This design comes from an exercise in tuning for small area and a short achievable clock period on the open sky130 flow, not from production work. At most, simulation tests tie the RTL to the original design; equivalence was not proved. The series may have gaps, and a smaller design here may also do less where the tests do not look. Only the layout flow was run in runs 2 and 3; the RTL was not checked for function there.

--- flow/config.mk ---
export PLATFORM = sky130hd
export DESIGN_NAME = top
export DESIGN_NICKNAME = top
export VERILOG_FILES = /design/flow/design.v
export SDC_FILE = /design/flow/constraint.sdc
export NUM_CORES = 4
export LEC_CHECK = 0
export CAP_MARGIN = 20
export CORE_MARGIN = 2
export CORE_UTILIZATION = 40
export SLEW_MARGIN = 20
--- flow/constraint.sdc ---
create_clock -name core_clock -period 7.0 [get_ports {clk}]
set_input_delay 1.4000 -clock core_clock [delete_from_list [all_inputs] [get_ports {clk}]]
set_output_delay 1.4000 -clock core_clock [all_outputs]
set_load 0.01 [all_outputs]
--- flow/design.v ---
module control_unit(
    input clk, rst,
    output reg a_sel, b_sel, PP1_CE, PP2_CE, add, PR_CE, PI_CE
);
    parameter S1 = 3'b001,
              S2 = 3'b010,
              S3 = 3'b011,
              S4 = 3'b100,
              S5 = 3'b101;
    reg [2:0] state, next;
    always @(posedge clk or posedge rst) begin
        if (rst)
            state <= S1;
        else
            state <= next;
    end
    always @(*) begin
        next = S1;
        PP1_CE = 0;
        PP2_CE = 0;
        add = 0;
        PR_CE = 0;
        PI_CE = 0;
        a_sel = 0;
        b_sel = 0;
        case (state) 
            S1: begin
					if(!rst)
                next = S2;
                PP1_CE = 1;
            end
            S2: begin
                next = S3;
                a_sel = 1;
                b_sel = 1;					 
                PP2_CE = 1;
            end
            S3: begin
                next = S4;
                b_sel = 1;
                PP1_CE = 1;					
                add = 1;
                PR_CE = 1;
            end
            S4: begin
                next = S5;
                a_sel = 1;
                PP2_CE = 1;
            end
            S5: begin
                next = S1;
                PI_CE = 1;
            end
        endcase
    end
endmodule
module datapath(
    input clk, rst,
    input a_sel, b_sel, PP1_CE, PP2_CE, add, PR_CE, PI_CE,
    input [11:0] ar, ai, br, bi,
    output reg [23:0] Pr, Pi
);
    wire [11:0] a_mux, b_mux;
    reg [23:0] PP1, PP2, PPs;
    wire [23:0] pro;
    assign a_mux = a_sel ? ai : ar;
    assign b_mux = b_sel ? bi : br;
    assign pro = a_mux * b_mux;  
    always @(posedge clk or posedge rst) begin
        if (rst) begin
            PP1 <= 0;
            PP2 <= 0;
        end else begin
            if (PP1_CE) 
                PP1 <= pro;
            if (PP2_CE) 
                PP2 <= pro;
        end
    end
    always @(*) begin
        if (!add)
            PPs = PP1 + PP2;
        else
            PPs = PP1 - PP2;
    end
    always @(posedge clk or posedge rst) begin
        if (rst) begin
            Pr <= 0;
            Pi <= 0;
        end else begin
            if (PR_CE) 
                Pr <= PPs;
            if (PI_CE) 
                Pi <= PPs;
        end
    end
endmodule
module top(
    input rst, clk,
    input [11:0] ar, ai, br, bi,
    output [23:0] Pi, Pr
);
    wire PP1_CE, PP2_CE, a_sel, b_sel, add, PI_CE, PR_CE;
    control_unit uut1(
        .clk(clk),
        .rst(rst),
        .a_sel(a_sel),
        .b_sel(b_sel),
        .PP1_CE(PP1_CE),
        .PP2_CE(PP2_CE),
        .add(add),
        .PR_CE(PR_CE),
        .PI_CE(PI_CE)
    );
    datapath uut2(
        .clk(clk),
        .rst(rst),
        .a_sel(a_sel),
        .b_sel(b_sel),
        .PP1_CE(PP1_CE),
        .PP2_CE(PP2_CE),
        .add(add),
        .PR_CE(PR_CE),
        .PI_CE(PI_CE),
        .ar(ar),
        .ai(ai),
        .br(br),
        .bi(bi),
        .Pr(Pr),
        .Pi(Pi)
    );
endmodule
--- flow/run.sh ---
#!/bin/bash
# synth_recipe.tcl (not shown) runs the flow's synth.tcl, then flattens the netlist and writes it again
# the make line also repeats each setting of config.mk as NAME=value (left out here)
make -C /OpenROAD-flow-scripts/flow DESIGN_CONFIG=/design/flow/config.mk WORK_HOME=/design/flow/orfs CLKGATE_MAP_FILE= SYNTH_SCRIPT=/design/flow/synth_recipe.tcl finish
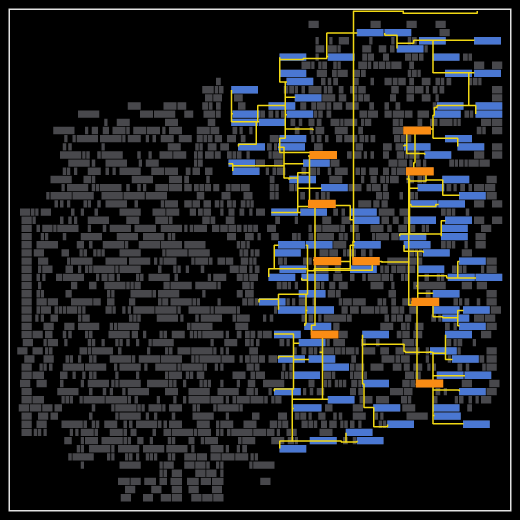
Fig. 1. Clock wires, drivers and flops (run 1).
Scale: 3 px per um.
[orange] cells driving clock nets | count: 9
[blue] flip-flops | count: 99
[yellow] clock wires | length: 1,230 um
routed clock nets: 10
Worst Skew: 10.4 ps

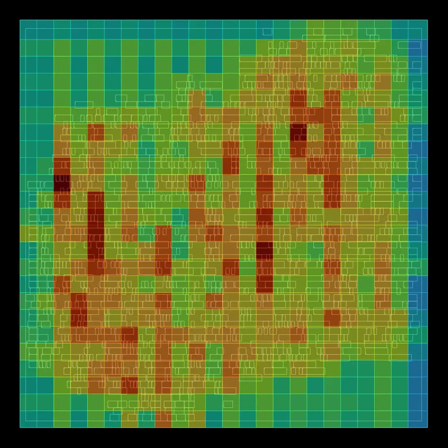
Fig. 2. Routing congestion (run 1).
post-DR wirelength/cell: 15.4 um
met1 global-route usage: 0.260
met3 Usage GRT: 0.0138

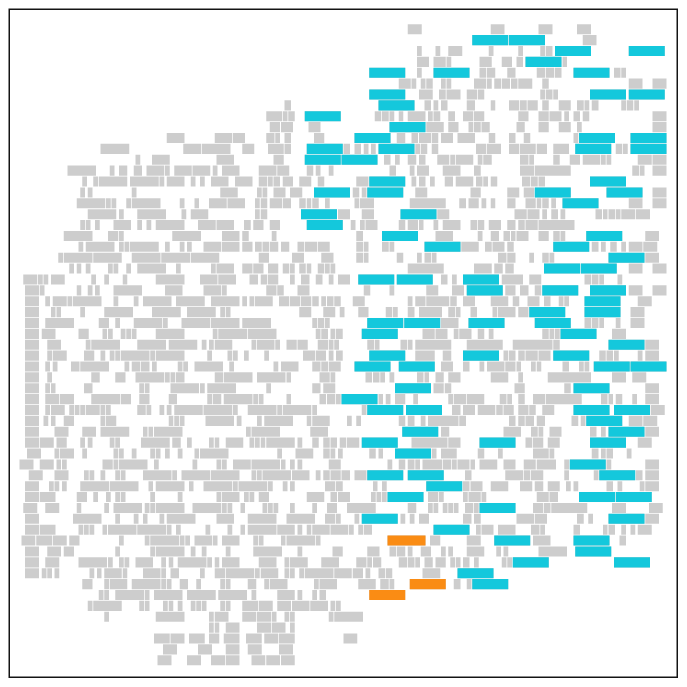
Fig. 3. Sequential cells coloured by instance or generate block (run 1).
Scale: 4 px per um.
| colour | scope | sequential cells |
|---|---|---|
| orange | `uut1` | 3 |
| cyan | `uut2` | 96 |
Final Util: 0.476
fin cells: 1,684
Die Area: 27,800 um^2

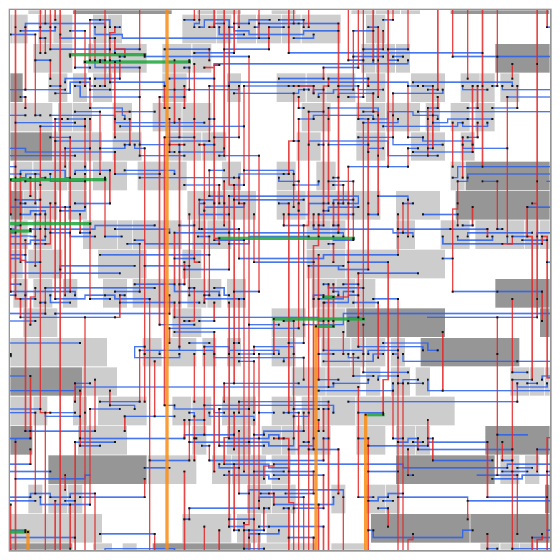
Fig. 4. Close-up of the layout (run 1).
Region (100, 100) to (150, 150) um. Cells in grey, sequential cells in the stronger grey; small squares are vias.
| colour | layer |
|---|---|
| blue | met1 |
| green | met3 |
| orange | met4 |
| red | met2 |
netlist names of flops here include: `uut2.Pi` (5), `uut2.Pr` (5), `uut2.PP1` (2)
sequential cells in the window: 12
cells with their middle in the window: 175
most frequent: nand2_1 (25), a21oi_1 (16), o21ai_0 (13)

==> results.json, run 1 <==
{
  "dpl.hpwl_um": 21200,
  "ff2ff_path_depth": 21,
  "post_cts_buffers": 0,
  "hold_ws_ps": 481,
  "r2r_start": "uut1.state[0]",
  "firstDrtPassIters": 5,
  "top_layer_used": "met4",
  "hold_viol_final": 0,
  "synth_edf_count": 0,
  "multi_input_area_um2": 7380,
  "layout-drive-gt1-share": 0.0615,
  "synth_top_area_share": 0.232,
  "setup_violations": 0,
  "start_util": 0.407,
  "num_vias": 8666,
  "overflow": 0,
  "crit_required_ps": 7210,
  "ant_nets": 0,
  "clock_path_buffers": 2,
  "final-seq-area_um2": 2480,
  "netlist.top_cell.by_area": "dfrtp_1",
  "fmax_mhz": 154,
  "cts-resized-gates": 0,
  "outcome": "complete, no violations",
  "cts_root_buffer": "clkbuf_16",
  "rsz0062_at_grt": "no",
  "worstSetupEndpoint": "uut2.PP2[23]",
  "synth_ff_type": "dfrtp_1",
  "slew_viol_final": 0,
  "antenna_found_initial": 0,
  "tightest_slew_ps": 929,
  "path_class": "input port to flip-flop",
  "yosys_warnings": 2,
  "place_ws_ps": 140,
  "drt_iter0_markers": 556,
  "die_w_um": 167
}
## run 1: placed cells by master (no fill, tap or decap), types with 32 or more instances in the layout
cell type / count
buf_4: 32
fa_1: 101
clkdlybuf4s50_1: 97
dfrtp_1: 98
o21ai_0: 98
ha_1: 86
nand2_1: 248
inv_1: 140
a21oi_1: 42
nor2_1: 101
## run 1: through the flow
| stage | cell area [um^2] | cells | util |
|---|---|---|---|
| final | 12400 | 1684 | 0.476 |
| after global routing | 12400 | 1684 | 0.476 |
| after CTS | 12400 | 1684 | 0.476 |
| after detailed placement | 12000 | 1668 | 0.463 |
| after global placement | 12000 | 1668 | 0.463 |
| after floorplan | 10600 | 1251 | - |
## run 1: area by class of cell
cell class | count | area share
clock buffer | 13 | 0.0219
clock inverter | 3 | 0.00364
inverter | 142 | 0.0433
multi-input combinational | 962 | 0.597
sequential | 99 | 0.201
tap | 335 | 0.0339
timing repair buffer | 130 | 0.0996
## run 1: kinds of logic (layout without fill, tap and decap cells)
kind of cell | count (synthesis) | in the layout | synth area share
fa+ha+maj | 187 | 187 | 0.293
compound gates | 223 | 223 | 0.132
simple gates | 461 | 461 | 0.191
buf+inv | 190 | 288 | 0.0695
flops | 99 | 99 | 0.234
mux | 35 | 35 | 0.0342
xor+xnor | 56 | 56 | 0.0464
## run 1: critical path, stage by stage
cell and delay, ps:
clkdlybuf4s50_1 480, nand2_1 50, nand2_1 250, nand2_1 130, fa_1 570, fa_1 450, fa_1 540, inv_1 50
fa_1 470, inv_1 50, fa_1 470, inv_1 40, ha_1 340, a211oi_1 310, nor3_1 120, o211ai_1 200
nand3_1 170, a221oi_1 340, xnor2_1 180, o21ai_0 100
## run 1: flip-flops by register name, summed over array words and instances, names as in the netlist
| name | flops |
|---|---|
| uut2.Pr | 24 |
| uut2.Pi | 24 |
| uut2.PP1 | 24 |
| uut1.state | 3 |
| uut2.PP2 | 24 |
==> run 2: a larger rewrite; changed files in full <==
removed: flow/run.sh
==> flow/design.v <==
module control_unit(
    input clk, rst,
    input [11:0] br, bi,
    output first, last,
    output reg [2:0] sbr, sbi
);
    reg [4:0] s;
    always @(posedge clk or posedge rst) begin
        if (rst)
            s <= 5'b00001;
        else
            s <= {s[3:0], s[4]};
    end
    assign first = s[1];
    assign last  = s[4];
    always @(posedge clk) begin
        sbr <= ({3{s[0]}} & br[2:0]) | ({3{s[1]}} & br[5:3])
             | ({3{s[2]}} & br[8:6]) | ({3{s[3]}} & br[11:9]);
        sbi <= ({3{s[0]}} & bi[2:0]) | ({3{s[1]}} & bi[5:3])
             | ({3{s[2]}} & bi[8:6]) | ({3{s[3]}} & bi[11:9]);
    end
endmodule
module datapath(
    input clk, first, last,
    input [11:0] ar, ai,
    input [2:0] sbr, sbi,
    output reg [23:0] Pr, Pi
);
    wire [12:0] hr = {Pr[0], Pr[23:12]} | {13{first}};
    wire [12:0] hi = {Pi[0], Pi[23:12]} & {13{~first}};
    wire [11:0] rp0 = ar & {12{sbr[0]}};
    wire [11:0] rn0 = ~(ai & {12{sbi[0]}});
    wire [11:0] ip0 = ar & {12{sbi[0]}};
    wire [11:0] iq0 = ai & {12{sbr[0]}};
    wire [11:0] rp1 = ar & {12{sbr[1]}};
    wire [11:0] rn1 = ~(ai & {12{sbi[1]}});
    wire [11:0] ip1 = ar & {12{sbi[1]}};
    wire [11:0] iq1 = ai & {12{sbr[1]}};
    wire [11:0] rp2 = ar & {12{sbr[2]}};
    wire [11:0] rn2 = ~(ai & {12{sbi[2]}});
    wire [11:0] ip2 = ar & {12{sbi[2]}};
    wire [11:0] iq2 = ai & {12{sbr[2]}};
    wire rs1 = hr[0] ^ rn0[0] ^ rp0[0];
    wire rc1 = hr[0] & rn0[0] | hr[0] & rp0[0] | rn0[0] & rp0[0];
    wire rs2 = hr[1] ^ rn0[1] ^ rn1[0];
    wire rc2 = hr[1] & rn0[1] | hr[1] & rn1[0] | rn0[1] & rn1[0];
    wire rs3 = rp0[1] ^ rp1[0] ^ rc1;
    wire rc3 = rp0[1] & rp1[0] | rp0[1] & rc1 | rp1[0] & rc1;
    wire rs4 = hr[2] ^ rn0[2] ^ rn1[1];
    wire rc4 = hr[2] & rn0[2] | hr[2] & rn1[1] | rn0[2] & rn1[1];
    wire rs5 = rn2[0] ^ rp0[2] ^ rp1[1];
    wire rc5 = rn2[0] & rp0[2] | rn2[0] & rp1[1] | rp0[2] & rp1[1];
    wire rs6 = rp2[0] ^ rc2 ^ rs4;
    wire rc6 = rp2[0] & rc2 | rp2[0] & rs4 | rc2 & rs4;
    wire rs7 = rs5 ^ rc3 ^ rs6;
    wire rc7 = rs5 & rc3 | rs5 & rs6 | rc3 & rs6;
    wire rs8 = hr[3] ^ rn0[3] ^ rn1[2];
    wire rc8 = hr[3] & rn0[3] | hr[3] & rn1[2] | rn0[3] & rn1[2];
    wire rs9 = rn2[1] ^ rp0[3] ^ rp1[2];
    wire rc9 = rn2[1] & rp0[3] | rn2[1] & rp1[2] | rp0[3] & rp1[2];
    wire rs10 = rp2[1] ^ rc4 ^ rc5;
    wire rc10 = rp2[1] & rc4 | rp2[1] & rc5 | rc4 & rc5;
    wire rs11 = rs8 ^ rs9 ^ rc6;
    wire rc11 = rs8 & rs9 | rs8 & rc6 | rs9 & rc6;
    wire rs12 = rs10 ^ rc7 ^ rs11;
    wire rc12 = rs10 & rc7 | rs10 & rs11 | rc7 & rs11;
    wire rs13 = hr[4] ^ rn0[4] ^ rn1[3];
    wire rc13 = hr[4] & rn0[4] | hr[4] & rn1[3] | rn0[4] & rn1[3];
    wire rs14 = rn2[2] ^ rp0[4] ^ rp1[3];
    wire rc14 = rn2[2] & rp0[4] | rn2[2] & rp1[3] | rp0[4] & rp1[3];
    wire rs15 = rp2[2] ^ rc8 ^ rc9;
    wire rc15 = rp2[2] & rc8 | rp2[2] & rc9 | rc8 & rc9;
    wire rs16 = rs13 ^ rs14 ^ rc10;
    wire rc16 = rs13 & rs14 | rs13 & rc10 | rs14 & rc10;
    wire rs17 = rs15 ^ rc11 ^ rs16;
    wire rc17 = rs15 & rc11 | rs15 & rs16 | rc11 & rs16;
    wire rs18 = hr[5] ^ rn0[5] ^ rn1[4];
    wire rc18 = hr[5] & rn0[5] | hr[5] & rn1[4] | rn0[5] & rn1[4];
    wire rs19 = rn2[3] ^ rp0[5] ^ rp1[4];
    wire rc19 = rn2[3] & rp0[5] | rn2[3] & rp1[4] | rp0[5] & rp1[4];
    wire rs20 = rp2[3] ^ rc13 ^ rc14;
    wire rc20 = rp2[3] & rc13 | rp2[3] & rc14 | rc13 & rc14;
    wire rs21 = rs18 ^ rs19 ^ rc15;
    wire rc21 = rs18 & rs19 | rs18 & rc15 | rs19 & rc15;
    wire rs22 = rs20 ^ rc16 ^ rs21;
    wire rc22 = rs20 & rc16 | rs20 & rs21 | rc16 & rs21;
    wire rs23 = hr[6] ^ rn0[6] ^ rn1[5];
    wire rc23 = hr[6] & rn0[6] | hr[6] & rn1[5] | rn0[6] & rn1[5];
    wire rs24 = rn2[4] ^ rp0[6] ^ rp1[5];
    wire rc24 = rn2[4] & rp0[6] | rn2[4] & rp1[5] | rp0[6] & rp1[5];
    wire rs25 = rp2[4] ^ rc18 ^ rc19;
    wire rc25 = rp2[4] & rc18 | rp2[4] & rc19 | rc18 & rc19;
    wire rs26 = rs23 ^ rs24 ^ rc20;
    wire rc26 = rs23 & rs24 | rs23 & rc20 | rs24 & rc20;
    wire rs27 = rs25 ^ rc21 ^ rs26;
    wire rc27 = rs25 & rc21 | rs25 & rs26 | rc21 & rs26;
    wire rs28 = hr[7] ^ rn0[7] ^ rn1[6];
    wire rc28 = hr[7] & rn0[7] | hr[7] & rn1[6] | rn0[7] & rn1[6];
    wire rs29 = rn2[5] ^ rp0[7] ^ rp1[6];
    wire rc29 = rn2[5] & rp0[7] | rn2[5] & rp1[6] | rp0[7] & rp1[6];
    wire rs30 = rp2[5] ^ rc23 ^ rc24;
    wire rc30 = rp2[5] & rc23 | rp2[5] & rc24 | rc23 & rc24;
    wire rs31 = rs28 ^ rs29 ^ rc25;
    wire rc31 = rs28 & rs29 | rs28 & rc25 | rs29 & rc25;
    wire rs32 = rs30 ^ rc26 ^ rs31;
    wire rc32 = rs30 & rc26 | rs30 & rs31 | rc26 & rs31;
    wire rs33 = hr[8] ^ rn0[8] ^ rn1[7];
    wire rc33 = hr[8] & rn0[8] | hr[8] & rn1[7] | rn0[8] & rn1[7];
    wire rs34 = rn2[6] ^ rp0[8] ^ rp1[7];
    wire rc34 = rn2[6] & rp0[8] | rn2[6] & rp1[7] | rp0[8] & rp1[7];
    wire rs35 = rp2[6] ^ rc28 ^ rc29;
    wire rc35 = rp2[6] & rc28 | rp2[6] & rc29 | rc28 & rc29;
    wire rs36 = rs33 ^ rs34 ^ rc30;
    wire rc36 = rs33 & rs34 | rs33 & rc30 | rs34 & rc30;
    wire rs37 = rs35 ^ rc31 ^ rs36;
    wire rc37 = rs35 & rc31 | rs35 & rs36 | rc31 & rs36;
    wire rs38 = hr[9] ^ rn0[9] ^ rn1[8];
    wire rc38 = hr[9] & rn0[9] | hr[9] & rn1[8] | rn0[9] & rn1[8];
    wire rs39 = rn2[7] ^ rp0[9] ^ rp1[8];
    wire rc39 = rn2[7] & rp0[9] | rn2[7] & rp1[8] | rp0[9] & rp1[8];
    wire rs40 = rp2[7] ^ rc33 ^ rc34;
    wire rc40 = rp2[7] & rc33 | rp2[7] & rc34 | rc33 & rc34;
    wire rs41 = rs38 ^ rs39 ^ rc35;
    wire rc41 = rs38 & rs39 | rs38 & rc35 | rs39 & rc35;
    wire rs42 = rs40 ^ rc36 ^ rs41;
    wire rc42 = rs40 & rc36 | rs40 & rs41 | rc36 & rs41;
    wire rs43 = hr[10] ^ rn0[10] ^ rn1[9];
    wire rc43 = hr[10] & rn0[10] | hr[10] & rn1[9] | rn0[10] & rn1[9];
    wire rs44 = rn2[8] ^ rp0[10] ^ rp1[9];
    wire rc44 = rn2[8] & rp0[10] | rn2[8] & rp1[9] | rp0[10] & rp1[9];
    wire rs45 = rp2[8] ^ rc38 ^ rc39;
    wire rc45 = rp2[8] & rc38 | rp2[8] & rc39 | rc38 & rc39;
    wire rs46 = rs43 ^ rs44 ^ rc40;
    wire rc46 = rs43 & rs44 | rs43 & rc40 | rs44 & rc40;
    wire rs47 = rs45 ^ rc41 ^ rs46;
    wire rc47 = rs45 & rc41 | rs45 & rs46 | rc41 & rs46;
    wire rs48 = hr[11] ^ rn0[11] ^ rn1[10];
    wire rc48 = hr[11] & rn0[11] | hr[11] & rn1[10] | rn0[11] & rn1[10];
    wire rs49 = rn2[9] ^ rp0[11] ^ rp1[10];
    wire rc49 = rn2[9] & rp0[11] | rn2[9] & rp1[10] | rp0[11] & rp1[10];
    wire rs50 = rp2[9] ^ rc43 ^ rc44;
    wire rc50 = rp2[9] & rc43 | rp2[9] & rc44 | rc43 & rc44;
    wire rs51 = rs48 ^ rs49 ^ rc45;
    wire rc51 = rs48 & rs49 | rs48 & rc45 | rs49 & rc45;
    wire rs52 = rs50 ^ rc46 ^ rs51;
    wire rc52 = rs50 & rc46 | rs50 & rs51 | rc46 & rs51;
    wire rs53 = hr[12] ^ rn1[11] ^ rn2[10];
    wire rc53 = hr[12] & rn1[11] | hr[12] & rn2[10] | rn1[11] & rn2[10];
    wire rs54 = rp1[11] ^ rp2[10] ^ rc48;
    wire rc54 = rp1[11] & rp2[10] | rp1[11] & rc48 | rp2[10] & rc48;
    wire rs55 = rc49 ^ rs53 ^ rc50;
    wire rc55 = rc49 & rs53 | rc49 & rc50 | rs53 & rc50;
    wire rs56 = rs54 ^ rc51 ^ rs55;
    wire rc56 = rs54 & rc51 | rs54 & rs55 | rc51 & rs55;
    wire rs57 = rn2[11] ^ rp2[11] ^ rc53;
    wire rc57 = rn2[11] & rp2[11] | rn2[11] & rc53 | rp2[11] & rc53;
    wire rs58 = rc54 ^ rs57 ^ rc55;
    wire rc58 = rc54 & rs57 | rc54 & rc55 | rs57 & rc55;
    wire [15:0] sr = {1'b0, rc57, rc56, rc52, rc47, rc42, rc37, rc32, rc27, rc22, rc17, rc12, rs12, rs7, rs2, rs1}
                    + {1'b0, rc58, rs58, rs56, rs52, rs47, rs42, rs37, rs32, rs27, rs22, rs17, 1'b0, 1'b0, rs3, 1'b0};
    wire is1 = hi[0] ^ ip0[0] ^ iq0[0];
    wire ic1 = hi[0] & ip0[0] | hi[0] & iq0[0] | ip0[0] & iq0[0];
    wire is2 = hi[1] ^ ip0[1] ^ ip1[0];
    wire ic2 = hi[1] & ip0[1] | hi[1] & ip1[0] | ip0[1] & ip1[0];
    wire is3 = iq0[1] ^ iq1[0] ^ ic1;
    wire ic3 = iq0[1] & iq1[0] | iq0[1] & ic1 | iq1[0] & ic1;
    wire is4 = hi[2] ^ ip0[2] ^ ip1[1];
    wire ic4 = hi[2] & ip0[2] | hi[2] & ip1[1] | ip0[2] & ip1[1];
    wire is5 = ip2[0] ^ iq0[2] ^ iq1[1];
    wire ic5 = ip2[0] & iq0[2] | ip2[0] & iq1[1] | iq0[2] & iq1[1];
    wire is6 = iq2[0] ^ ic2 ^ is4;
    wire ic6 = iq2[0] & ic2 | iq2[0] & is4 | ic2 & is4;
    wire is7 = is5 ^ ic3 ^ is6;
    wire ic7 = is5 & ic3 | is5 & is6 | ic3 & is6;
    wire is8 = hi[3] ^ ip0[3] ^ ip1[2];
    wire ic8 = hi[3] & ip0[3] | hi[3] & ip1[2] | ip0[3] & ip1[2];
    wire is9 = ip2[1] ^ iq0[3] ^ iq1[2];
    wire ic9 = ip2[1] & iq0[3] | ip2[1] & iq1[2] | iq0[3] & iq1[2];
    wire is10 = iq2[1] ^ ic4 ^ ic5;
    wire ic10 = iq2[1] & ic4 | iq2[1] & ic5 | ic4 & ic5;
    wire is11 = is8 ^ is9 ^ ic6;
    wire ic11 = is8 & is9 | is8 & ic6 | is9 & ic6;
    wire is12 = is10 ^ ic7 ^ is11;
    wire ic12 = is10 & ic7 | is10 & is11 | ic7 & is11;
    wire is13 = hi[4] ^ ip0[4] ^ ip1[3];
    wire ic13 = hi[4] & ip0[4] | hi[4] & ip1[3] | ip0[4] & ip1[3];
    wire is14 = ip2[2] ^ iq0[4] ^ iq1[3];
    wire ic14 = ip2[2] & iq0[4] | ip2[2] & iq1[3] | iq0[4] & iq1[3];
    wire is15 = iq2[2] ^ ic8 ^ ic9;
    wire ic15 = iq2[2] & ic8 | iq2[2] & ic9 | ic8 & ic9;
    wire is16 = is13 ^ is14 ^ ic10;
    wire ic16 = is13 & is14 | is13 & ic10 | is14 & ic10;
    wire is17 = is15 ^ ic11 ^ is16;
    wire ic17 = is15 & ic11 | is15 & is16 | ic11 & is16;
    wire is18 = hi[5] ^ ip0[5] ^ ip1[4];
    wire ic18 = hi[5] & ip0[5] | hi[5] & ip1[4] | ip0[5] & ip1[4];
    wire is19 = ip2[3] ^ iq0[5] ^ iq1[4];
    wire ic19 = ip2[3] & iq0[5] | ip2[3] & iq1[4] | iq0[5] & iq1[4];
    wire is20 = iq2[3] ^ ic13 ^ ic14;
    wire ic20 = iq2[3] & ic13 | iq2[3] & ic14 | ic13 & ic14;
    wire is21 = is18 ^ is19 ^ ic15;
    wire ic21 = is18 & is19 | is18 & ic15 | is19 & ic15;
    wire is22 = is20 ^ ic16 ^ is21;
    wire ic22 = is20 & ic16 | is20 & is21 | ic16 & is21;
    wire is23 = hi[6] ^ ip0[6] ^ ip1[5];
    wire ic23 = hi[6] & ip0[6] | hi[6] & ip1[5] | ip0[6] & ip1[5];
    wire is24 = ip2[4] ^ iq0[6] ^ iq1[5];
    wire ic24 = ip2[4] & iq0[6] | ip2[4] & iq1[5] | iq0[6] & iq1[5];
    wire is25 = iq2[4] ^ ic18 ^ ic19;
    wire ic25 = iq2[4] & ic18 | iq2[4] & ic19 | ic18 & ic19;
    wire is26 = is23 ^ is24 ^ ic20;
    wire ic26 = is23 & is24 | is23 & ic20 | is24 & ic20;
    wire is27 = is25 ^ ic21 ^ is26;
    wire ic27 = is25 & ic21 | is25 & is26 | ic21 & is26;
    wire is28 = hi[7] ^ ip0[7] ^ ip1[6];
    wire ic28 = hi[7] & ip0[7] | hi[7] & ip1[6] | ip0[7] & ip1[6];
    wire is29 = ip2[5] ^ iq0[7] ^ iq1[6];
    wire ic29 = ip2[5] & iq0[7] | ip2[5] & iq1[6] | iq0[7] & iq1[6];
    wire is30 = iq2[5] ^ ic23 ^ ic24;
    wire ic30 = iq2[5] & ic23 | iq2[5] & ic24 | ic23 & ic24;
    wire is31 = is28 ^ is29 ^ ic25;
    wire ic31 = is28 & is29 | is28 & ic25 | is29 & ic25;
    wire is32 = is30 ^ ic26 ^ is31;
    wire ic32 = is30 & ic26 | is30 & is31 | ic26 & is31;
    wire is33 = hi[8] ^ ip0[8] ^ ip1[7];
    wire ic33 = hi[8] & ip0[8] | hi[8] & ip1[7] | ip0[8] & ip1[7];
    wire is34 = ip2[6] ^ iq0[8] ^ iq1[7];
    wire ic34 = ip2[6] & iq0[8] | ip2[6] & iq1[7] | iq0[8] & iq1[7];
    wire is35 = iq2[6] ^ ic28 ^ ic29;
    wire ic35 = iq2[6] & ic28 | iq2[6] & ic29 | ic28 & ic29;
    wire is36 = is33 ^ is34 ^ ic30;
    wire ic36 = is33 & is34 | is33 & ic30 | is34 & ic30;
    wire is37 = is35 ^ ic31 ^ is36;
    wire ic37 = is35 & ic31 | is35 & is36 | ic31 & is36;
    wire is38 = hi[9] ^ ip0[9] ^ ip1[8];
    wire ic38 = hi[9] & ip0[9] | hi[9] & ip1[8] | ip0[9] & ip1[8];
    wire is39 = ip2[7] ^ iq0[9] ^ iq1[8];
    wire ic39 = ip2[7] & iq0[9] | ip2[7] & iq1[8] | iq0[9] & iq1[8];
    wire is40 = iq2[7] ^ ic33 ^ ic34;
    wire ic40 = iq2[7] & ic33 | iq2[7] & ic34 | ic33 & ic34;
    wire is41 = is38 ^ is39 ^ ic35;
    wire ic41 = is38 & is39 | is38 & ic35 | is39 & ic35;
    wire is42 = is40 ^ ic36 ^ is41;
    wire ic42 = is40 & ic36 | is40 & is41 | ic36 & is41;
    wire is43 = hi[10] ^ ip0[10] ^ ip1[9];
    wire ic43 = hi[10] & ip0[10] | hi[10] & ip1[9] | ip0[10] & ip1[9];
    wire is44 = ip2[8] ^ iq0[10] ^ iq1[9];
    wire ic44 = ip2[8] & iq0[10] | ip2[8] & iq1[9] | iq0[10] & iq1[9];
    wire is45 = iq2[8] ^ ic38 ^ ic39;
    wire ic45 = iq2[8] & ic38 | iq2[8] & ic39 | ic38 & ic39;
    wire is46 = is43 ^ is44 ^ ic40;
    wire ic46 = is43 & is44 | is43 & ic40 | is44 & ic40;
    wire is47 = is45 ^ ic41 ^ is46;
    wire ic47 = is45 & ic41 | is45 & is46 | ic41 & is46;
    wire is48 = hi[11] ^ ip0[11] ^ ip1[10];
    wire ic48 = hi[11] & ip0[11] | hi[11] & ip1[10] | ip0[11] & ip1[10];
    wire is49 = ip2[9] ^ iq0[11] ^ iq1[10];
    wire ic49 = ip2[9] & iq0[11] | ip2[9] & iq1[10] | iq0[11] & iq1[10];
    wire is50 = iq2[9] ^ ic43 ^ ic44;
    wire ic50 = iq2[9] & ic43 | iq2[9] & ic44 | ic43 & ic44;
    wire is51 = is48 ^ is49 ^ ic45;
    wire ic51 = is48 & is49 | is48 & ic45 | is49 & ic45;
    wire is52 = is50 ^ ic46 ^ is51;
    wire ic52 = is50 & ic46 | is50 & is51 | ic46 & is51;
    wire is53 = hi[12] ^ ip1[11] ^ ip2[10];
    wire ic53 = hi[12] & ip1[11] | hi[12] & ip2[10] | ip1[11] & ip2[10];
    wire is54 = iq1[11] ^ iq2[10] ^ ic48;
    wire ic54 = iq1[11] & iq2[10] | iq1[11] & ic48 | iq2[10] & ic48;
    wire is55 = ic49 ^ is53 ^ ic50;
    wire ic55 = ic49 & is53 | ic49 & ic50 | is53 & ic50;
    wire is56 = is54 ^ ic51 ^ is55;
    wire ic56 = is54 & ic51 | is54 & is55 | ic51 & is55;
    wire is57 = ip2[11] ^ iq2[11] ^ ic53;
    wire ic57 = ip2[11] & iq2[11] | ip2[11] & ic53 | iq2[11] & ic53;
    wire is58 = ic54 ^ is57 ^ ic55;
    wire ic58 = ic54 & is57 | ic54 & ic55 | is57 & ic55;
    wire [15:0] si = {1'b0, ic57, ic56, ic52, ic47, ic42, ic37, ic32, ic27, ic22, ic17, ic12, is12, is7, is2, is1}
                    + {1'b0, ic58, is58, is56, is52, is47, is42, is37, is32, is27, is22, is17, 1'b0, 1'b0, is3, 1'b0};
    always @(posedge clk) begin
        Pr[23:12] <= sr[14:3];
        Pr[11:9]  <= sr[2:0];
        Pr[8:1]   <= Pr[11:4];
        Pr[0]     <= last ? Pr[3] : sr[15];
        Pi[23:12] <= si[14:3];
        Pi[11:9]  <= si[2:0];
        Pi[8:1]   <= Pi[11:4];
        Pi[0]     <= last ? Pi[3] : si[15];
    end
endmodule
module top(
    input rst, clk,
    input [11:0] ar, ai, br, bi,
    output [23:0] Pi, Pr
);
    wire       first, last;
    wire [2:0] sbr, sbi;
    control_unit uut1(
        .clk(clk), .rst(rst), .br(br), .bi(bi),
        .first(first), .last(last), .sbr(sbr), .sbi(sbi)
    );
    datapath uut2(
        .clk(clk), .first(first), .last(last),
        .ar(ar), .ai(ai), .sbr(sbr), .sbi(sbi),
        .Pr(Pr), .Pi(Pi)
    );
endmodule
==> flow/flow/run.sh <==
#!/bin/bash
# The standard layout (standard.sh) with three changes to how the layout
# is made:
#  - the port buffers are buf_1 cells instead of the delay cells that
#    buffer_ports picks by default;
#  - clock tree synthesis uses small clock buffers and no dummy loads;
#  - synthesis skips the early "abc -fast" pass inside yosys synth, so that
#    extract_fa sees the full adders written in the RTL.
# The tool output goes to standard.log in this folder.
set -e
cat >> config.mk <<'EOC'
export BUFFER_PORTS_ARGS = -buffer_cell sky130_fd_sc_hd__buf_1
export CTS_ARGS = -sink_clustering_enable -repair_clock_nets -buf_list {sky130_fd_sc_hd__clkbuf_4 sky130_fd_sc_hd__clkbuf_8} -root_buf sky130_fd_sc_hd__clkbuf_8 -dont_use_dummy_load
export SYNTH_ARGS = -noabc
EOC
bash standard.sh > standard.log 2>&1
==> flow/standard.sh <==
#!/bin/bash
# synth_recipe.tcl (not shown) runs the flow's synth.tcl, then flattens the netlist and writes it again
# the make line also repeats each setting of config.mk as NAME=value (left out here)
make -C /OpenROAD-flow-scripts/flow DESIGN_CONFIG=/design/flow/config.mk WORK_HOME=/design/flow/orfs CLKGATE_MAP_FILE= SYNTH_SCRIPT=/design/flow/synth_recipe.tcl "${@:-finish}"
==> flow/config.mk <==
export PLATFORM = sky130hd
export DESIGN_NAME = top
export DESIGN_NICKNAME = top
export VERILOG_FILES = /design/flow/design.v
export SDC_FILE = /design/flow/constraint.sdc
export NUM_CORES = 4
export LEC_CHECK = 0
export CAP_MARGIN = 20
export CORE_MARGIN = 2
export CORE_UTILIZATION = 40
export SLEW_MARGIN = 20
export BUFFER_PORTS_ARGS = -buffer_cell sky130_fd_sc_hd__buf_1
export CTS_ARGS = -sink_clustering_enable -repair_clock_nets -buf_list {sky130_fd_sc_hd__clkbuf_4 sky130_fd_sc_hd__clkbuf_8} -root_buf sky130_fd_sc_hd__clkbuf_8 -dont_use_dummy_load
export SYNTH_ARGS = -noabc
==> run 2 against run 1 <==
Compared with the run above: register-to-register slack better by 1500 ps; global-route usage is 1.7 points lower; worst setup slack better by 1200 ps; non-clock buffer count is 29 lower; routed wire length is 49% lower; critical path depth is 7 lower; hold slack worse by 140 ps; final cell count is 48% lower; design area is 45% lower; sequential share of layout area is 2.2 points lower; critical endpoint is now uut2.Pr[23].
==> results.json, run 2 <==
{
  "path_class": "input port to flip-flop",
  "clock_path_buffers": 2,
  "synth_edf_count": 0,
  "dpl_cell_area_um2": 6640,
  "drt_iter0_markers": 226,
  "synth_ff_type": "dfxtp_1",
  "largestRegisters": "uut2.Pi x24, uut2.Pr x24, uut1.s x5",
  "skew_ps": 10.9,
  "final_common_cell": "and2_1",
  "avgRoutedWirePerCell_um": 15.0,
  "design_area_um2": 6760,
  "fmax_mhz": 190,
  "start_util": 0.404,
  "ff2ff_path_depth": 12,
  "dp_cells": 869,
  "cts_root_buffer": "clkbuf_8",
  "crit_required_ps": 7220,
  "yosys_warnings": 2,
  "slew_viol_final": 0,
  "hold_viol_final": 0,
  "ant_nets": 0,
  "firstDrtPassIters": 4,
  "die_w_um": 127,
  "tightest_slew_ps": 806,
  "synth_top_area_share": 0.382,
  "outcome": "complete, no violations",
  "final_cell_mix": "and2_1, fa_1, buf_1",
  "cts-resized-gates": 0,
  "layout-drive-gt1-share": 0.0217,
  "dpl.hpwl_um": 10700,
  "rsz0062_at_grt": "no",
  "top_layer_used": "met4",
  "overflow": 0
}
==> run 2: metal layers <==
metal | GRT usage | vias to the layer above
met5 | 0 | -
met4 | 0.0549 | 0
met3 | 0.0339 | 14
met2 | 0.299 | 104
met1 | 0.227 | 2208
li1 | - | 2105
==> run 2: worst paths after layout <==
path	start	end	slack (ps)
setup / recovery	ai[2]	uut2.Pr[23]	1750
hold reg to reg	uut2.Pr[11]	uut2.Pr[8]	340
hold / removal	uut2.Pr[11]	uut2.Pr[8]	340
setup reg to reg	uut1.sbi[0]	uut2.Pr[23]	2220
min in group asynchronous	rst	uut1.s[2]	910
max in group asynchronous	rst	uut1.s[0]	5850
==> run 2: stage by stage <==
stage / worst slack, ps / hold WS [ps]
after floorplan: 1730 / 382
after global placement: 1470 / 336
after detailed placement: 1390 / 341
after CTS: 1760 / 346
after global routing: 1610 / 355
final: 1750 / 344
==> run 2: kinds of logic (layout without fill, tap and decap cells) <==
family,after synthesis,after routing,synth area share
mux,2,2,0.00329
fa+ha+maj,142,142,0.436
compound gates,68,68,0.0739
xor+xnor,17,17,0.0245
simple gates,239,239,0.220
buf+inv,71,163,0.0439
flops,59,59,0.199
==> run 2: layout make-up <==
class	instances	area, um^2
Clock buffer	9	124
Fill cell	1500	8270
Tap cell	188	235
Timing Repair Buffer	101	394
Multi-Input combinational cell	468	4600
Sequential cell	59	1210
Inverter	53	199
==> run 2: worst max-delay path: stages <==
cell	delay, ps
buf_1	130
and2_1	200
fa_1	540
inv_1	50
fa_1	510
fa_1	440
fa_1	370
ha_1	320
a41o_1	250
a21o_1	220
a211o_1	370
nor3b_1	160
or4_1	500
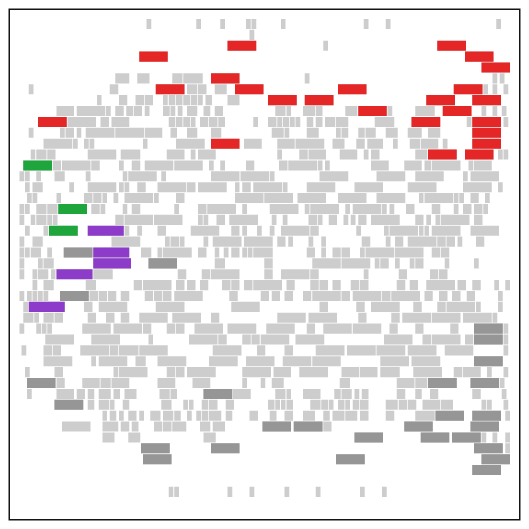
Fig. 5. Sequential cells grouped by signal name (run 2).
Scale: 4 px per um.
| colour | name in the netlist | sequential cells |
|---|---|---|
| purple | `uut1.s` | 5 |
| green | `uut1.sbi` | 3 |
| red | `uut2.Pr` | 24 |
Final Util: 0.450
fraction of area in registers: 0.179
register area: 1210 um^2

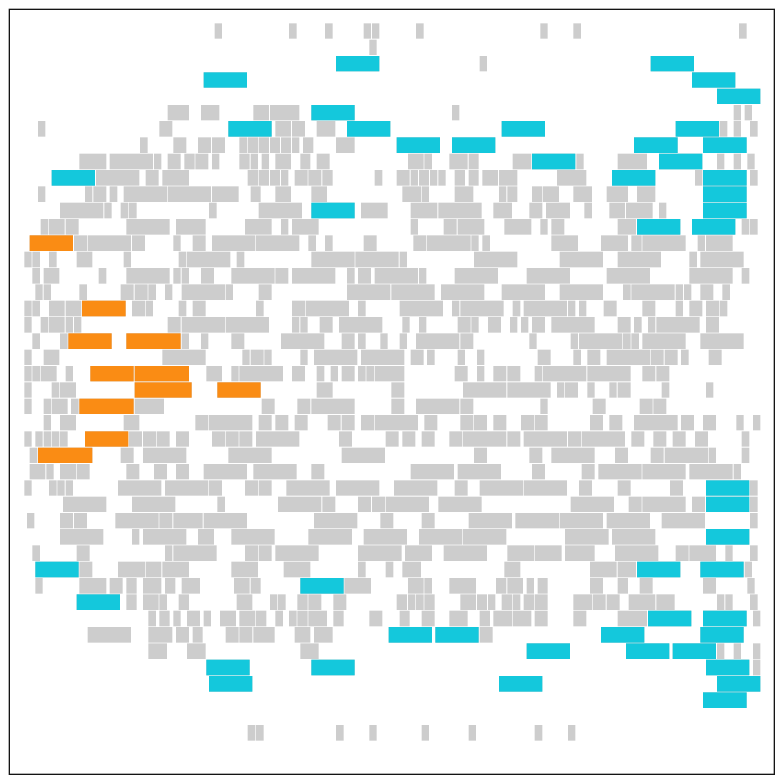
Fig. 6. Sequential cells coloured by instance or generate block (run 2).
Scale: 6 px per um.
| colour | scope | sequential cells | where |
|---|---|---|---|
| orange | `uut1` | 11 | middle left |
| cyan | `uut2` | 48 | spread over the die |
fin cells: 878
Die Area: 16,200 um^2

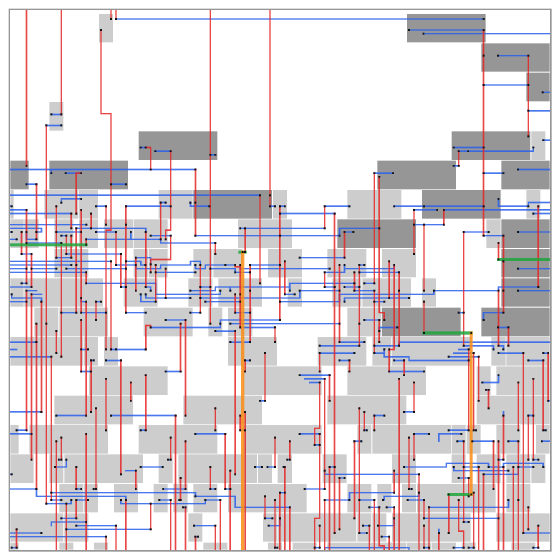
Fig. 7. Close-up of the layout (run 2).
Region (70, 70) to (120, 120) um. Cells in grey, sequential cells in the stronger grey; small squares are vias.
| colour | layer |
|---|---|
| blue | met1 |
| red | met2 |
| orange | met4 |
| green | met3 |
cells with their middle in the window: 114
sequential cells in the window: 15
netlist names of flops here include: `uut2.Pr` (15)
most frequent: fa_1 (23), inv_1 (19), dfxtp_1 (15)

==> inputs of run 3 (changes only) <==
==> flow/flow/run.sh (replaced) <==
#!/bin/bash
# The standard layout (standard.sh) with two changes to how the layout
# is made:
#  - the port buffers are buf_1 cells instead of the delay cells that
#    buffer_ports picks by default;
#  - clock tree synthesis uses small clock buffers and no dummy loads.
# The tool output goes to standard.log in this folder.
set -e
cat >> config.mk <<'EOC'
export BUFFER_PORTS_ARGS = -buffer_cell sky130_fd_sc_hd__buf_1
export CTS_ARGS = -sink_clustering_enable -repair_clock_nets -buf_list {sky130_fd_sc_hd__clkbuf_4 sky130_fd_sc_hd__clkbuf_8} -root_buf sky130_fd_sc_hd__clkbuf_8 -dont_use_dummy_load
EOC
bash standard.sh > standard.log 2>&1
--- a/flow/config.mk
+++ b/flow/config.mk
@@ -12,3 +12,2 @@
 export BUFFER_PORTS_ARGS = -buffer_cell sky130_fd_sc_hd__buf_1
 export CTS_ARGS = -sink_clustering_enable -repair_clock_nets -buf_list {sky130_fd_sc_hd__clkbuf_4 sky130_fd_sc_hd__clkbuf_8} -root_buf sky130_fd_sc_hd__clkbuf_8 -dont_use_dummy_load
-export SYNTH_ARGS = -noabc
==> run 3 against run 2 <==
Compared with the run above: hold slack better by 7.1 ps; final cell count increased by 5.2%; global-route usage hardly changed; fmax rose by 6.5%; via count is 1.8% higher.
==> results.json, run 3 <==
{
  "track_usage": 0.176,
  "cts_root_buffer": "clkbuf_8",
  "dieArea_um2": 16500,
  "fmax_mhz": 203,
  "overflow": 0,
  "final_cell_mix": "inv_1, fa_1, buf_1",
  "drt_iter0_markers": 197,
  "layout-drive-gt1-share": 0.0285,
  "firstDrtPassIters": 4,
  "place_ws_ps": 1740,
  "crit_required_ps": 7240,
  "tightest_slew_ps": 944,
  "fin_ws_ps": 2060,
  "final_common_cell": "inv_1",
  "die_w_um": 128,
  "slew_viol_final": 0,
  "hold_ws_ps": 351,
  "cts-resized-gates": 0,
  "dpl.hpwl_um": 10800,
  "clock_path_buffers": 2,
  "synth_ff_type": "dfxtp_1",
  "start_util": 0.409,
  "ff2ff_path_depth": 12,
  "yosys_warnings": 2,
  "largestRegisters": "uut2.Pi x24, uut2.Pr x24, uut1.s x5",
  "avgRoutedWirePerCell_um": 14.4,
  "outcome": "complete, no violations",
  "path_class": "input port to flip-flop",
  "insertion_delay_ps": 350,
  "hold_viol_final": 0,
  "max_cap_viol_count": 0,
  "rsz0062_at_grt": "no",
  "start_kind": "input port"
}
==> run 3: changes by cell type after synthesis, sizes merged, moves of 4 or more <==
cell / before / now
inv: 53 / 126
and2: 122 / 96
nand2: 41 / 62
nor2b: 18 / 10
xnor2: 10 / 18
nor3: 7 / 2
nand4: 6 / 2
or2: 1 / 5
==> run 3: critical path, cell delays in order <==
cell and delay [ps]:
buf_1 220, nand2_1 130, fa_1 460, fa_1 390, inv_1 70, fa_1 420
fa_1 440, ha_1 370, a21oi_1 160, nand2_1 90, a221oi_1 460, o21ai_1 250
o311ai_1 330
==> run 3: logic make-up after synthesis <==
logic type,synth area share
AOI/OAI and AO/OA,0.0705
xor gates and xnor gates,0.0325
adders and majority gates,0.427
buffers and inverters,0.0860
DFF,0.195
and+or+nand+nor,0.189
==> run 3: worst paths after layout <==
kind                            slack [ps]          end   startpoint
worst max-delay path                  2060  uut2.Pi[22]        ar[3]
worst min-delay path                   350   uut2.Pr[7]  uut2.Pr[10]
worst max register to register        2370  uut2.Pi[22]  uut1.sbi[1]
min in group asynchronous              890    uut1.s[4]          rst
max in group asynchronous             5870    uut1.s[0]          rst
worst min register to register         350   uut2.Pr[7]  uut2.Pr[10]
==> run 3: per-layer routing <==
| layer | vias up | wire length [um] | global-route usage |
|---|---|---|---|
| met4 | 0 | 187 | 0.0504 |
| met3 | 15 | 740 | 0.0395 |
| li1 | 2137 | - | - |
| met1 | 2242 | 5640 | 0.219 |
| met5 | - | 0 | 0 |
| met2 | 117 | 6720 | 0.307 |
==> run 3: through the flow <==
step	instance area, um^2	cells
after global placement	6740	915
after floorplan	6190	645
final	6870	924
after global routing	6870	924
after detailed placement	6740	915
after CTS	6870	924
==> run 3: area by class of cell <==
class                   count  area [um^2]
fillers                  1510         8280
multi-input cells         444         4450
flip-flops and latches     59         1210
inverters                 126          473
repair buffers             98          372
well taps                 188          235
clock buffers               9          124
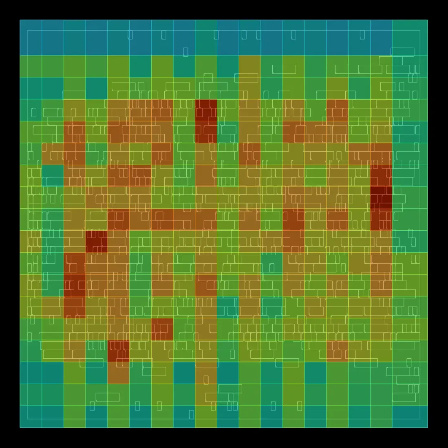
Fig. 8. Routing congestion (run 3).
met2 usage: 0.307
GR peak layer: met2

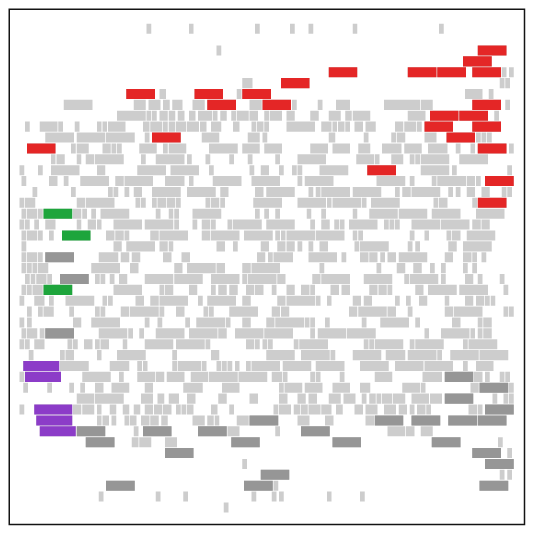
Fig. 9. Sequential cells grouped by signal name (run 3).
Scale: 4 px per um.
| colour | name in the netlist | sequential cells |
|---|---|---|
| green | `uut1.sbi` | 3 |
| red | `uut2.Pr` | 24 |
| purple | `uut1.s` | 5 |
not coloured: 27
fraction of area in registers: 0.176
Final Util: 0.453

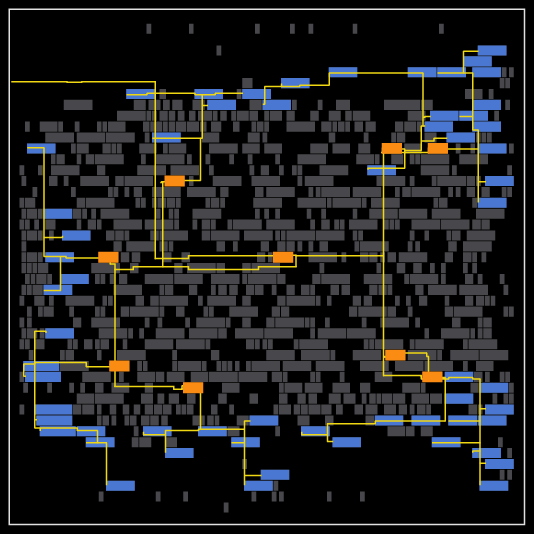
Fig. 10. Clock wires, drivers and flops (run 3).
Scale: 4 px per um.
[orange] cells driving clock nets | count: 9
[yellow] clock wires | length: 937 um
[blue] flip-flops | count: 59
flops lie: spread over the die
Worst Skew: 16.3 ps

--- run 4 (changed files replaced; the others as in run 3) ---
==> flow/design.v <==
module control_unit(
    input clk, rst,
    input [11:0] br, bi,
    output first, last,
    output reg [2:0] sbr, sbi
);
    reg [4:0] s;
    always @(posedge clk or posedge rst) begin
        if (rst)
            s <= 5'b00001;
        else
            s <= {s[3:0], s[4]};
    end
    assign first = s[1];
    assign last  = s[4];
    always @(posedge clk) begin
        sbr <= ({3{s[0]}} & br[2:0]) | ({3{s[1]}} & br[5:3])
             | ({3{s[2]}} & br[8:6]) | ({3{s[3]}} & br[11:9]);
        sbi <= ({3{s[0]}} & bi[2:0]) | ({3{s[1]}} & bi[5:3])
             | ({3{s[2]}} & bi[8:6]) | ({3{s[3]}} & bi[11:9]);
    end
endmodule
module datapath(
    input clk, first,
    input [11:0] ar, ai,
    input [2:0] sbr, sbi,
    output [23:0] Pr, Pi
);
    wire [11:0] rp0 = ar & {12{sbr[0]}};
    wire [11:0] rn0 = ~(ai & {12{sbi[0]}});
    wire [11:0] ip0 = ar & {12{sbi[0]}};
    wire [11:0] iq0 = ai & {12{sbr[0]}};
    wire [11:0] rp1 = ar & {12{sbr[1]}};
    wire [11:0] rn1 = ~(ai & {12{sbi[1]}});
    wire [11:0] ip1 = ar & {12{sbi[1]}};
    wire [11:0] iq1 = ai & {12{sbr[1]}};
    wire [11:0] rp2 = ar & {12{sbr[2]}};
    wire [11:0] rn2 = ~(ai & {12{sbi[2]}});
    wire [11:0] ip2 = ar & {12{sbi[2]}};
    wire [11:0] iq2 = ai & {12{sbr[2]}};
    reg  [14:0]  ra;   
    reg  [11:0]  rb;   
    reg  [8:0]  rl;
    wire [15:0] zr = {1'b0, ra[14], ra[13], ra[12], ra[11], ra[10], ra[9], ra[8], ra[7], ra[6], ra[5], ra[4], ra[3], ra[2], ra[1], ra[0]}
                    + {1'b0, rb[11], rb[10], rb[9], rb[8], rb[7], rb[6], rb[5], rb[4], rb[3], rb[2], rb[1], 1'b0, 1'b0, rb[0], 1'b0};
    wire [12:0] hr = zr[15:3] | {13{first}};
    wire rs1 = rn0[0] ^ rp0[0] ^ hr[0];
    wire rc1 = rn0[0] & rp0[0] | rn0[0] & hr[0] | rp0[0] & hr[0];
    wire rs2 = rn0[1] ^ rn1[0] ^ rp0[1];
    wire rc2 = rn0[1] & rn1[0] | rn0[1] & rp0[1] | rn1[0] & rp0[1];
    wire rs3 = rp1[0] ^ rs2 ^ hr[1];
    wire rc3 = rp1[0] & rs2 | rp1[0] & hr[1] | rs2 & hr[1];
    wire rs4 = rn0[2] ^ rn1[1] ^ rn2[0];
    wire rc4 = rn0[2] & rn1[1] | rn0[2] & rn2[0] | rn1[1] & rn2[0];
    wire rs5 = rp0[2] ^ rp1[1] ^ rp2[0];
    wire rc5 = rp0[2] & rp1[1] | rp0[2] & rp2[0] | rp1[1] & rp2[0];
    wire rs6 = rc2 ^ rs4 ^ rs5;
    wire rc6 = rc2 & rs4 | rc2 & rs5 | rs4 & rs5;
    wire rs7 = hr[2] ^ rs6 ^ rc3;
    wire rc7 = hr[2] & rs6 | hr[2] & rc3 | rs6 & rc3;
    wire rs8 = rn0[3] ^ rn1[2] ^ rn2[1];
    wire rc8 = rn0[3] & rn1[2] | rn0[3] & rn2[1] | rn1[2] & rn2[1];
    wire rs9 = rp0[3] ^ rp1[2] ^ rp2[1];
    wire rc9 = rp0[3] & rp1[2] | rp0[3] & rp2[1] | rp1[2] & rp2[1];
    wire rs10 = rc4 ^ rc5 ^ rs8;
    wire rc10 = rc4 & rc5 | rc4 & rs8 | rc5 & rs8;
    wire rs11 = rs9 ^ hr[3] ^ rc6;
    wire rc11 = rs9 & hr[3] | rs9 & rc6 | hr[3] & rc6;
    wire rs12 = rs10 ^ rs11 ^ rc7;
    wire rc12 = rs10 & rs11 | rs10 & rc7 | rs11 & rc7;
    wire rs13 = rn0[4] ^ rn1[3] ^ rn2[2];
    wire rc13 = rn0[4] & rn1[3] | rn0[4] & rn2[2] | rn1[3] & rn2[2];
    wire rs14 = rp0[4] ^ rp1[3] ^ rp2[2];
    wire rc14 = rp0[4] & rp1[3] | rp0[4] & rp2[2] | rp1[3] & rp2[2];
    wire rs15 = rc8 ^ rc9 ^ rs13;
    wire rc15 = rc8 & rc9 | rc8 & rs13 | rc9 & rs13;
    wire rs16 = rs14 ^ hr[4] ^ rc10;
    wire rc16 = rs14 & hr[4] | rs14 & rc10 | hr[4] & rc10;
    wire rs17 = rs15 ^ rc11 ^ rs16;
    wire rc17 = rs15 & rc11 | rs15 & rs16 | rc11 & rs16;
    wire rs18 = rn0[5] ^ rn1[4] ^ rn2[3];
    wire rc18 = rn0[5] & rn1[4] | rn0[5] & rn2[3] | rn1[4] & rn2[3];
    wire rs19 = rp0[5] ^ rp1[4] ^ rp2[3];
    wire rc19 = rp0[5] & rp1[4] | rp0[5] & rp2[3] | rp1[4] & rp2[3];
    wire rs20 = rc13 ^ rc14 ^ rs18;
    wire rc20 = rc13 & rc14 | rc13 & rs18 | rc14 & rs18;
    wire rs21 = rs19 ^ hr[5] ^ rc15;
    wire rc21 = rs19 & hr[5] | rs19 & rc15 | hr[5] & rc15;
    wire rs22 = rs20 ^ rc16 ^ rs21;
    wire rc22 = rs20 & rc16 | rs20 & rs21 | rc16 & rs21;
    wire rs23 = rn0[6] ^ rn1[5] ^ rn2[4];
    wire rc23 = rn0[6] & rn1[5] | rn0[6] & rn2[4] | rn1[5] & rn2[4];
    wire rs24 = rp0[6] ^ rp1[5] ^ rp2[4];
    wire rc24 = rp0[6] & rp1[5] | rp0[6] & rp2[4] | rp1[5] & rp2[4];
    wire rs25 = rc18 ^ rc19 ^ rs23;
    wire rc25 = rc18 & rc19 | rc18 & rs23 | rc19 & rs23;
    wire rs26 = rs24 ^ hr[6] ^ rc20;
    wire rc26 = rs24 & hr[6] | rs24 & rc20 | hr[6] & rc20;
    wire rs27 = rs25 ^ rc21 ^ rs26;
    wire rc27 = rs25 & rc21 | rs25 & rs26 | rc21 & rs26;
    wire rs28 = rn0[7] ^ rn1[6] ^ rn2[5];
    wire rc28 = rn0[7] & rn1[6] | rn0[7] & rn2[5] | rn1[6] & rn2[5];
    wire rs29 = rp0[7] ^ rp1[6] ^ rp2[5];
    wire rc29 = rp0[7] & rp1[6] | rp0[7] & rp2[5] | rp1[6] & rp2[5];
    wire rs30 = rc23 ^ rc24 ^ rs28;
    wire rc30 = rc23 & rc24 | rc23 & rs28 | rc24 & rs28;
    wire rs31 = rs29 ^ hr[7] ^ rc25;
    wire rc31 = rs29 & hr[7] | rs29 & rc25 | hr[7] & rc25;
    wire rs32 = rs30 ^ rc26 ^ rs31;
    wire rc32 = rs30 & rc26 | rs30 & rs31 | rc26 & rs31;
    wire rs33 = rn0[8] ^ rn1[7] ^ rn2[6];
    wire rc33 = rn0[8] & rn1[7] | rn0[8] & rn2[6] | rn1[7] & rn2[6];
    wire rs34 = rp0[8] ^ rp1[7] ^ rp2[6];
    wire rc34 = rp0[8] & rp1[7] | rp0[8] & rp2[6] | rp1[7] & rp2[6];
    wire rs35 = rc28 ^ rc29 ^ rs33;
    wire rc35 = rc28 & rc29 | rc28 & rs33 | rc29 & rs33;
    wire rs36 = rs34 ^ hr[8] ^ rc30;
    wire rc36 = rs34 & hr[8] | rs34 & rc30 | hr[8] & rc30;
    wire rs37 = rs35 ^ rc31 ^ rs36;
    wire rc37 = rs35 & rc31 | rs35 & rs36 | rc31 & rs36;
    wire rs38 = rn0[9] ^ rn1[8] ^ rn2[7];
    wire rc38 = rn0[9] & rn1[8] | rn0[9] & rn2[7] | rn1[8] & rn2[7];
    wire rs39 = rp0[9] ^ rp1[8] ^ rp2[7];
    wire rc39 = rp0[9] & rp1[8] | rp0[9] & rp2[7] | rp1[8] & rp2[7];
    wire rs40 = rc33 ^ rc34 ^ rs38;
    wire rc40 = rc33 & rc34 | rc33 & rs38 | rc34 & rs38;
    wire rs41 = rs39 ^ hr[9] ^ rc35;
    wire rc41 = rs39 & hr[9] | rs39 & rc35 | hr[9] & rc35;
    wire rs42 = rs40 ^ rc36 ^ rs41;
    wire rc42 = rs40 & rc36 | rs40 & rs41 | rc36 & rs41;
    wire rs43 = rn0[10] ^ rn1[9] ^ rn2[8];
    wire rc43 = rn0[10] & rn1[9] | rn0[10] & rn2[8] | rn1[9] & rn2[8];
    wire rs44 = rp0[10] ^ rp1[9] ^ rp2[8];
    wire rc44 = rp0[10] & rp1[9] | rp0[10] & rp2[8] | rp1[9] & rp2[8];
    wire rs45 = rc38 ^ rc39 ^ rs43;
    wire rc45 = rc38 & rc39 | rc38 & rs43 | rc39 & rs43;
    wire rs46 = rs44 ^ hr[10] ^ rc40;
    wire rc46 = rs44 & hr[10] | rs44 & rc40 | hr[10] & rc40;
    wire rs47 = rs45 ^ rc41 ^ rs46;
    wire rc47 = rs45 & rc41 | rs45 & rs46 | rc41 & rs46;
    wire rs48 = rn0[11] ^ rn1[10] ^ rn2[9];
    wire rc48 = rn0[11] & rn1[10] | rn0[11] & rn2[9] | rn1[10] & rn2[9];
    wire rs49 = rp0[11] ^ rp1[10] ^ rp2[9];
    wire rc49 = rp0[11] & rp1[10] | rp0[11] & rp2[9] | rp1[10] & rp2[9];
    wire rs50 = rc43 ^ rc44 ^ rs48;
    wire rc50 = rc43 & rc44 | rc43 & rs48 | rc44 & rs48;
    wire rs51 = rs49 ^ hr[11] ^ rc45;
    wire rc51 = rs49 & hr[11] | rs49 & rc45 | hr[11] & rc45;
    wire rs52 = rs50 ^ rc46 ^ rs51;
    wire rc52 = rs50 & rc46 | rs50 & rs51 | rc46 & rs51;
    wire rs53 = rn1[11] ^ rn2[10] ^ rp1[11];
    wire rc53 = rn1[11] & rn2[10] | rn1[11] & rp1[11] | rn2[10] & rp1[11];
    wire rs54 = rp2[10] ^ rc48 ^ rc49;
    wire rc54 = rp2[10] & rc48 | rp2[10] & rc49 | rc48 & rc49;
    wire rs55 = rs53 ^ hr[12] ^ rc50;
    wire rc55 = rs53 & hr[12] | rs53 & rc50 | hr[12] & rc50;
    wire rs56 = rs54 ^ rc51 ^ rs55;
    wire rc56 = rs54 & rc51 | rs54 & rs55 | rc51 & rs55;
    wire rs57 = rn2[11] ^ rp2[11] ^ rc53;
    wire rc57 = rn2[11] & rp2[11] | rn2[11] & rc53 | rp2[11] & rc53;
    wire rs58 = rc54 ^ rs57 ^ rc55;
    wire rc58 = rc54 & rs57 | rc54 & rc55 | rs57 & rc55;
    always @(posedge clk) begin
        ra <= {rc57, rc56, rc52, rc47, rc42, rc37, rc32, rc27, rc22, rc17, rc12, rs12, rs7, rc1, rs1};
        rb <= {rc58, rs58, rs56, rs52, rs47, rs42, rs37, rs32, rs27, rs22, rs17, rs3};
        rl <= {zr[2:0], rl[8:3]};
    end
    reg  [14:0]  ia;   
    reg  [11:0]  ib;   
    reg  [8:0]  il;
    wire [15:0] zi = {1'b0, ia[14], ia[13], ia[12], ia[11], ia[10], ia[9], ia[8], ia[7], ia[6], ia[5], ia[4], ia[3], ia[2], ia[1], ia[0]}
                    + {1'b0, ib[11], ib[10], ib[9], ib[8], ib[7], ib[6], ib[5], ib[4], ib[3], ib[2], ib[1], 1'b0, 1'b0, ib[0], 1'b0};
    wire [12:0] hi = zi[15:3] & {13{~first}};
    wire is1 = ip0[0] ^ iq0[0] ^ hi[0];
    wire ic1 = ip0[0] & iq0[0] | ip0[0] & hi[0] | iq0[0] & hi[0];
    wire is2 = ip0[1] ^ ip1[0] ^ iq0[1];
    wire ic2 = ip0[1] & ip1[0] | ip0[1] & iq0[1] | ip1[0] & iq0[1];
    wire is3 = iq1[0] ^ is2 ^ hi[1];
    wire ic3 = iq1[0] & is2 | iq1[0] & hi[1] | is2 & hi[1];
    wire is4 = ip0[2] ^ ip1[1] ^ ip2[0];
    wire ic4 = ip0[2] & ip1[1] | ip0[2] & ip2[0] | ip1[1] & ip2[0];
    wire is5 = iq0[2] ^ iq1[1] ^ iq2[0];
    wire ic5 = iq0[2] & iq1[1] | iq0[2] & iq2[0] | iq1[1] & iq2[0];
    wire is6 = ic2 ^ is4 ^ is5;
    wire ic6 = ic2 & is4 | ic2 & is5 | is4 & is5;
    wire is7 = hi[2] ^ is6 ^ ic3;
    wire ic7 = hi[2] & is6 | hi[2] & ic3 | is6 & ic3;
    wire is8 = ip0[3] ^ ip1[2] ^ ip2[1];
    wire ic8 = ip0[3] & ip1[2] | ip0[3] & ip2[1] | ip1[2] & ip2[1];
    wire is9 = iq0[3] ^ iq1[2] ^ iq2[1];
    wire ic9 = iq0[3] & iq1[2] | iq0[3] & iq2[1] | iq1[2] & iq2[1];
    wire is10 = ic4 ^ ic5 ^ is8;
    wire ic10 = ic4 & ic5 | ic4 & is8 | ic5 & is8;
    wire is11 = is9 ^ hi[3] ^ ic6;
    wire ic11 = is9 & hi[3] | is9 & ic6 | hi[3] & ic6;
    wire is12 = is10 ^ is11 ^ ic7;
    wire ic12 = is10 & is11 | is10 & ic7 | is11 & ic7;
    wire is13 = ip0[4] ^ ip1[3] ^ ip2[2];
    wire ic13 = ip0[4] & ip1[3] | ip0[4] & ip2[2] | ip1[3] & ip2[2];
    wire is14 = iq0[4] ^ iq1[3] ^ iq2[2];
    wire ic14 = iq0[4] & iq1[3] | iq0[4] & iq2[2] | iq1[3] & iq2[2];
    wire is15 = ic8 ^ ic9 ^ is13;
    wire ic15 = ic8 & ic9 | ic8 & is13 | ic9 & is13;
    wire is16 = is14 ^ hi[4] ^ ic10;
    wire ic16 = is14 & hi[4] | is14 & ic10 | hi[4] & ic10;
    wire is17 = is15 ^ ic11 ^ is16;
    wire ic17 = is15 & ic11 | is15 & is16 | ic11 & is16;
    wire is18 = ip0[5] ^ ip1[4] ^ ip2[3];
    wire ic18 = ip0[5] & ip1[4] | ip0[5] & ip2[3] | ip1[4] & ip2[3];
    wire is19 = iq0[5] ^ iq1[4] ^ iq2[3];
    wire ic19 = iq0[5] & iq1[4] | iq0[5] & iq2[3] | iq1[4] & iq2[3];
    wire is20 = ic13 ^ ic14 ^ is18;
    wire ic20 = ic13 & ic14 | ic13 & is18 | ic14 & is18;
    wire is21 = is19 ^ hi[5] ^ ic15;
    wire ic21 = is19 & hi[5] | is19 & ic15 | hi[5] & ic15;
    wire is22 = is20 ^ ic16 ^ is21;
    wire ic22 = is20 & ic16 | is20 & is21 | ic16 & is21;
    wire is23 = ip0[6] ^ ip1[5] ^ ip2[4];
    wire ic23 = ip0[6] & ip1[5] | ip0[6] & ip2[4] | ip1[5] & ip2[4];
    wire is24 = iq0[6] ^ iq1[5] ^ iq2[4];
    wire ic24 = iq0[6] & iq1[5] | iq0[6] & iq2[4] | iq1[5] & iq2[4];
    wire is25 = ic18 ^ ic19 ^ is23;
    wire ic25 = ic18 & ic19 | ic18 & is23 | ic19 & is23;
    wire is26 = is24 ^ hi[6] ^ ic20;
    wire ic26 = is24 & hi[6] | is24 & ic20 | hi[6] & ic20;
    wire is27 = is25 ^ ic21 ^ is26;
    wire ic27 = is25 & ic21 | is25 & is26 | ic21 & is26;
    wire is28 = ip0[7] ^ ip1[6] ^ ip2[5];
    wire ic28 = ip0[7] & ip1[6] | ip0[7] & ip2[5] | ip1[6] & ip2[5];
    wire is29 = iq0[7] ^ iq1[6] ^ iq2[5];
    wire ic29 = iq0[7] & iq1[6] | iq0[7] & iq2[5] | iq1[6] & iq2[5];
    wire is30 = ic23 ^ ic24 ^ is28;
    wire ic30 = ic23 & ic24 | ic23 & is28 | ic24 & is28;
    wire is31 = is29 ^ hi[7] ^ ic25;
    wire ic31 = is29 & hi[7] | is29 & ic25 | hi[7] & ic25;
    wire is32 = is30 ^ ic26 ^ is31;
    wire ic32 = is30 & ic26 | is30 & is31 | ic26 & is31;
    wire is33 = ip0[8] ^ ip1[7] ^ ip2[6];
    wire ic33 = ip0[8] & ip1[7] | ip0[8] & ip2[6] | ip1[7] & ip2[6];
    wire is34 = iq0[8] ^ iq1[7] ^ iq2[6];
    wire ic34 = iq0[8] & iq1[7] | iq0[8] & iq2[6] | iq1[7] & iq2[6];
    wire is35 = ic28 ^ ic29 ^ is33;
    wire ic35 = ic28 & ic29 | ic28 & is33 | ic29 & is33;
    wire is36 = is34 ^ hi[8] ^ ic30;
    wire ic36 = is34 & hi[8] | is34 & ic30 | hi[8] & ic30;
    wire is37 = is35 ^ ic31 ^ is36;
    wire ic37 = is35 & ic31 | is35 & is36 | ic31 & is36;
    wire is38 = ip0[9] ^ ip1[8] ^ ip2[7];
    wire ic38 = ip0[9] & ip1[8] | ip0[9] & ip2[7] | ip1[8] & ip2[7];
    wire is39 = iq0[9] ^ iq1[8] ^ iq2[7];
    wire ic39 = iq0[9] & iq1[8] | iq0[9] & iq2[7] | iq1[8] & iq2[7];
    wire is40 = ic33 ^ ic34 ^ is38;
    wire ic40 = ic33 & ic34 | ic33 & is38 | ic34 & is38;
    wire is41 = is39 ^ hi[9] ^ ic35;
    wire ic41 = is39 & hi[9] | is39 & ic35 | hi[9] & ic35;
    wire is42 = is40 ^ ic36 ^ is41;
    wire ic42 = is40 & ic36 | is40 & is41 | ic36 & is41;
    wire is43 = ip0[10] ^ ip1[9] ^ ip2[8];
    wire ic43 = ip0[10] & ip1[9] | ip0[10] & ip2[8] | ip1[9] & ip2[8];
    wire is44 = iq0[10] ^ iq1[9] ^ iq2[8];
    wire ic44 = iq0[10] & iq1[9] | iq0[10] & iq2[8] | iq1[9] & iq2[8];
    wire is45 = ic38 ^ ic39 ^ is43;
    wire ic45 = ic38 & ic39 | ic38 & is43 | ic39 & is43;
    wire is46 = is44 ^ hi[10] ^ ic40;
    wire ic46 = is44 & hi[10] | is44 & ic40 | hi[10] & ic40;
    wire is47 = is45 ^ ic41 ^ is46;
    wire ic47 = is45 & ic41 | is45 & is46 | ic41 & is46;
    wire is48 = ip0[11] ^ ip1[10] ^ ip2[9];
    wire ic48 = ip0[11] & ip1[10] | ip0[11] & ip2[9] | ip1[10] & ip2[9];
    wire is49 = iq0[11] ^ iq1[10] ^ iq2[9];
    wire ic49 = iq0[11] & iq1[10] | iq0[11] & iq2[9] | iq1[10] & iq2[9];
    wire is50 = ic43 ^ ic44 ^ is48;
    wire ic50 = ic43 & ic44 | ic43 & is48 | ic44 & is48;
    wire is51 = is49 ^ hi[11] ^ ic45;
    wire ic51 = is49 & hi[11] | is49 & ic45 | hi[11] & ic45;
    wire is52 = is50 ^ ic46 ^ is51;
    wire ic52 = is50 & ic46 | is50 & is51 | ic46 & is51;
    wire is53 = ip1[11] ^ ip2[10] ^ iq1[11];
    wire ic53 = ip1[11] & ip2[10] | ip1[11] & iq1[11] | ip2[10] & iq1[11];
    wire is54 = iq2[10] ^ ic48 ^ ic49;
    wire ic54 = iq2[10] & ic48 | iq2[10] & ic49 | ic48 & ic49;
    wire is55 = is53 ^ hi[12] ^ ic50;
    wire ic55 = is53 & hi[12] | is53 & ic50 | hi[12] & ic50;
    wire is56 = is54 ^ ic51 ^ is55;
    wire ic56 = is54 & ic51 | is54 & is55 | ic51 & is55;
    wire is57 = ip2[11] ^ iq2[11] ^ ic53;
    wire ic57 = ip2[11] & iq2[11] | ip2[11] & ic53 | iq2[11] & ic53;
    wire is58 = ic54 ^ is57 ^ ic55;
    wire ic58 = ic54 & is57 | ic54 & ic55 | is57 & ic55;
    always @(posedge clk) begin
        ia <= {ic57, ic56, ic52, ic47, ic42, ic37, ic32, ic27, ic22, ic17, ic12, is12, is7, ic1, is1};
        ib <= {ic58, is58, is56, is52, is47, is42, is37, is32, is27, is22, is17, is3};
        il <= {zi[2:0], il[8:3]};
    end
    assign Pr = {zr[14:0], rl};
    assign Pi = {zi[14:0], il};
endmodule
module top(
    input rst, clk,
    input [11:0] ar, ai, br, bi,
    output [23:0] Pi, Pr
);
    wire       first, last;
    wire [2:0] sbr, sbi;
    control_unit uut1(
        .clk(clk), .rst(rst), .br(br), .bi(bi),
        .first(first), .last(last), .sbr(sbr), .sbi(sbi)
    );
    datapath uut2(
        .clk(clk), .first(first),
        .ar(ar), .ai(ai), .sbr(sbr), .sbi(sbi),
        .Pr(Pr), .Pi(Pi)
    );
endmodule
==> flow/config.mk <==
export PLATFORM = sky130hd
export DESIGN_NAME = top
export DESIGN_NICKNAME = top
export VERILOG_FILES = /design/flow/design.v
export SDC_FILE = /design/flow/constraint.sdc
export NUM_CORES = 4
export LEC_CHECK = 0
export CAP_MARGIN = 20
export CORE_MARGIN = 2
export CORE_UTILIZATION = 40
export SETUP_SLACK_MARGIN = 3.6
export SLEW_MARGIN = 20
export BUFFER_PORTS_ARGS = -buffer_cell sky130_fd_sc_hd__buf_1
export CTS_ARGS = -sink_clustering_enable -repair_clock_nets -buf_list {sky130_fd_sc_hd__clkbuf_4 sky130_fd_sc_hd__clkbuf_8} -root_buf sky130_fd_sc_hd__clkbuf_8 -dont_use_dummy_load
==> run 4 against run 3 <==
Compared with the run above: still clean; clock skew is essentially flat; sequential cell count grew 24; non-clock buffer count grew 19; first-iteration DRC count grew 2.0%; die area grew 8.1%; routed wire length grew 1.9%; utilization grew 3.4 points; critical path depth shrank 7; clock-buffer cell count is the same; largest cell class unchanged.
==> results.json, run 4 <==
{
  "max_stage_delay_ps": 550,
  "hold_ws_ps": 353,
  "dieArea_um2": 17800,
  "outcome": "complete, no violations",
  "avgRoutedWirePerCell_um": 13.3,
  "tightest_slew_ps": 819,
  "numCtsBuffers": 9,
  "overflow": 0,
  "die_height_um": 134,
  "start_kind": "flip-flop",
  "clock_path_buffers": 2,
  "synth_ff_type": "dfxtp_1",
  "yosysMostFrequentCell": "inv_1",
  "final_cells": 1018,
  "track_usage": 0.163,
  "cp_slowest_cell": "or4_1",
  "fin_crit_ps": 3570,
  "fmax_mhz": 280,
  "yosys_warnings": 2,
  "max_cap_viol_count": 0,
  "routed_wl_um": 13500,
  "rsz0062_at_grt": "yes",
  "fill_cells": 1599,
  "cts_sinks": 83,
  "synth_top_area_share": 0.346,
  "final_cell_mix": "inv_1, fa_1, nand2_1",
  "hold_viol_final": 0,
  "num_vias": 4862,
  "core_area_um2": 16500,
  "antenna_found_initial": 2,
  "synth_cell_types": 50,
  "slew_viol_final": 0,
  "layout-drive-gt1-share": 0.187,
  "synth-seq-cells": 83,
  "die_w_um": 134,
  "largestRegisters": "uut2.ia x15, uut2.ra x15",
  "start_util": 0.408,
  "cts.hold.buffers_added": 0,
  "synthCells": 690,
  "crit_chain": "ha_2 > a21o_1 > a31oi_2 > or4_1 > o311a_1 > buf_2",
  "synth_commonest_cells": "inv_1, fa_1, nand2_1, and2_1, dfxtp_1",
  "path_clk_slew_ps": 80,
  "cp_max_fo": 6,
  "cts_root_buffer": "clkbuf_8",
  "final_common_cell": "inv_1",
  "crit_required_ps": 5600,
  "drt_iter0_markers": 201,
  "ant_nets": 0,
  "dp_cells": 992,
  "firstDrtPassIters": 4,
  "dpl.hpwl_um": 10400,
  "path_class": "flip-flop to primary output",
  "num_rows": 47,
  "remaining_drc_errors": 0
}
-- run 4: metrics by stage --
stage	setup slack [ps]	area, um^2
finish	3430	8020
global route	3340	8010
CTS	3400	7850
detailed placement	3170	7370
global placement	3210	7370
floorplan	3510	6780
-- run 4: worst paths after layout --
| check | startpoint | endpoint | slack [ps] | cells past startpoint |
|---|---|---|---|---|
| worst max-delay path | uut2.ia[11] | Pi[23] | 3430 | 6 |
| worst min-delay path | uut2.rl[4] | uut2.rl[1] | 350 | 0 |
| worst max register to register | uut1.sbi[0] | uut2.rb[6] | 3920 | 7 |
| worst min register to register | uut2.rl[4] | uut2.rl[1] | 350 | 0 |
| max in group asynchronous | rst | uut1.s[0] | 5870 | 2 |
| min in group asynchronous | rst | uut1.s[2] | 900 | 2 |
-- run 4: final cells by class --
type                    instances  area (um^2)  share of cell area
multi-input cells             454         4850               0.605
flip-flops and latches         83         1700               0.212
repair buffers                117          564              0.0704
inverters                     134          503              0.0627
well taps                     220          275              0.0343
clock buffers                   9          124              0.0155
diodes                          1         2.50            0.000312
-- run 4: worst max-delay path: cells and delay by family, from the launching register on --
| kind | cells | cell delay [ps] |
|---|---|---|
| compound gates | 3 | 460 |
| fa+ha+maj | 1 | 380 |
| buf+inv | 1 | 140 |
| flops | 1 | 300 |
| simple gates | 1 | 550 |
-- run 4: layer usage --
metal | track usage | wire length, um
met5 | 0 | 0
met4 | 0.0349 | 153
met3 | 0.0361 | 744
met2 | 0.285 | 6820
met1 | 0.208 | 5810
-- run 4: cells by family after synthesis --
| family | Yosys count | synth area share |
|---|---|---|
| buf+inv | 153 | 0.0869 |
| xor+xnor | 21 | 0.0274 |
| mux | 2 | 0.00335 |
| compound gates | 68 | 0.0708 |
| flops | 83 | 0.251 |
| fa+ha+maj | 142 | 0.394 |
| simple gates | 221 | 0.166 |
-- run 4: repair_timing --
item                       4_1_cts  5_1_grt
resized for setup               53       48
pin swaps                       23       11
setup endpoints to repair       23       34
gates cloned                     0        0
buffers inserted                12        4
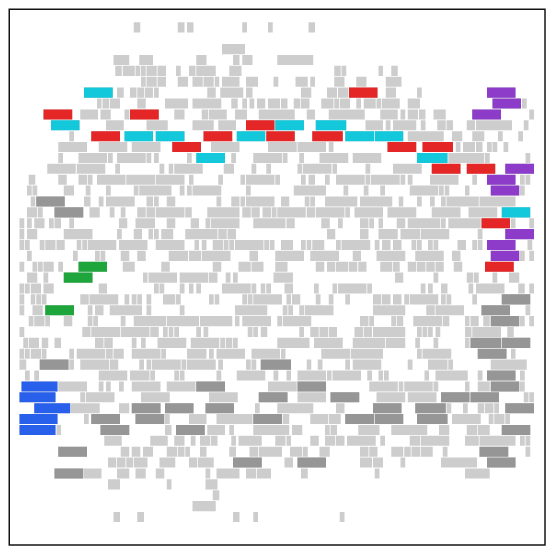
Fig. 11. Sequential cells grouped by signal name (run 4).
Scale: 4 px per um.
| colour | name in the netlist | sequential cells |
|---|---|---|
| red | `uut2.ia` | 15 |
| green | `uut1.sbi` | 3 |
| purple | `uut2.il` | 9 |
| cyan | `uut2.ib` | 12 |
| blue | `uut1.s` | 5 |
Final Util: 0.487
fraction of area in registers: 0.212
register area: 1700 um^2

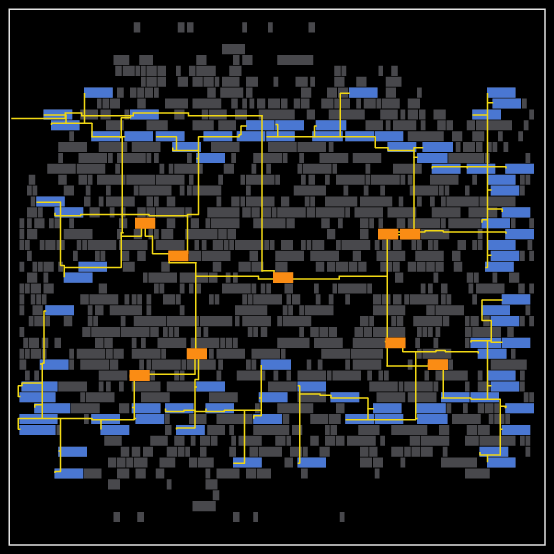
Fig. 12. Clock wires, drivers and flops (run 4).
Scale: 4 px per um.
[orange] cells driving clock nets | count: 9
[yellow] clock wires | length: 1,080 um
[blue] flip-flops | count: 83
routed clock nets: 10
Worst Skew: 16.5 ps
worst skew pair latency: 350 ps

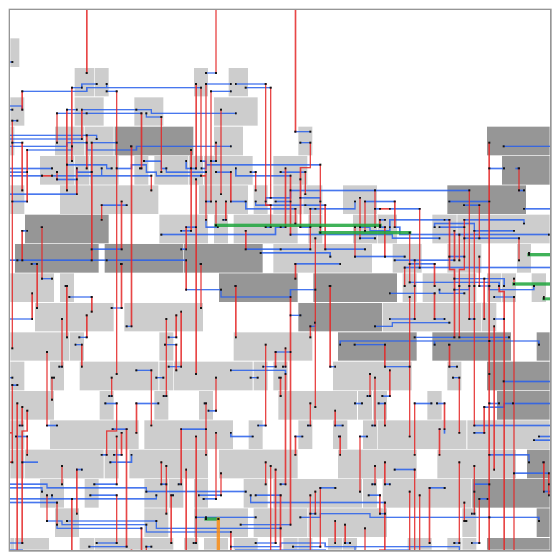
Fig. 13. Close-up of the layout (run 4).
Region (75, 75) to (125, 125) um. Cells in grey, sequential cells in the stronger grey; small squares are vias.
| colour | layer |
|---|---|
| orange | met4 |
| blue | met1 |
| red | met2 |
| green | met3 |
netlist names of flops here include: `uut2.ia` (7), `uut2.il` (5), `uut2.ib` (4)
cells with their middle in the window: 118
sequential cells in the window: 16
most frequent: inv_1 (27), fa_1 (15), dfxtp_1 (12)

==> inputs of run 5 (changes only) <==
--- a/flow/config.mk
+++ b/flow/config.mk
@@ -9,5 +9,4 @@
 export CORE_MARGIN = 2
 export CORE_UTILIZATION = 40
-export SETUP_SLACK_MARGIN = 3.6
 export SLEW_MARGIN = 20
 export BUFFER_PORTS_ARGS = -buffer_cell sky130_fd_sc_hd__buf_1
==> run 5 against run 4 <==
Compared with the run above: sequential share of layout area up 1.6 points; register-to-register slack got worse by 80 ps; fmax fell by 7.8%; non-clock buffer count decreased by 17; highest routed layer unchanged; global-route usage shrank 0.53 points.
==> results.json, run 5 <==
{
  "outcome": "complete, no violations",
  "start_kind": "flip-flop",
  "die_w_um": 134,
  "firstDrtPassIters": 5,
  "synth_top_area_share": 0.346,
  "max_cap_viol_count": 0,
  "cp.depth": 7,
  "synth-seq-cells": 83,
  "cts.hold.buffers_added": 0,
  "cts-resized-gates": 0,
  "dp_cells": 991,
  "max_stage_delay_ps": 510,
  "crit_family": "simple AND/OR/NAND/NOR gates",
  "tightest_slew_ps": 889,
  "diodes": 0,
  "synthCells": 690,
  "rsz0062_at_grt": "no",
  "num_rows": 47,
  "numCtsBuffers": 9,
  "die_height_um": 134,
  "cts_sinks": 83,
  "fin_crit_ps": 3870,
  "dpl.hpwl_um": 10300,
  "synth_ff_type": "dfxtp_1",
  "cp.buffers_inverters": 1,
  "rrSetupSlack_ps": 3840,
  "yosys_warnings": 2,
  "clock_path_buffers": 2,
  "hold_depth": 0,
  "path_class": "flip-flop to primary output",
  "antenna_found_initial": 0,
  "drt_iter0_markers": 168,
  "track_usage": 0.158,
  "final_common_cell": "inv_1",
  "synth_cell_types": 50,
  "design_area_um2": 7420,
  "routed_wl_um": 12900,
  "start_util": 0.408,
  "final_cell_mix": "inv_1, fa_1, buf_1",
  "worstSetupEndpoint": "Pi[23]"
}
[run 5: cell counts after synthesis]
Identical to the previous run, type by type.
[run 5: worst min path at each step]
stage / start / endpoint / slack (ps)
floorplan: uut2.ia[0] / uut2.il[6] / 330
global placement: uut2.rl[7] / uut2.rl[4] / 330
detailed placement: uut2.ia[0] / uut2.il[6] / 340
CTS: uut2.il[3] / uut2.il[0] / 350
global route: uut2.il[6] / uut2.il[3] / 360
finish: uut2.il[3] / uut2.il[0] / 350
[run 5: through the flow]
step                utilization  hold slack (ps)  setup WS (ps)
floorplan                     -              332           3450
global placement          0.443              334           3140
detailed placement        0.443              337           3110
CTS                       0.451              354           3100
global route              0.451              361           2990
finish                    0.451              352           3130
[run 5: area by class of cell]
cell class,instances,area [um^2]
Multi-Input combinational cell,454,4440
Sequential cell,83,1690
Tap cell,220,275
Inverter,134,503
Fill cell,1672,9050
Clock buffer,9,124
Timing Repair Buffer,100,387
[run 5: cell families (layout without fill, tap and decap cells)]
logic type      Yosys count  in the layout  share of synthesized area
xor+xnor                 21             21                     0.0274
compound gates           68             68                     0.0708
mux                       2              2                    0.00335
buf+inv                 153            243                     0.0869
flops                    83             83                      0.251
fa+ha+maj               142            142                      0.394
simple gates            221            221                      0.166
[run 5: layer usage]
metal | up-vias | GRT usage | share of wire
met5 | - | 0 | 0
met4 | 0 | 0.0461 | 0.013
met1 | 2388 | 0.197 | 0.42
met3 | 14 | 0.0449 | 0.057
li1 | 2275 | - | -
met2 | 107 | 0.267 | 0.50
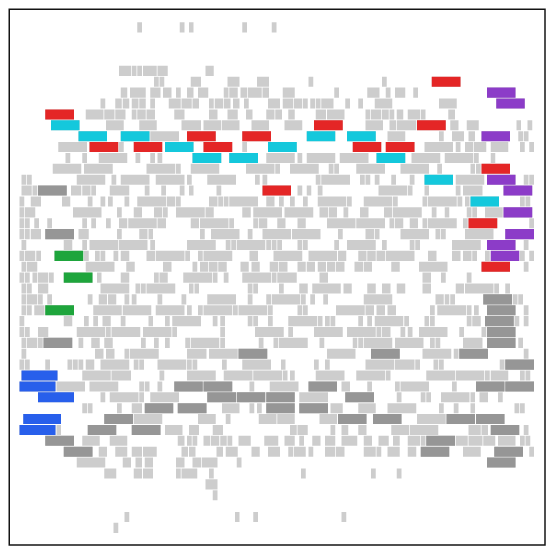
Fig. 14. Sequential cells grouped by signal name (run 5).
Scale: 4 px per um.
| colour | name in the netlist | sequential cells |
|---|---|---|
| red | `uut2.ia` | 15 |
| cyan | `uut2.ib` | 12 |
| green | `uut1.sbi` | 3 |
| blue | `uut1.s` | 5 |
| purple | `uut2.il` | 9 |
not coloured: 39
Final Util: 0.451
register area: 1690 um^2
fraction of area in registers: 0.228

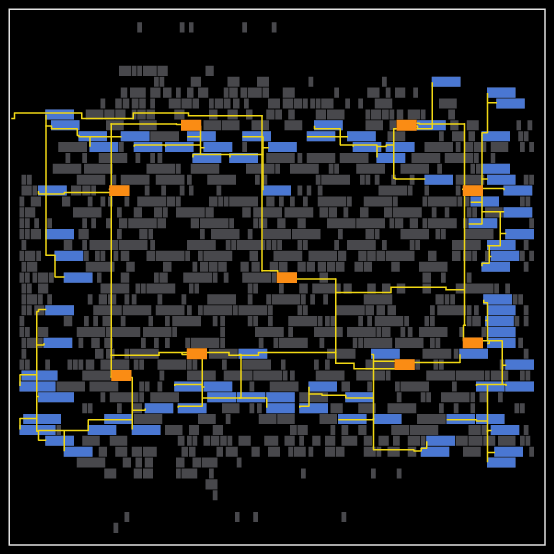
Fig. 15. Clock wires, drivers and flops (run 5).
Scale: 4 px per um.
[yellow] clock wires | length: 1,060 um
[orange] cells driving clock nets | count: 9
[blue] flip-flops | count: 83
routed clock nets: 10
worst skew pair latency: 380 ps

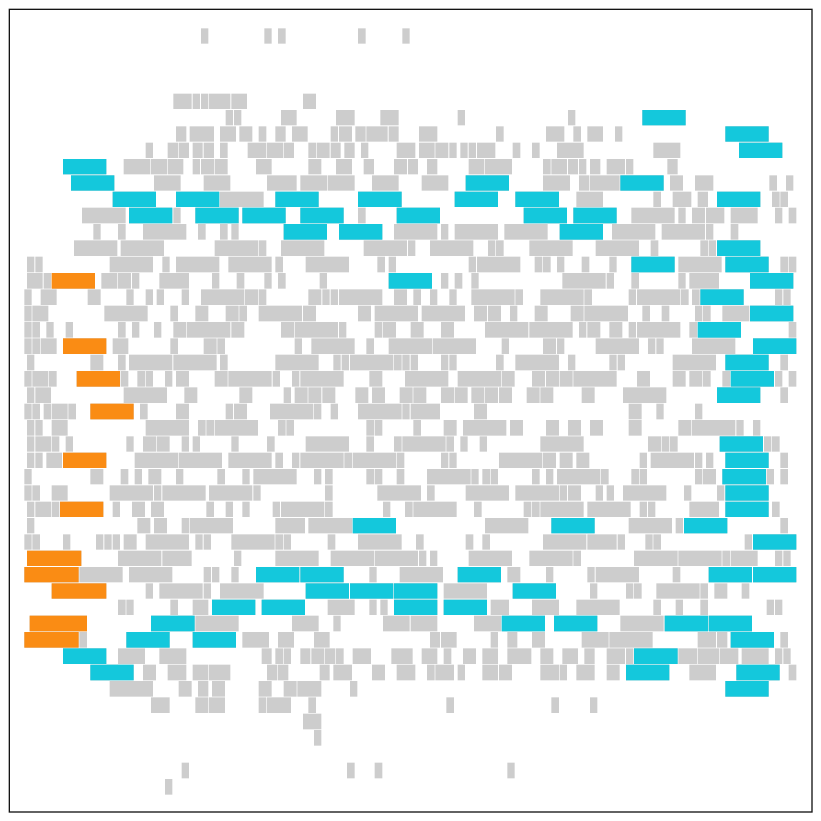
Fig. 16. Sequential cells coloured by instance or generate block (run 5).
Scale: 6 px per um.
| colour | scope | sequential cells |
|---|---|---|
| cyan | `uut2` | 72 |
| orange | `uut1` | 11 |
Die Area: 17,800 um^2
fin cells: 1,000

==> inputs of run 6 (changes only) <==
==> flow/flow/run.sh (replaced) <==
#!/bin/bash
# The standard layout (standard.sh) with these changes to how the layout
# is made:
#  - the port buffers are buf_1 cells instead of the delay cells that
#    buffer_ports picks by default;
#  - clock tree synthesis uses small clock buffers and no dummy loads;
#  - after the standard synthesis, polarity.py removes the inverters that
#    extract_fa leaves between full adders (same function, same registers).
# Each tool's output goes to a log file in this folder.
set -e
cat >> config.mk <<'EOC'
export BUFFER_PORTS_ARGS = -buffer_cell sky130_fd_sc_hd__buf_1
export CTS_ARGS = -sink_clustering_enable -repair_clock_nets -buf_list {sky130_fd_sc_hd__clkbuf_4 sky130_fd_sc_hd__clkbuf_8} -root_buf sky130_fd_sc_hd__clkbuf_8 -dont_use_dummy_load
EOC
bash standard.sh synth > synth.log 2>&1
R=orfs/results/sky130hd/top/base
cp $R/1_2_yosys.v yosys_netlist.v
python3 flow/polarity.py yosys_netlist.v $R/1_2_yosys.v > polarity.log 2>&1
rm -f $R/1_synth.odb $R/1_synth.sdc
bash standard.sh > standard.log 2>&1
==> flow/flow/polarity.py (new file) <==
#!/usr/bin/env python3
"""Inverter clean-up for a Yosys gate netlist (sky130hd), function preserved.

Yosys's extract_fa often maps a full adder in its inverted form, which leaves
inverters between full adders. A full adder is self-dual:
FA(~a, ~b, ~c) = (~sum, ~cout). This script chooses for every fa_1 whether it
works on true or inverted values, and for every and2/nand2 and or2/nor2 gate
which of the two it is, so as to need as few inverters as possible; then it
rewrites the netlist with at most one inverter per net.
Registers, ports and all other cells are left as they are.

usage: polarity.py IN.v OUT.v
"""
import random
import re
import sys

P = "sky130_fd_sc_hd__"
INV = {P + "inv_1", P + "inv_2"}
FA = P + "fa_1"
# Pairs of cells with the same inputs whose outputs are each other's inverse.
AREA = {"and2_1": 6.2560, "nand2_1": 3.7536, "or2_1": 6.2560, "nor2_1": 3.7536,
        "and3_1": 6.2560, "nand3_1": 5.0048, "or3_1": 6.2560, "nor3_1": 5.0048,
        "a21o_1": 7.5072, "a21oi_1": 5.0048, "o21a_1": 7.5072, "o21ai_0": 5.0048,
        "a22o_1": 8.7584, "a22oi_1": 7.5072, "o22a_1": 8.7584, "o22ai_1": 6.2560,
        "xor2_1": 8.7584, "xnor2_1": 8.7584}
PAIRS = [("and2_1", "X", "nand2_1", "Y"), ("or2_1", "X", "nor2_1", "Y"),
         ("and3_1", "X", "nand3_1", "Y"), ("or3_1", "X", "nor3_1", "Y"),
         ("a21o_1", "X", "a21oi_1", "Y"), ("o21a_1", "X", "o21ai_0", "Y"),
         ("a22o_1", "X", "a22oi_1", "Y"), ("o22a_1", "X", "o22ai_1", "Y"),
         ("xor2_1", "X", "xnor2_1", "Y")]
SWAP = {}
for a, ap, b, bp in PAIRS:
    SWAP[P + a] = (P + b, ap, bp, AREA[a] - AREA[b])
    SWAP[P + b] = (P + a, bp, ap, AREA[b] - AREA[a])
OUTPINS = {"X", "Y", "Q", "Q_N", "SUM", "COUT", "HI", "LO"}
INV_AREA = 3.7536

src = open(sys.argv[1]).read()
m = re.search(r"^module\s+(\w+)\s*\((.*?)\);", src, re.M | re.S)
ports = set(p.strip() for p in m.group(2).split(","))
body_start = m.end()
end = src.rindex("endmodule")

cell_re = re.compile(r"^\s*(" + P + r"\w+)\s+(\S+)\s*\((.*?)\);\s*$", re.M | re.S)
pin_re = re.compile(r"\.(\w+)\(\s*(.*?)\s*\)")
cells = {}
order = []
for cm in cell_re.finditer(src, body_start, end):
    typ, name, conns = cm.group(1), cm.group(2), cm.group(3)
    pins = {p: n for p, n in pin_re.findall(conns)}
    cells[name] = [typ, pins]
    order.append(name)


def base(net):
    return net.split("[")[0].lstrip("\\").strip()


def is_port(net):
    return base(net) in ports


driver = {}
loads = {}
for name, (typ, pins) in cells.items():
    for p, n in pins.items():
        if p in OUTPINS:
            driver[n] = (name, p)
        else:
            loads.setdefault(n, []).append((name, p))

# Inverters that may be removed: internal nets on both sides.
removable = set()
for name, (typ, pins) in cells.items():
    if typ in INV and not is_port(pins["A"]) and not is_port(pins["Y"]):
        removable.add(name)


def root_of(net):
    par = 0
    while net in driver and driver[net][0] in removable:
        net = cells[driver[net][0]][1]["A"]
        par ^= 1
    return net, par


# For every root net: its flippable driver (if any) and its load pins with
# the parity each saw through the removable inverters.
roots = {}
def collect(net, par, r):
    for (c, p) in loads.get(net, []):
        if c in removable:
            collect(cells[c][1]["Y"], par ^ 1, r)
        else:
            roots[r]["loads"].append((c, p, par))

for net in set(list(driver) + list(loads)):
    if net in driver and driver[net][0] in removable:
        continue
    roots[net] = {"loads": []}
    collect(net, 0, net)

var_of_root = {}
for r in roots:
    if r in driver:
        c, p = driver[r]
        if cells[c][0] == FA or cells[c][0] in SWAP:
            var_of_root[r] = c
# A cell that drives a port keeps its polarity.
for r in list(var_of_root):
    if is_port(r):
        fixed = var_of_root[r]
        for r2 in [x for x, v in var_of_root.items() if v == fixed]:
            del var_of_root[r2]
variables = sorted(set(var_of_root.values()))
flip = {v: 0 for v in variables}
roots_of_var = {v: set() for v in variables}
for r, v in var_of_root.items():
    roots_of_var[v].add(r)
for r, d in roots.items():
    for (c, p, par) in d["loads"]:
        if cells[c][0] == FA:
            roots_of_var[c].add(r)


def root_cost(r):
    fd = flip.get(var_of_root.get(r), 0)
    need = False
    for (c, p, par) in roots[r]["loads"]:
        fl = flip[c] if cells[c][0] == FA else 0
        if (par ^ fl) != fd:
            need = True
            break
    return INV_AREA if need else 0.0


def var_cost(v):
    return SWAP[cells[v][0]][3] * (-1 if flip[v] else 0) if cells[v][0] in SWAP else 0.0


def total():
    return sum(root_cost(r) for r in roots) + sum(var_cost(v) for v in variables if cells[v][0] in SWAP)


def delta(v):
    rs = roots_of_var[v]
    before = sum(root_cost(r) for r in rs) + var_cost(v)
    flip[v] ^= 1
    after = sum(root_cost(r) for r in rs) + var_cost(v)
    flip[v] ^= 1
    return after - before


start = total()
random.seed(1)
best, best_flip = start, dict(flip)
for restart in range(20):
    if restart:
        flip = dict(best_flip)
        for v in random.sample(variables, max(1, len(variables) // 10)):
            flip[v] ^= 1
    improved = True
    while improved:
        improved = False
        for v in variables:
            if delta(v) < -1e-9:
                flip[v] ^= 1
                improved = True
    t = total()
    if t < best - 1e-9:
        best, best_flip = t, dict(flip)
flip = best_flip

# Rewrite.
def esc(n):
    return n + " " if n.startswith("\\") else n


newinv = []
newnets = []
for r in sorted(roots):
    d = roots[r]
    fd = flip.get(var_of_root.get(r), 0)
    inv_net = None
    for (c, p, par) in d["loads"]:
        fl = flip[c] if cells[c][0] == FA else 0
        if (par ^ fl) != fd:
            if inv_net is None:
                k = len(newinv)
                inv_net = f"polnet_{k}"
                newnets.append(inv_net)
                newinv.append((f"polinv_{k}", r, inv_net))
            cells[c][1][p] = inv_net
        else:
            cells[c][1][p] = r
for v in variables:
    if flip[v] and cells[v][0] in SWAP:
        typ, pins = cells[v]
        nt, op, np_, _ = SWAP[typ]
        pins[np_] = pins.pop(op)
        cells[v][0] = nt
for c in removable:
    del cells[c]

used = set()
for typ, pins in cells.values():
    used.update(pins.values())
for (_, a, y) in newinv:
    used.add(a)
    used.add(y)

out = [src[:body_start]]
decl_re = re.compile(r"^\s*wire\s+(\[[^\]]*\]\s*)?(\S+)\s*;\s*$")
for line in src[body_start:end].split("\n"):
    if cell_re.match(line + "\n") or line.strip().startswith(P):
        break
    dm = decl_re.match(line)
    if dm and not dm.group(1) and not is_port(dm.group(2)):
        name = dm.group(2)
        if name not in used and name + " " not in used and name.strip() not in {u.strip() for u in used}:
            continue
    out.append(line + "\n")
for n in newnets:
    out.append(f"  wire {n};\n")
for name in order:
    if name not in cells:
        continue
    typ, pins = cells[name]
    conns = ",\n".join(f"    .{p}({esc(n)})" for p, n in pins.items())
    out.append(f"  {typ} {name} (\n{conns}\n  );\n")
for (name, a, y) in newinv:
    out.append(f"  {P}inv_1 {name} (\n    .A({esc(a)}),\n    .Y({esc(y)})\n  );\n")
out.append(src[end:])
open(sys.argv[2], "w").write("".join(out))
nflip = sum(flip.values())
if len(sys.argv) > 3:
    from collections import Counter
    why = Counter()
    for (name, a, y) in newinv:
        d = driver.get(a)
        dt = cells[d[0]][0].replace(P, "") if d and d[0] in cells else "port/none"
        lt = tuple(sorted(set(cells[c][0].replace(P, "") + "." + p for (c, p, par) in roots[a]["loads"])))
        why[(dt, lt)] += 1
    for k, v in why.most_common():
        print(v, k)
print(f"polarity: removed {len(removable)} inverters, added {len(newinv)}, "
      f"flipped {nflip} of {len(variables)} cells; cost {start:.1f} -> {best:.1f}")
==> run 6 against run 5 <==
Compared with the run above: non-clock buffer count is 2 lower; worst setup slack better by 44 ps; fmax rose by 1.1%; synthesized area is 4.7% lower; sequential share of layout area rose by 1.1 points; register-to-register slack gained 40 ps; die area decreased by 4.6%; clock-buffer cell count did not move; final cell count decreased by 8.9%.
==> results.json, run 6 <==
{
  "busiest_layer": "met2",
  "dpl.hpwl_um": 10200,
  "start_util": 0.406,
  "synthCells": 607,
  "cts-resized-gates": 0,
  "max_cap_viol_count": 0,
  "tns_ps": 0,
  "antenna_found_initial": 0,
  "slew_viol_final": 0,
  "die_w_um": 130,
  "fin_crit_ps": 3830,
  "crit_family": "simple AND/OR/NAND/NOR gates",
  "post_cts_buffers": 0,
  "grt_pass1_wl_um": 21900,
  "rsz0062_at_grt": "no",
  "grt_pass1_vias": 4792,
  "final_common_cell": "fa_1",
  "cts.hold.buffers_added": 0,
  "dp_cells": 902,
  "remaining_drc_errors": 0,
  "path_class": "flip-flop to primary output",
  "crit_path_end_kind": "primary output",
  "start_kind": "flip-flop",
  "fmax_mhz": 261,
  "routed_wl_um": 12600,
  "yosys_warnings": 2,
  "gr-usage-met1": 0.205,
  "htreeDepth": 3,
  "clock_path_buffers": 2,
  "setup_violations": 0,
  "io_pins": 98,
  "cp.buffers_inverters": 1,
  "ant_nets": 0,
  "die_height_um": 130,
  "grtUsageMet3": 0.0371,
  "num_rows": 46,
  "max_stage_delay_ps": 510,
  "numCtsBuffers": 9,
  "drt_iter0_markers": 172,
  "port_buffers": 97,
  "avgSynthCellArea_um2": 10.5,
  "cts_sinks": 83,
  "diodes": 0,
  "final_cell_mix": "fa_1, nand2_1, buf_1",
  "firstDrtPassIters": 4,
  "insertion_delay_ps": 350,
  "outcome": "complete, no violations",
  "tightest_slew_ps": 900,
  "skew_ps": 24.3
}
-- run 6: layout make-up --
type | count | area [um^2]
fill | 1535 | 8690
sequential | 83 | 1690
inverter | 51 | 191
timing repair buffer | 98 | 372
clock buffer | 9 | 124
tap | 216 | 270
multi-input combinational | 454 | 4440
-- run 6: per-layer routing --
layer / up-vias / routed length, um / part of all wire
met5: - / 0 / 0
met4: 0 / 111 / 0.0088
met3: 11 / 744 / 0.059
met2: 128 / 6500 / 0.52
met1: 2223 / 5260 / 0.42
li1: 2107 / - / -
-- run 6: path summary, 6_finish.rpt --
| path | from | to | slack, ps | cells after the start |
|---|---|---|---|---|
| max in group asynchronous | rst | uut1.s[0] | 5880 | 2 |
| setup reg to reg | uut1.sbi[0] | uut2.ib[8] | 3880 | 6 |
| min in group asynchronous | rst | uut1.s[3] | 890 | 2 |
| hold reg to reg | uut2.rl[3] | uut2.rl[0] | 350 | 0 |
| hold / removal | uut2.rl[3] | uut2.rl[0] | 350 | 0 |
| setup / recovery | uut2.ib[1] | Pi[23] | 3170 | 7 |
-- run 6: through the flow --
step	hold slack, ps	area [um^2]	setup WS (ps)	utilization
final	352	7080	3170	0.449
after global routing	364	7080	3030	0.449
after CTS	354	7080	3150	0.449
after detailed placement	335	6960	3130	0.441
after global placement	334	6960	3210	0.441
after floorplan	332	6400	3440	-
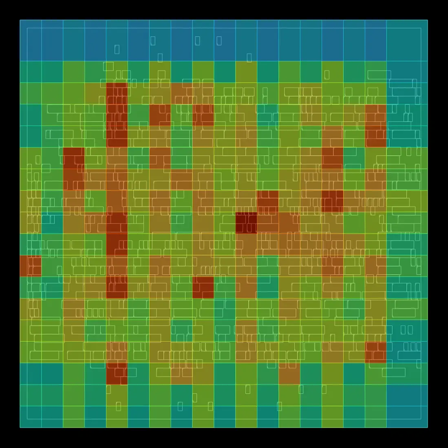
Fig. 17. Routing congestion (run 6).
met2 usage: 0.292
gr usage total: 0.164
Final Util: 0.449

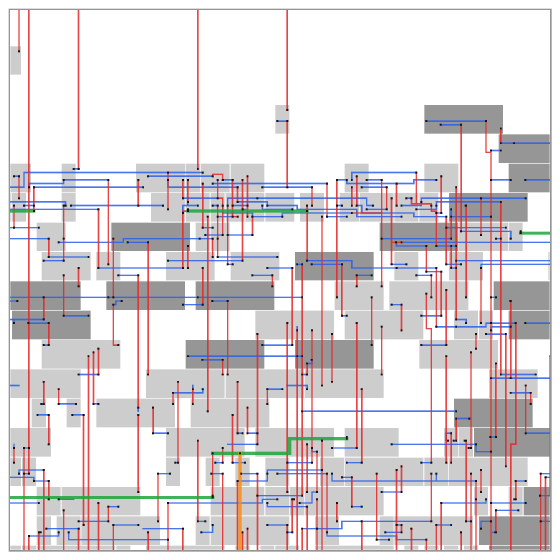
Fig. 18. Close-up of the layout (run 6).
Region (73, 73) to (123, 123) um. Cells in grey, sequential cells in the stronger grey; small squares are vias.
| colour | layer |
|---|---|
| green | met3 |
| blue | met1 |
| orange | met4 |
| red | met2 |
most frequent: fa_1 (21), dfxtp_1 (18), inv_1 (14)
cells with their middle in the window: 101
sequential cells in the window: 18
netlist names of flops here include: `uut2.ia` (8), `uut2.ib` (5), `uut2.il` (5)

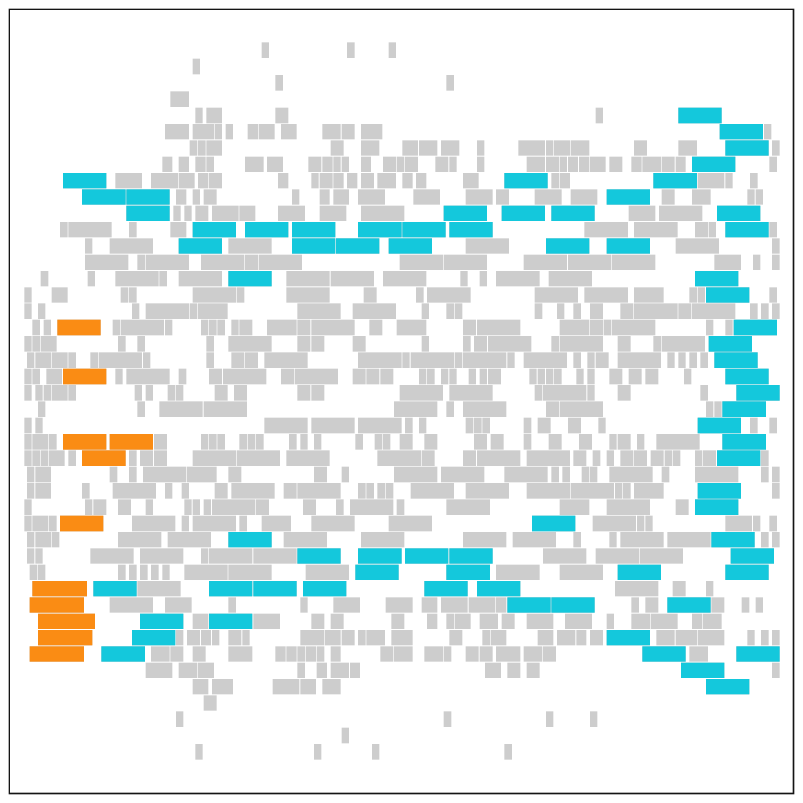
Fig. 19. Sequential cells coloured by instance or generate block (run 6).
Scale: 6 px per um.
| colour | scope | sequential cells |
|---|---|---|
| cyan | `uut2` | 72 |
| orange | `uut1` | 11 |
Die Area: 17,000 um^2
fin cells: 911

==> inputs of run 7 (changes only) <==
--- a/flow/config.mk
+++ b/flow/config.mk
@@ -9,4 +9,5 @@
 export CORE_MARGIN = 2
 export CORE_UTILIZATION = 40
+export SETUP_SLACK_MARGIN = 3.45
 export SLEW_MARGIN = 20
 export BUFFER_PORTS_ARGS = -buffer_cell sky130_fd_sc_hd__buf_1
==> run 7 against run 6 <==
Compared with the run above: design area up 4.2%; critical endpoint unchanged; die area stayed put; worst setup slack better by 210 ps; largest cell class unchanged; still clean on timing, DRC and antenna.
==> results.json, run 7 <==
{
  "r2r_start": "uut1.sbr[0]",
  "slew_viol_final": 0,
  "port_buffers": 97,
  "antenna_found_initial": 0,
  "hold_depth": 0,
  "ff2ff_path_depth": 6,
  "outcome": "complete, no violations",
  "path_class": "flip-flop to primary output",
  "io_pins": 98,
  "final_common_cell": "fa_1",
  "grt_pass1_vias": 4790,
  "firstDrtPassIters": 6,
  "holdPathEnd": "uut2.rl[4]",
  "setup_violations": 0,
  "hp-start": "uut2.rl[7]",
  "place_ws_ps": 3180,
  "cts_sinks": 83,
  "routed_wl_um": 13000,
  "crit_path_end_kind": "primary output",
  "fmax_mhz": 277,
  "ant_nets": 0,
  "start_util": 0.406,
  "tns_ps": 0,
  "drt_iter0_markers": 162,
  "fin_ws_ps": 3390,
  "cts.hold.buffers_added": 0,
  "remaining_drc_errors": 0,
  "max_stage_delay_ps": 570,
  "numCtsBuffers": 9
}
[run 7: stage by stage]
step | cell area (um^2) | instances
finish | 7380 | 919
global route | 7380 | 919
CTS | 7240 | 914
detailed placement | 6960 | 902
global placement | 6960 | 902
floorplan | 6400 | 607
[run 7: what timing repair did]
action	4_1_cts	5_1_grt
endpoints found under the setup margin	10	11
setup buffers	3	5
pin swaps	10	13
gates resized for setup	22	22
endpoints found under the hold margin	0	0
[run 7: how the worst max path moves through the flow]
stage	startpoint	end	slack (ps)	cells after the start
floorplan	ai[2]	uut2.ra[3]	3460	6
global placement	ar[6]	uut2.ib[4]	3220	7
detailed placement	ai[2]	uut2.ra[3]	3180	7
CTS	uut2.ib[4]	Pi[23]	3320	7
global route	uut2.ia[9]	Pi[23]	3260	7
finish	uut2.ia[9]	Pi[23]	3390	7
[run 7: final cells by class]
class	count	area (um^2)	area share
Sequential cell	83	1700	0.230
Inverter	51	191	0.0259
Clock buffer	9	124	0.0168
Tap cell	216	270	0.0366
Timing Repair Buffer	106	439	0.0595
Multi-Input combinational cell	454	4660	0.632
[run 7: worst reg2reg max path: cells and delay by family, from the launching register on]
family        cells  cell delay (ps)
buf+inv           1               50
fa+ha+maj         4             1850
simple gates      1              200
flops             1              900
[run 7: per-layer routing]
layer,vias up,wire length (um),GRT usage
li1,2114,-,-
met1,2262,5380,0.201
met2,125,6750,0.295
met3,11,729,0.0387
met4,0,115,0.0394
met5,-,0,0
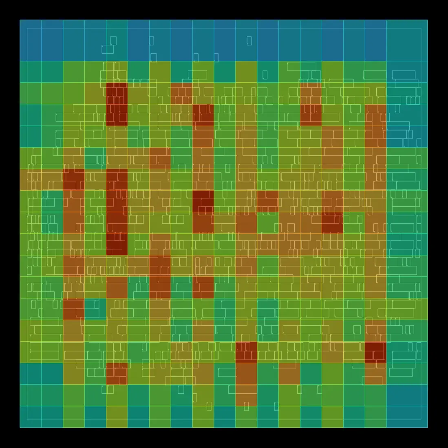
Fig. 20. Routing congestion (run 7).
Final Util: 0.468
post-DR wirelength/cell: 14.1 um
met3 Usage GRT: 0.0387

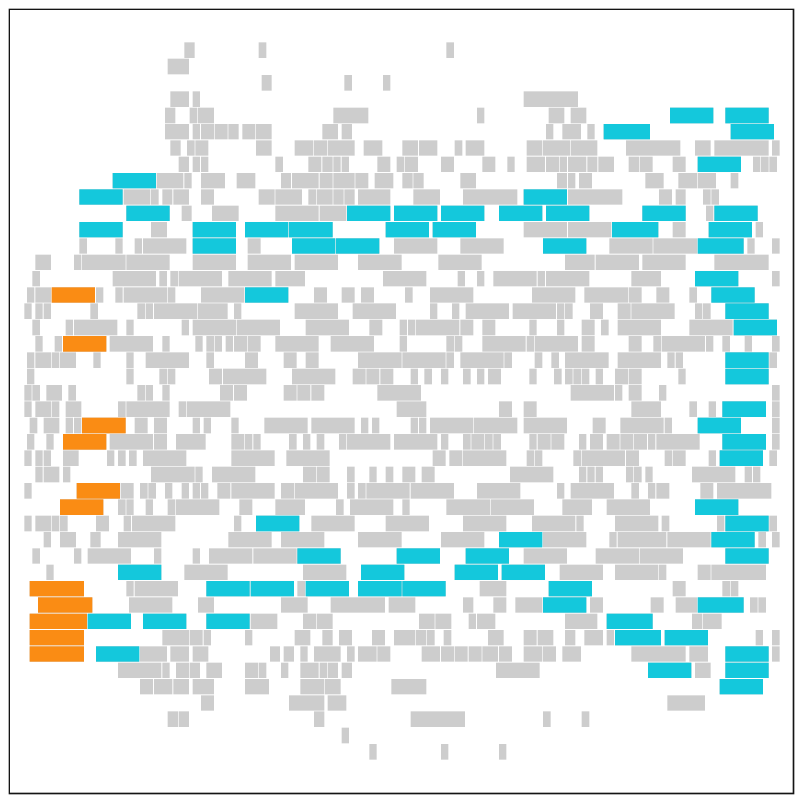
Fig. 21. Sequential cells coloured by instance or generate block (run 7).
Scale: 6 px per um.
| colour | scope | sequential cells |
|---|---|---|
| cyan | `uut2` | 72 |
| orange | `uut1` | 11 |
fin cells: 919

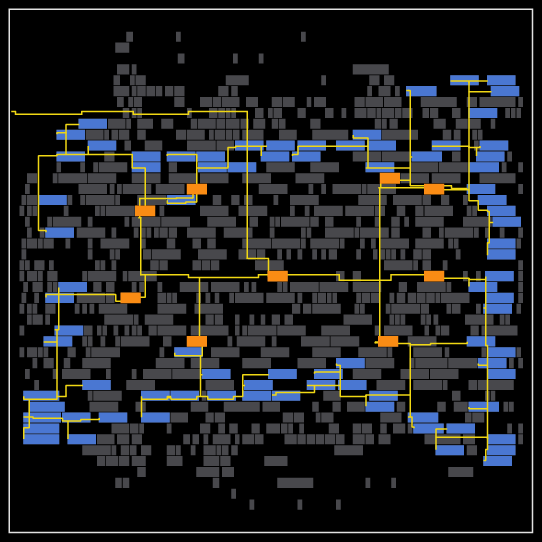
Fig. 22. Clock wires, drivers and flops (run 7).
Scale: 4 px per um.
[yellow] clock wires | length: 987 um
[blue] flip-flops | count: 83
[orange] cells driving clock nets | count: 9
routed clock nets: 10
worst skew pair latency: 360 ps
Worst Skew: 23.4 ps

==> inputs of run 8 (changes only) <==
--- a/flow/config.mk
+++ b/flow/config.mk
@@ -9,5 +9,5 @@
 export CORE_MARGIN = 2
 export CORE_UTILIZATION = 40
-export SETUP_SLACK_MARGIN = 3.45
+export SETUP_SLACK_MARGIN = 3.3
 export SLEW_MARGIN = 20
 export BUFFER_PORTS_ARGS = -buffer_cell sky130_fd_sc_hd__buf_1
==> run 8 against run 7 <==
Compared with the run above: fmax decreased by 0.89%; synthesized area stayed put; largest cell class unchanged; critical path depth unchanged; first-iteration DRC count decreased by 4.3%.
==> results.json, run 8 <==
{
  "tns_ps": 0,
  "slew_viol_final": 0,
  "outcome": "complete, no violations",
  "port_buffers": 97,
  "final_common_cell": "fa_1",
  "fin_ws_ps": 3350,
  "start_kind": "flip-flop",
  "avgRoutedWirePerCell_um": 14.0,
  "antenna_found_initial": 0,
  "start_util": 0.406,
  "grt_pass1_wl_um": 22000,
  "grt_pass1_vias": 4817,
  "routed_wl_um": 12800,
  "firstDrtPassIters": 4,
  "setup_violations": 0,
  "yosys_warnings": 2,
  "holdPathEnd": "uut2.rl[0]",
  "fmax_mhz": 274,
  "dp_cells": 902,
  "drt_iter0_markers": 155,
  "place_ws_ps": 3130,
  "numCtsBuffers": 9,
  "crit_path_end_kind": "primary output",
  "r2r_start": "uut1.sbi[0]",
  "synthToLayoutAreaGrowth_pct": 12.8,
  "final_cells": 915,
  "ant_nets": 0,
  "io_pins": 98,
  "cts_sinks": 83,
  "ff2ff_path_depth": 6,
  "remaining_drc_errors": 0,
  "hold_depth": 0,
  "die_height_um": 130
}
[run 8: cell count changes in the layout (fill, tap and decap cells not counted), moves of 3 or more]
cell	delta
dfxtp_2	-4
ha_1	+8
dfxtp_1	+4
buf_4	-4
buf_2	-3
ha_4	-9
[run 8: worst max path at each step]
stage | from | end | slack (ps) | cells after the start
floorplan | ai[2] | uut2.ra[3] | 3440 | 6
global placement | ar[6] | uut2.ib[4] | 3210 | 7
detailed placement | ar[10] | uut2.ib[8] | 3130 | 7
CTS | uut2.ib[1] | Pi[23] | 3300 | 7
global route | uut2.ia[4] | Pi[23] | 3230 | 7
finish | uut2.ib[1] | Pi[23] | 3350 | 7
[run 8: repair_timing]
action | in CTS | in global routing
buffers inserted | 0 | 4
setup endpoints to repair | 4 | 7
pin swaps | 5 | 11
hold buffers | 0 | 0
gates resized for setup | 9 | 13
hold endpoints to repair | 0 | 0
[run 8: routing by layer]
layer	global-route usage	vias to the layer above	part of all wire
li1	-	2114	-
met2	0.294	129	0.52
met5	0	-	0
met3	0.0371	11	0.061
met4	0.0332	0	0.0087
met1	0.206	2237	0.41
[run 8: through the flow]
stage	hold WS (ps)	area, um^2
2_1_floorplan	332	6400
3_3_place_gp	334	6960
3_5_place_dp	335	6960
4_1_cts	354	7120
5_1_grt	364	7220
6_report	352	7220
[run 8: worst max-delay path, cell delays in order (launching register included)]
cell and delay, ps:
dfxtp_2 330, ha_4 280, nand4_1 170, a211oi_4 370, nor3_4 80, or4_1 400, o311a_1 140, buf_2 140
[run 8: area by class of cell]
cell class | instances | area [um^2] | area share
Multi-Input combinational cell | 454 | 4530 | 0.628
Tap cell | 216 | 270 | 0.0374
Inverter | 51 | 191 | 0.0265
Timing Repair Buffer | 102 | 408 | 0.0565
Sequential cell | 83 | 1690 | 0.234
Clock buffer | 9 | 124 | 0.0172
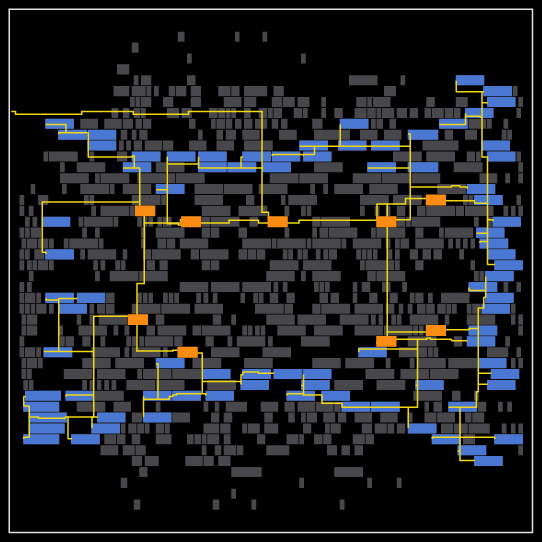
Fig. 23. Clock wires, drivers and flops (run 8).
Scale: 4 px per um.
[yellow] clock wires | length: 995 um
[blue] flip-flops | count: 83
[orange] cells driving clock nets | count: 9
routed clock nets: 10
worst skew pair latency: 350 ps
Worst Skew: 24.7 ps

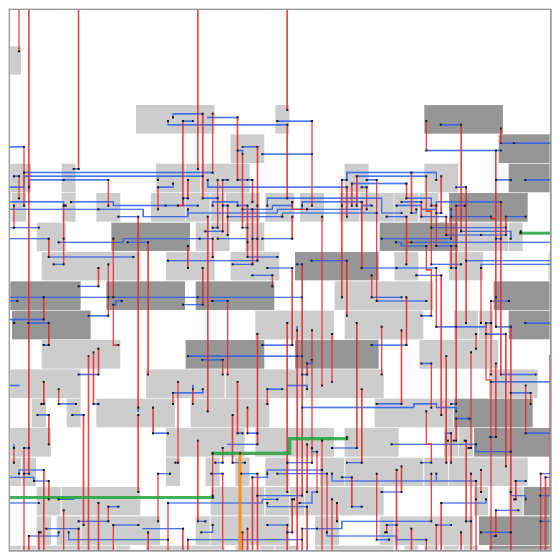
Fig. 24. Close-up of the layout (run 8).
Region (73, 73) to (123, 123) um. Cells in grey, sequential cells in the stronger grey; small squares are vias.
| colour | layer |
|---|---|
| green | met3 |
| blue | met1 |
| red | met2 |
| orange | met4 |
most frequent: fa_1 (21), dfxtp_1 (16), inv_1 (14)
sequential cells in the window: 18
netlist names of flops here include: `uut2.ia` (8), `uut2.ib` (5), `uut2.il` (5)
cells with their middle in the window: 102

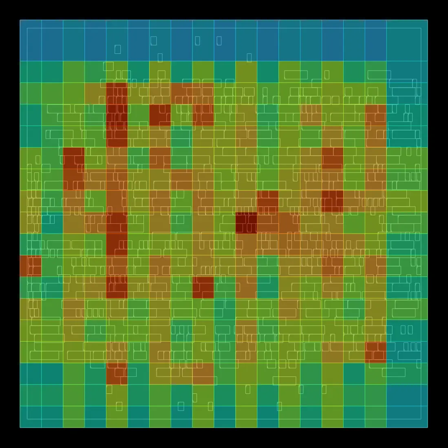
Fig. 25. Routing congestion (run 8).
Final Util: 0.458
met2 usage: 0.294


==> layout pictures side by side <==
Routing congestion.
picture 1
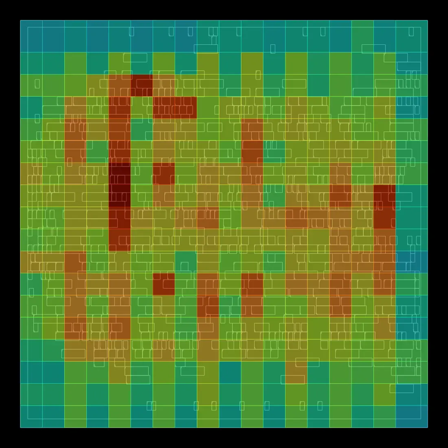
picture 2
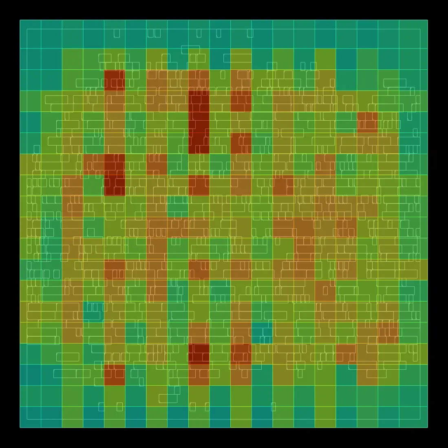
Picture 2 is run 4.
Picture 1 is run 2.


==> gallery <==
Sequential cells grouped by signal name.
panel A
Scale: 4 px per um.
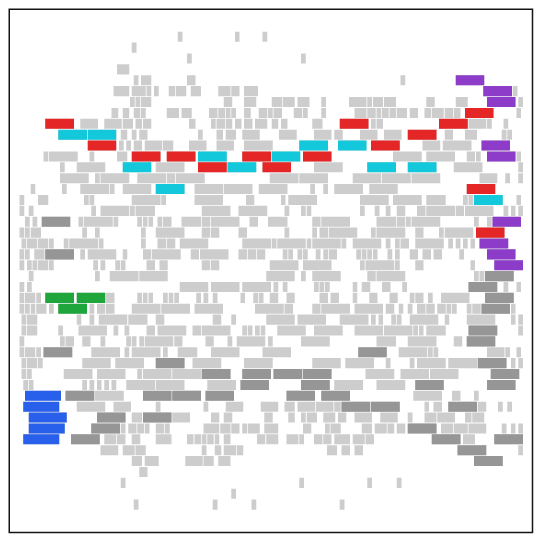
panel B
Scale: 3 px per um.
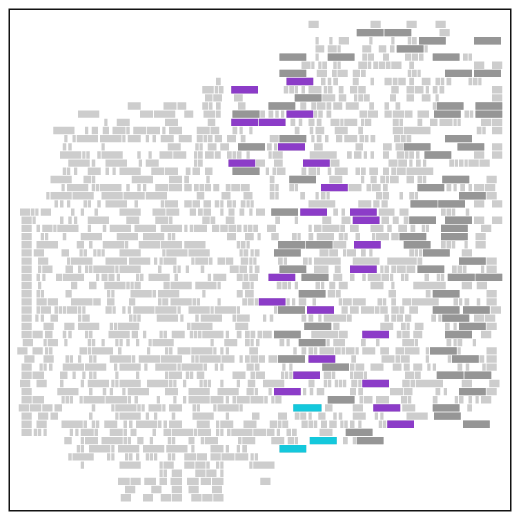
run 1 -> panel B
run 6 -> panel A

Key to panel A:
| colour | name in the netlist | sequential cells |
|---|---|---|
| blue | `uut1.s` | 5 |
| cyan | `uut2.ib` | 12 |
| purple | `uut2.il` | 9 |
| green | `uut1.sbi` | 3 |
| red | `uut2.ia` | 15 |
not coloured: 39

==> port drivers added, routing unchanged <==
How much do the figures lean on ideal ports? The routed layouts below were timed once more, with nothing changed but the port constraints.
Step 1 (the two cells are an assumption about what drives the block):
set clk [get_ports {clk}]
set_driving_cell -lib_cell sky130_fd_sc_hd__clkbuf_16 $clk
set_driving_cell -lib_cell sky130_fd_sc_hd__buf_2 [delete_from_list [all_inputs] $clk]
Step 2 times the ports against the registers' clock, not the clock port: input delays grow and output delays shrink by t, the midpoint of the rising clock arrivals with the driver on.
Three values: no drivers, after step 1, after step 2; two values: the first two.
run	shift t [ns]	slack for setup (ns)	latest minus earliest clock arrival (ns)
run 1	0.379	0.497 / 0.516 / 0.138	0.011 / 0.011
run 2	0.390	1.745 / 1.759 / 1.370	0.011 / 0.011
run 3	0.382	2.064 / 2.074 / 1.692	0.016 / 0.017
run 4	0.374	3.432 / 3.396 / 3.265	0.017 / 0.016
run 5	0.406	3.129 / 3.093 / 3.095	0.019 / 0.019
run 6	0.372	3.173 / 3.141 / 3.131	0.024 / 0.025
run 7	0.381	3.386 / 3.351 / 3.160	0.024 / 0.024
run 8	0.373	3.353 / 3.320 / 3.136	0.024 / 0.024
After both steps setup and hold are still met in every run listed. For run 2, which loses most, drivers alone change the setup slack by +0.014 ns; drivers and shift together by -0.375 ns.
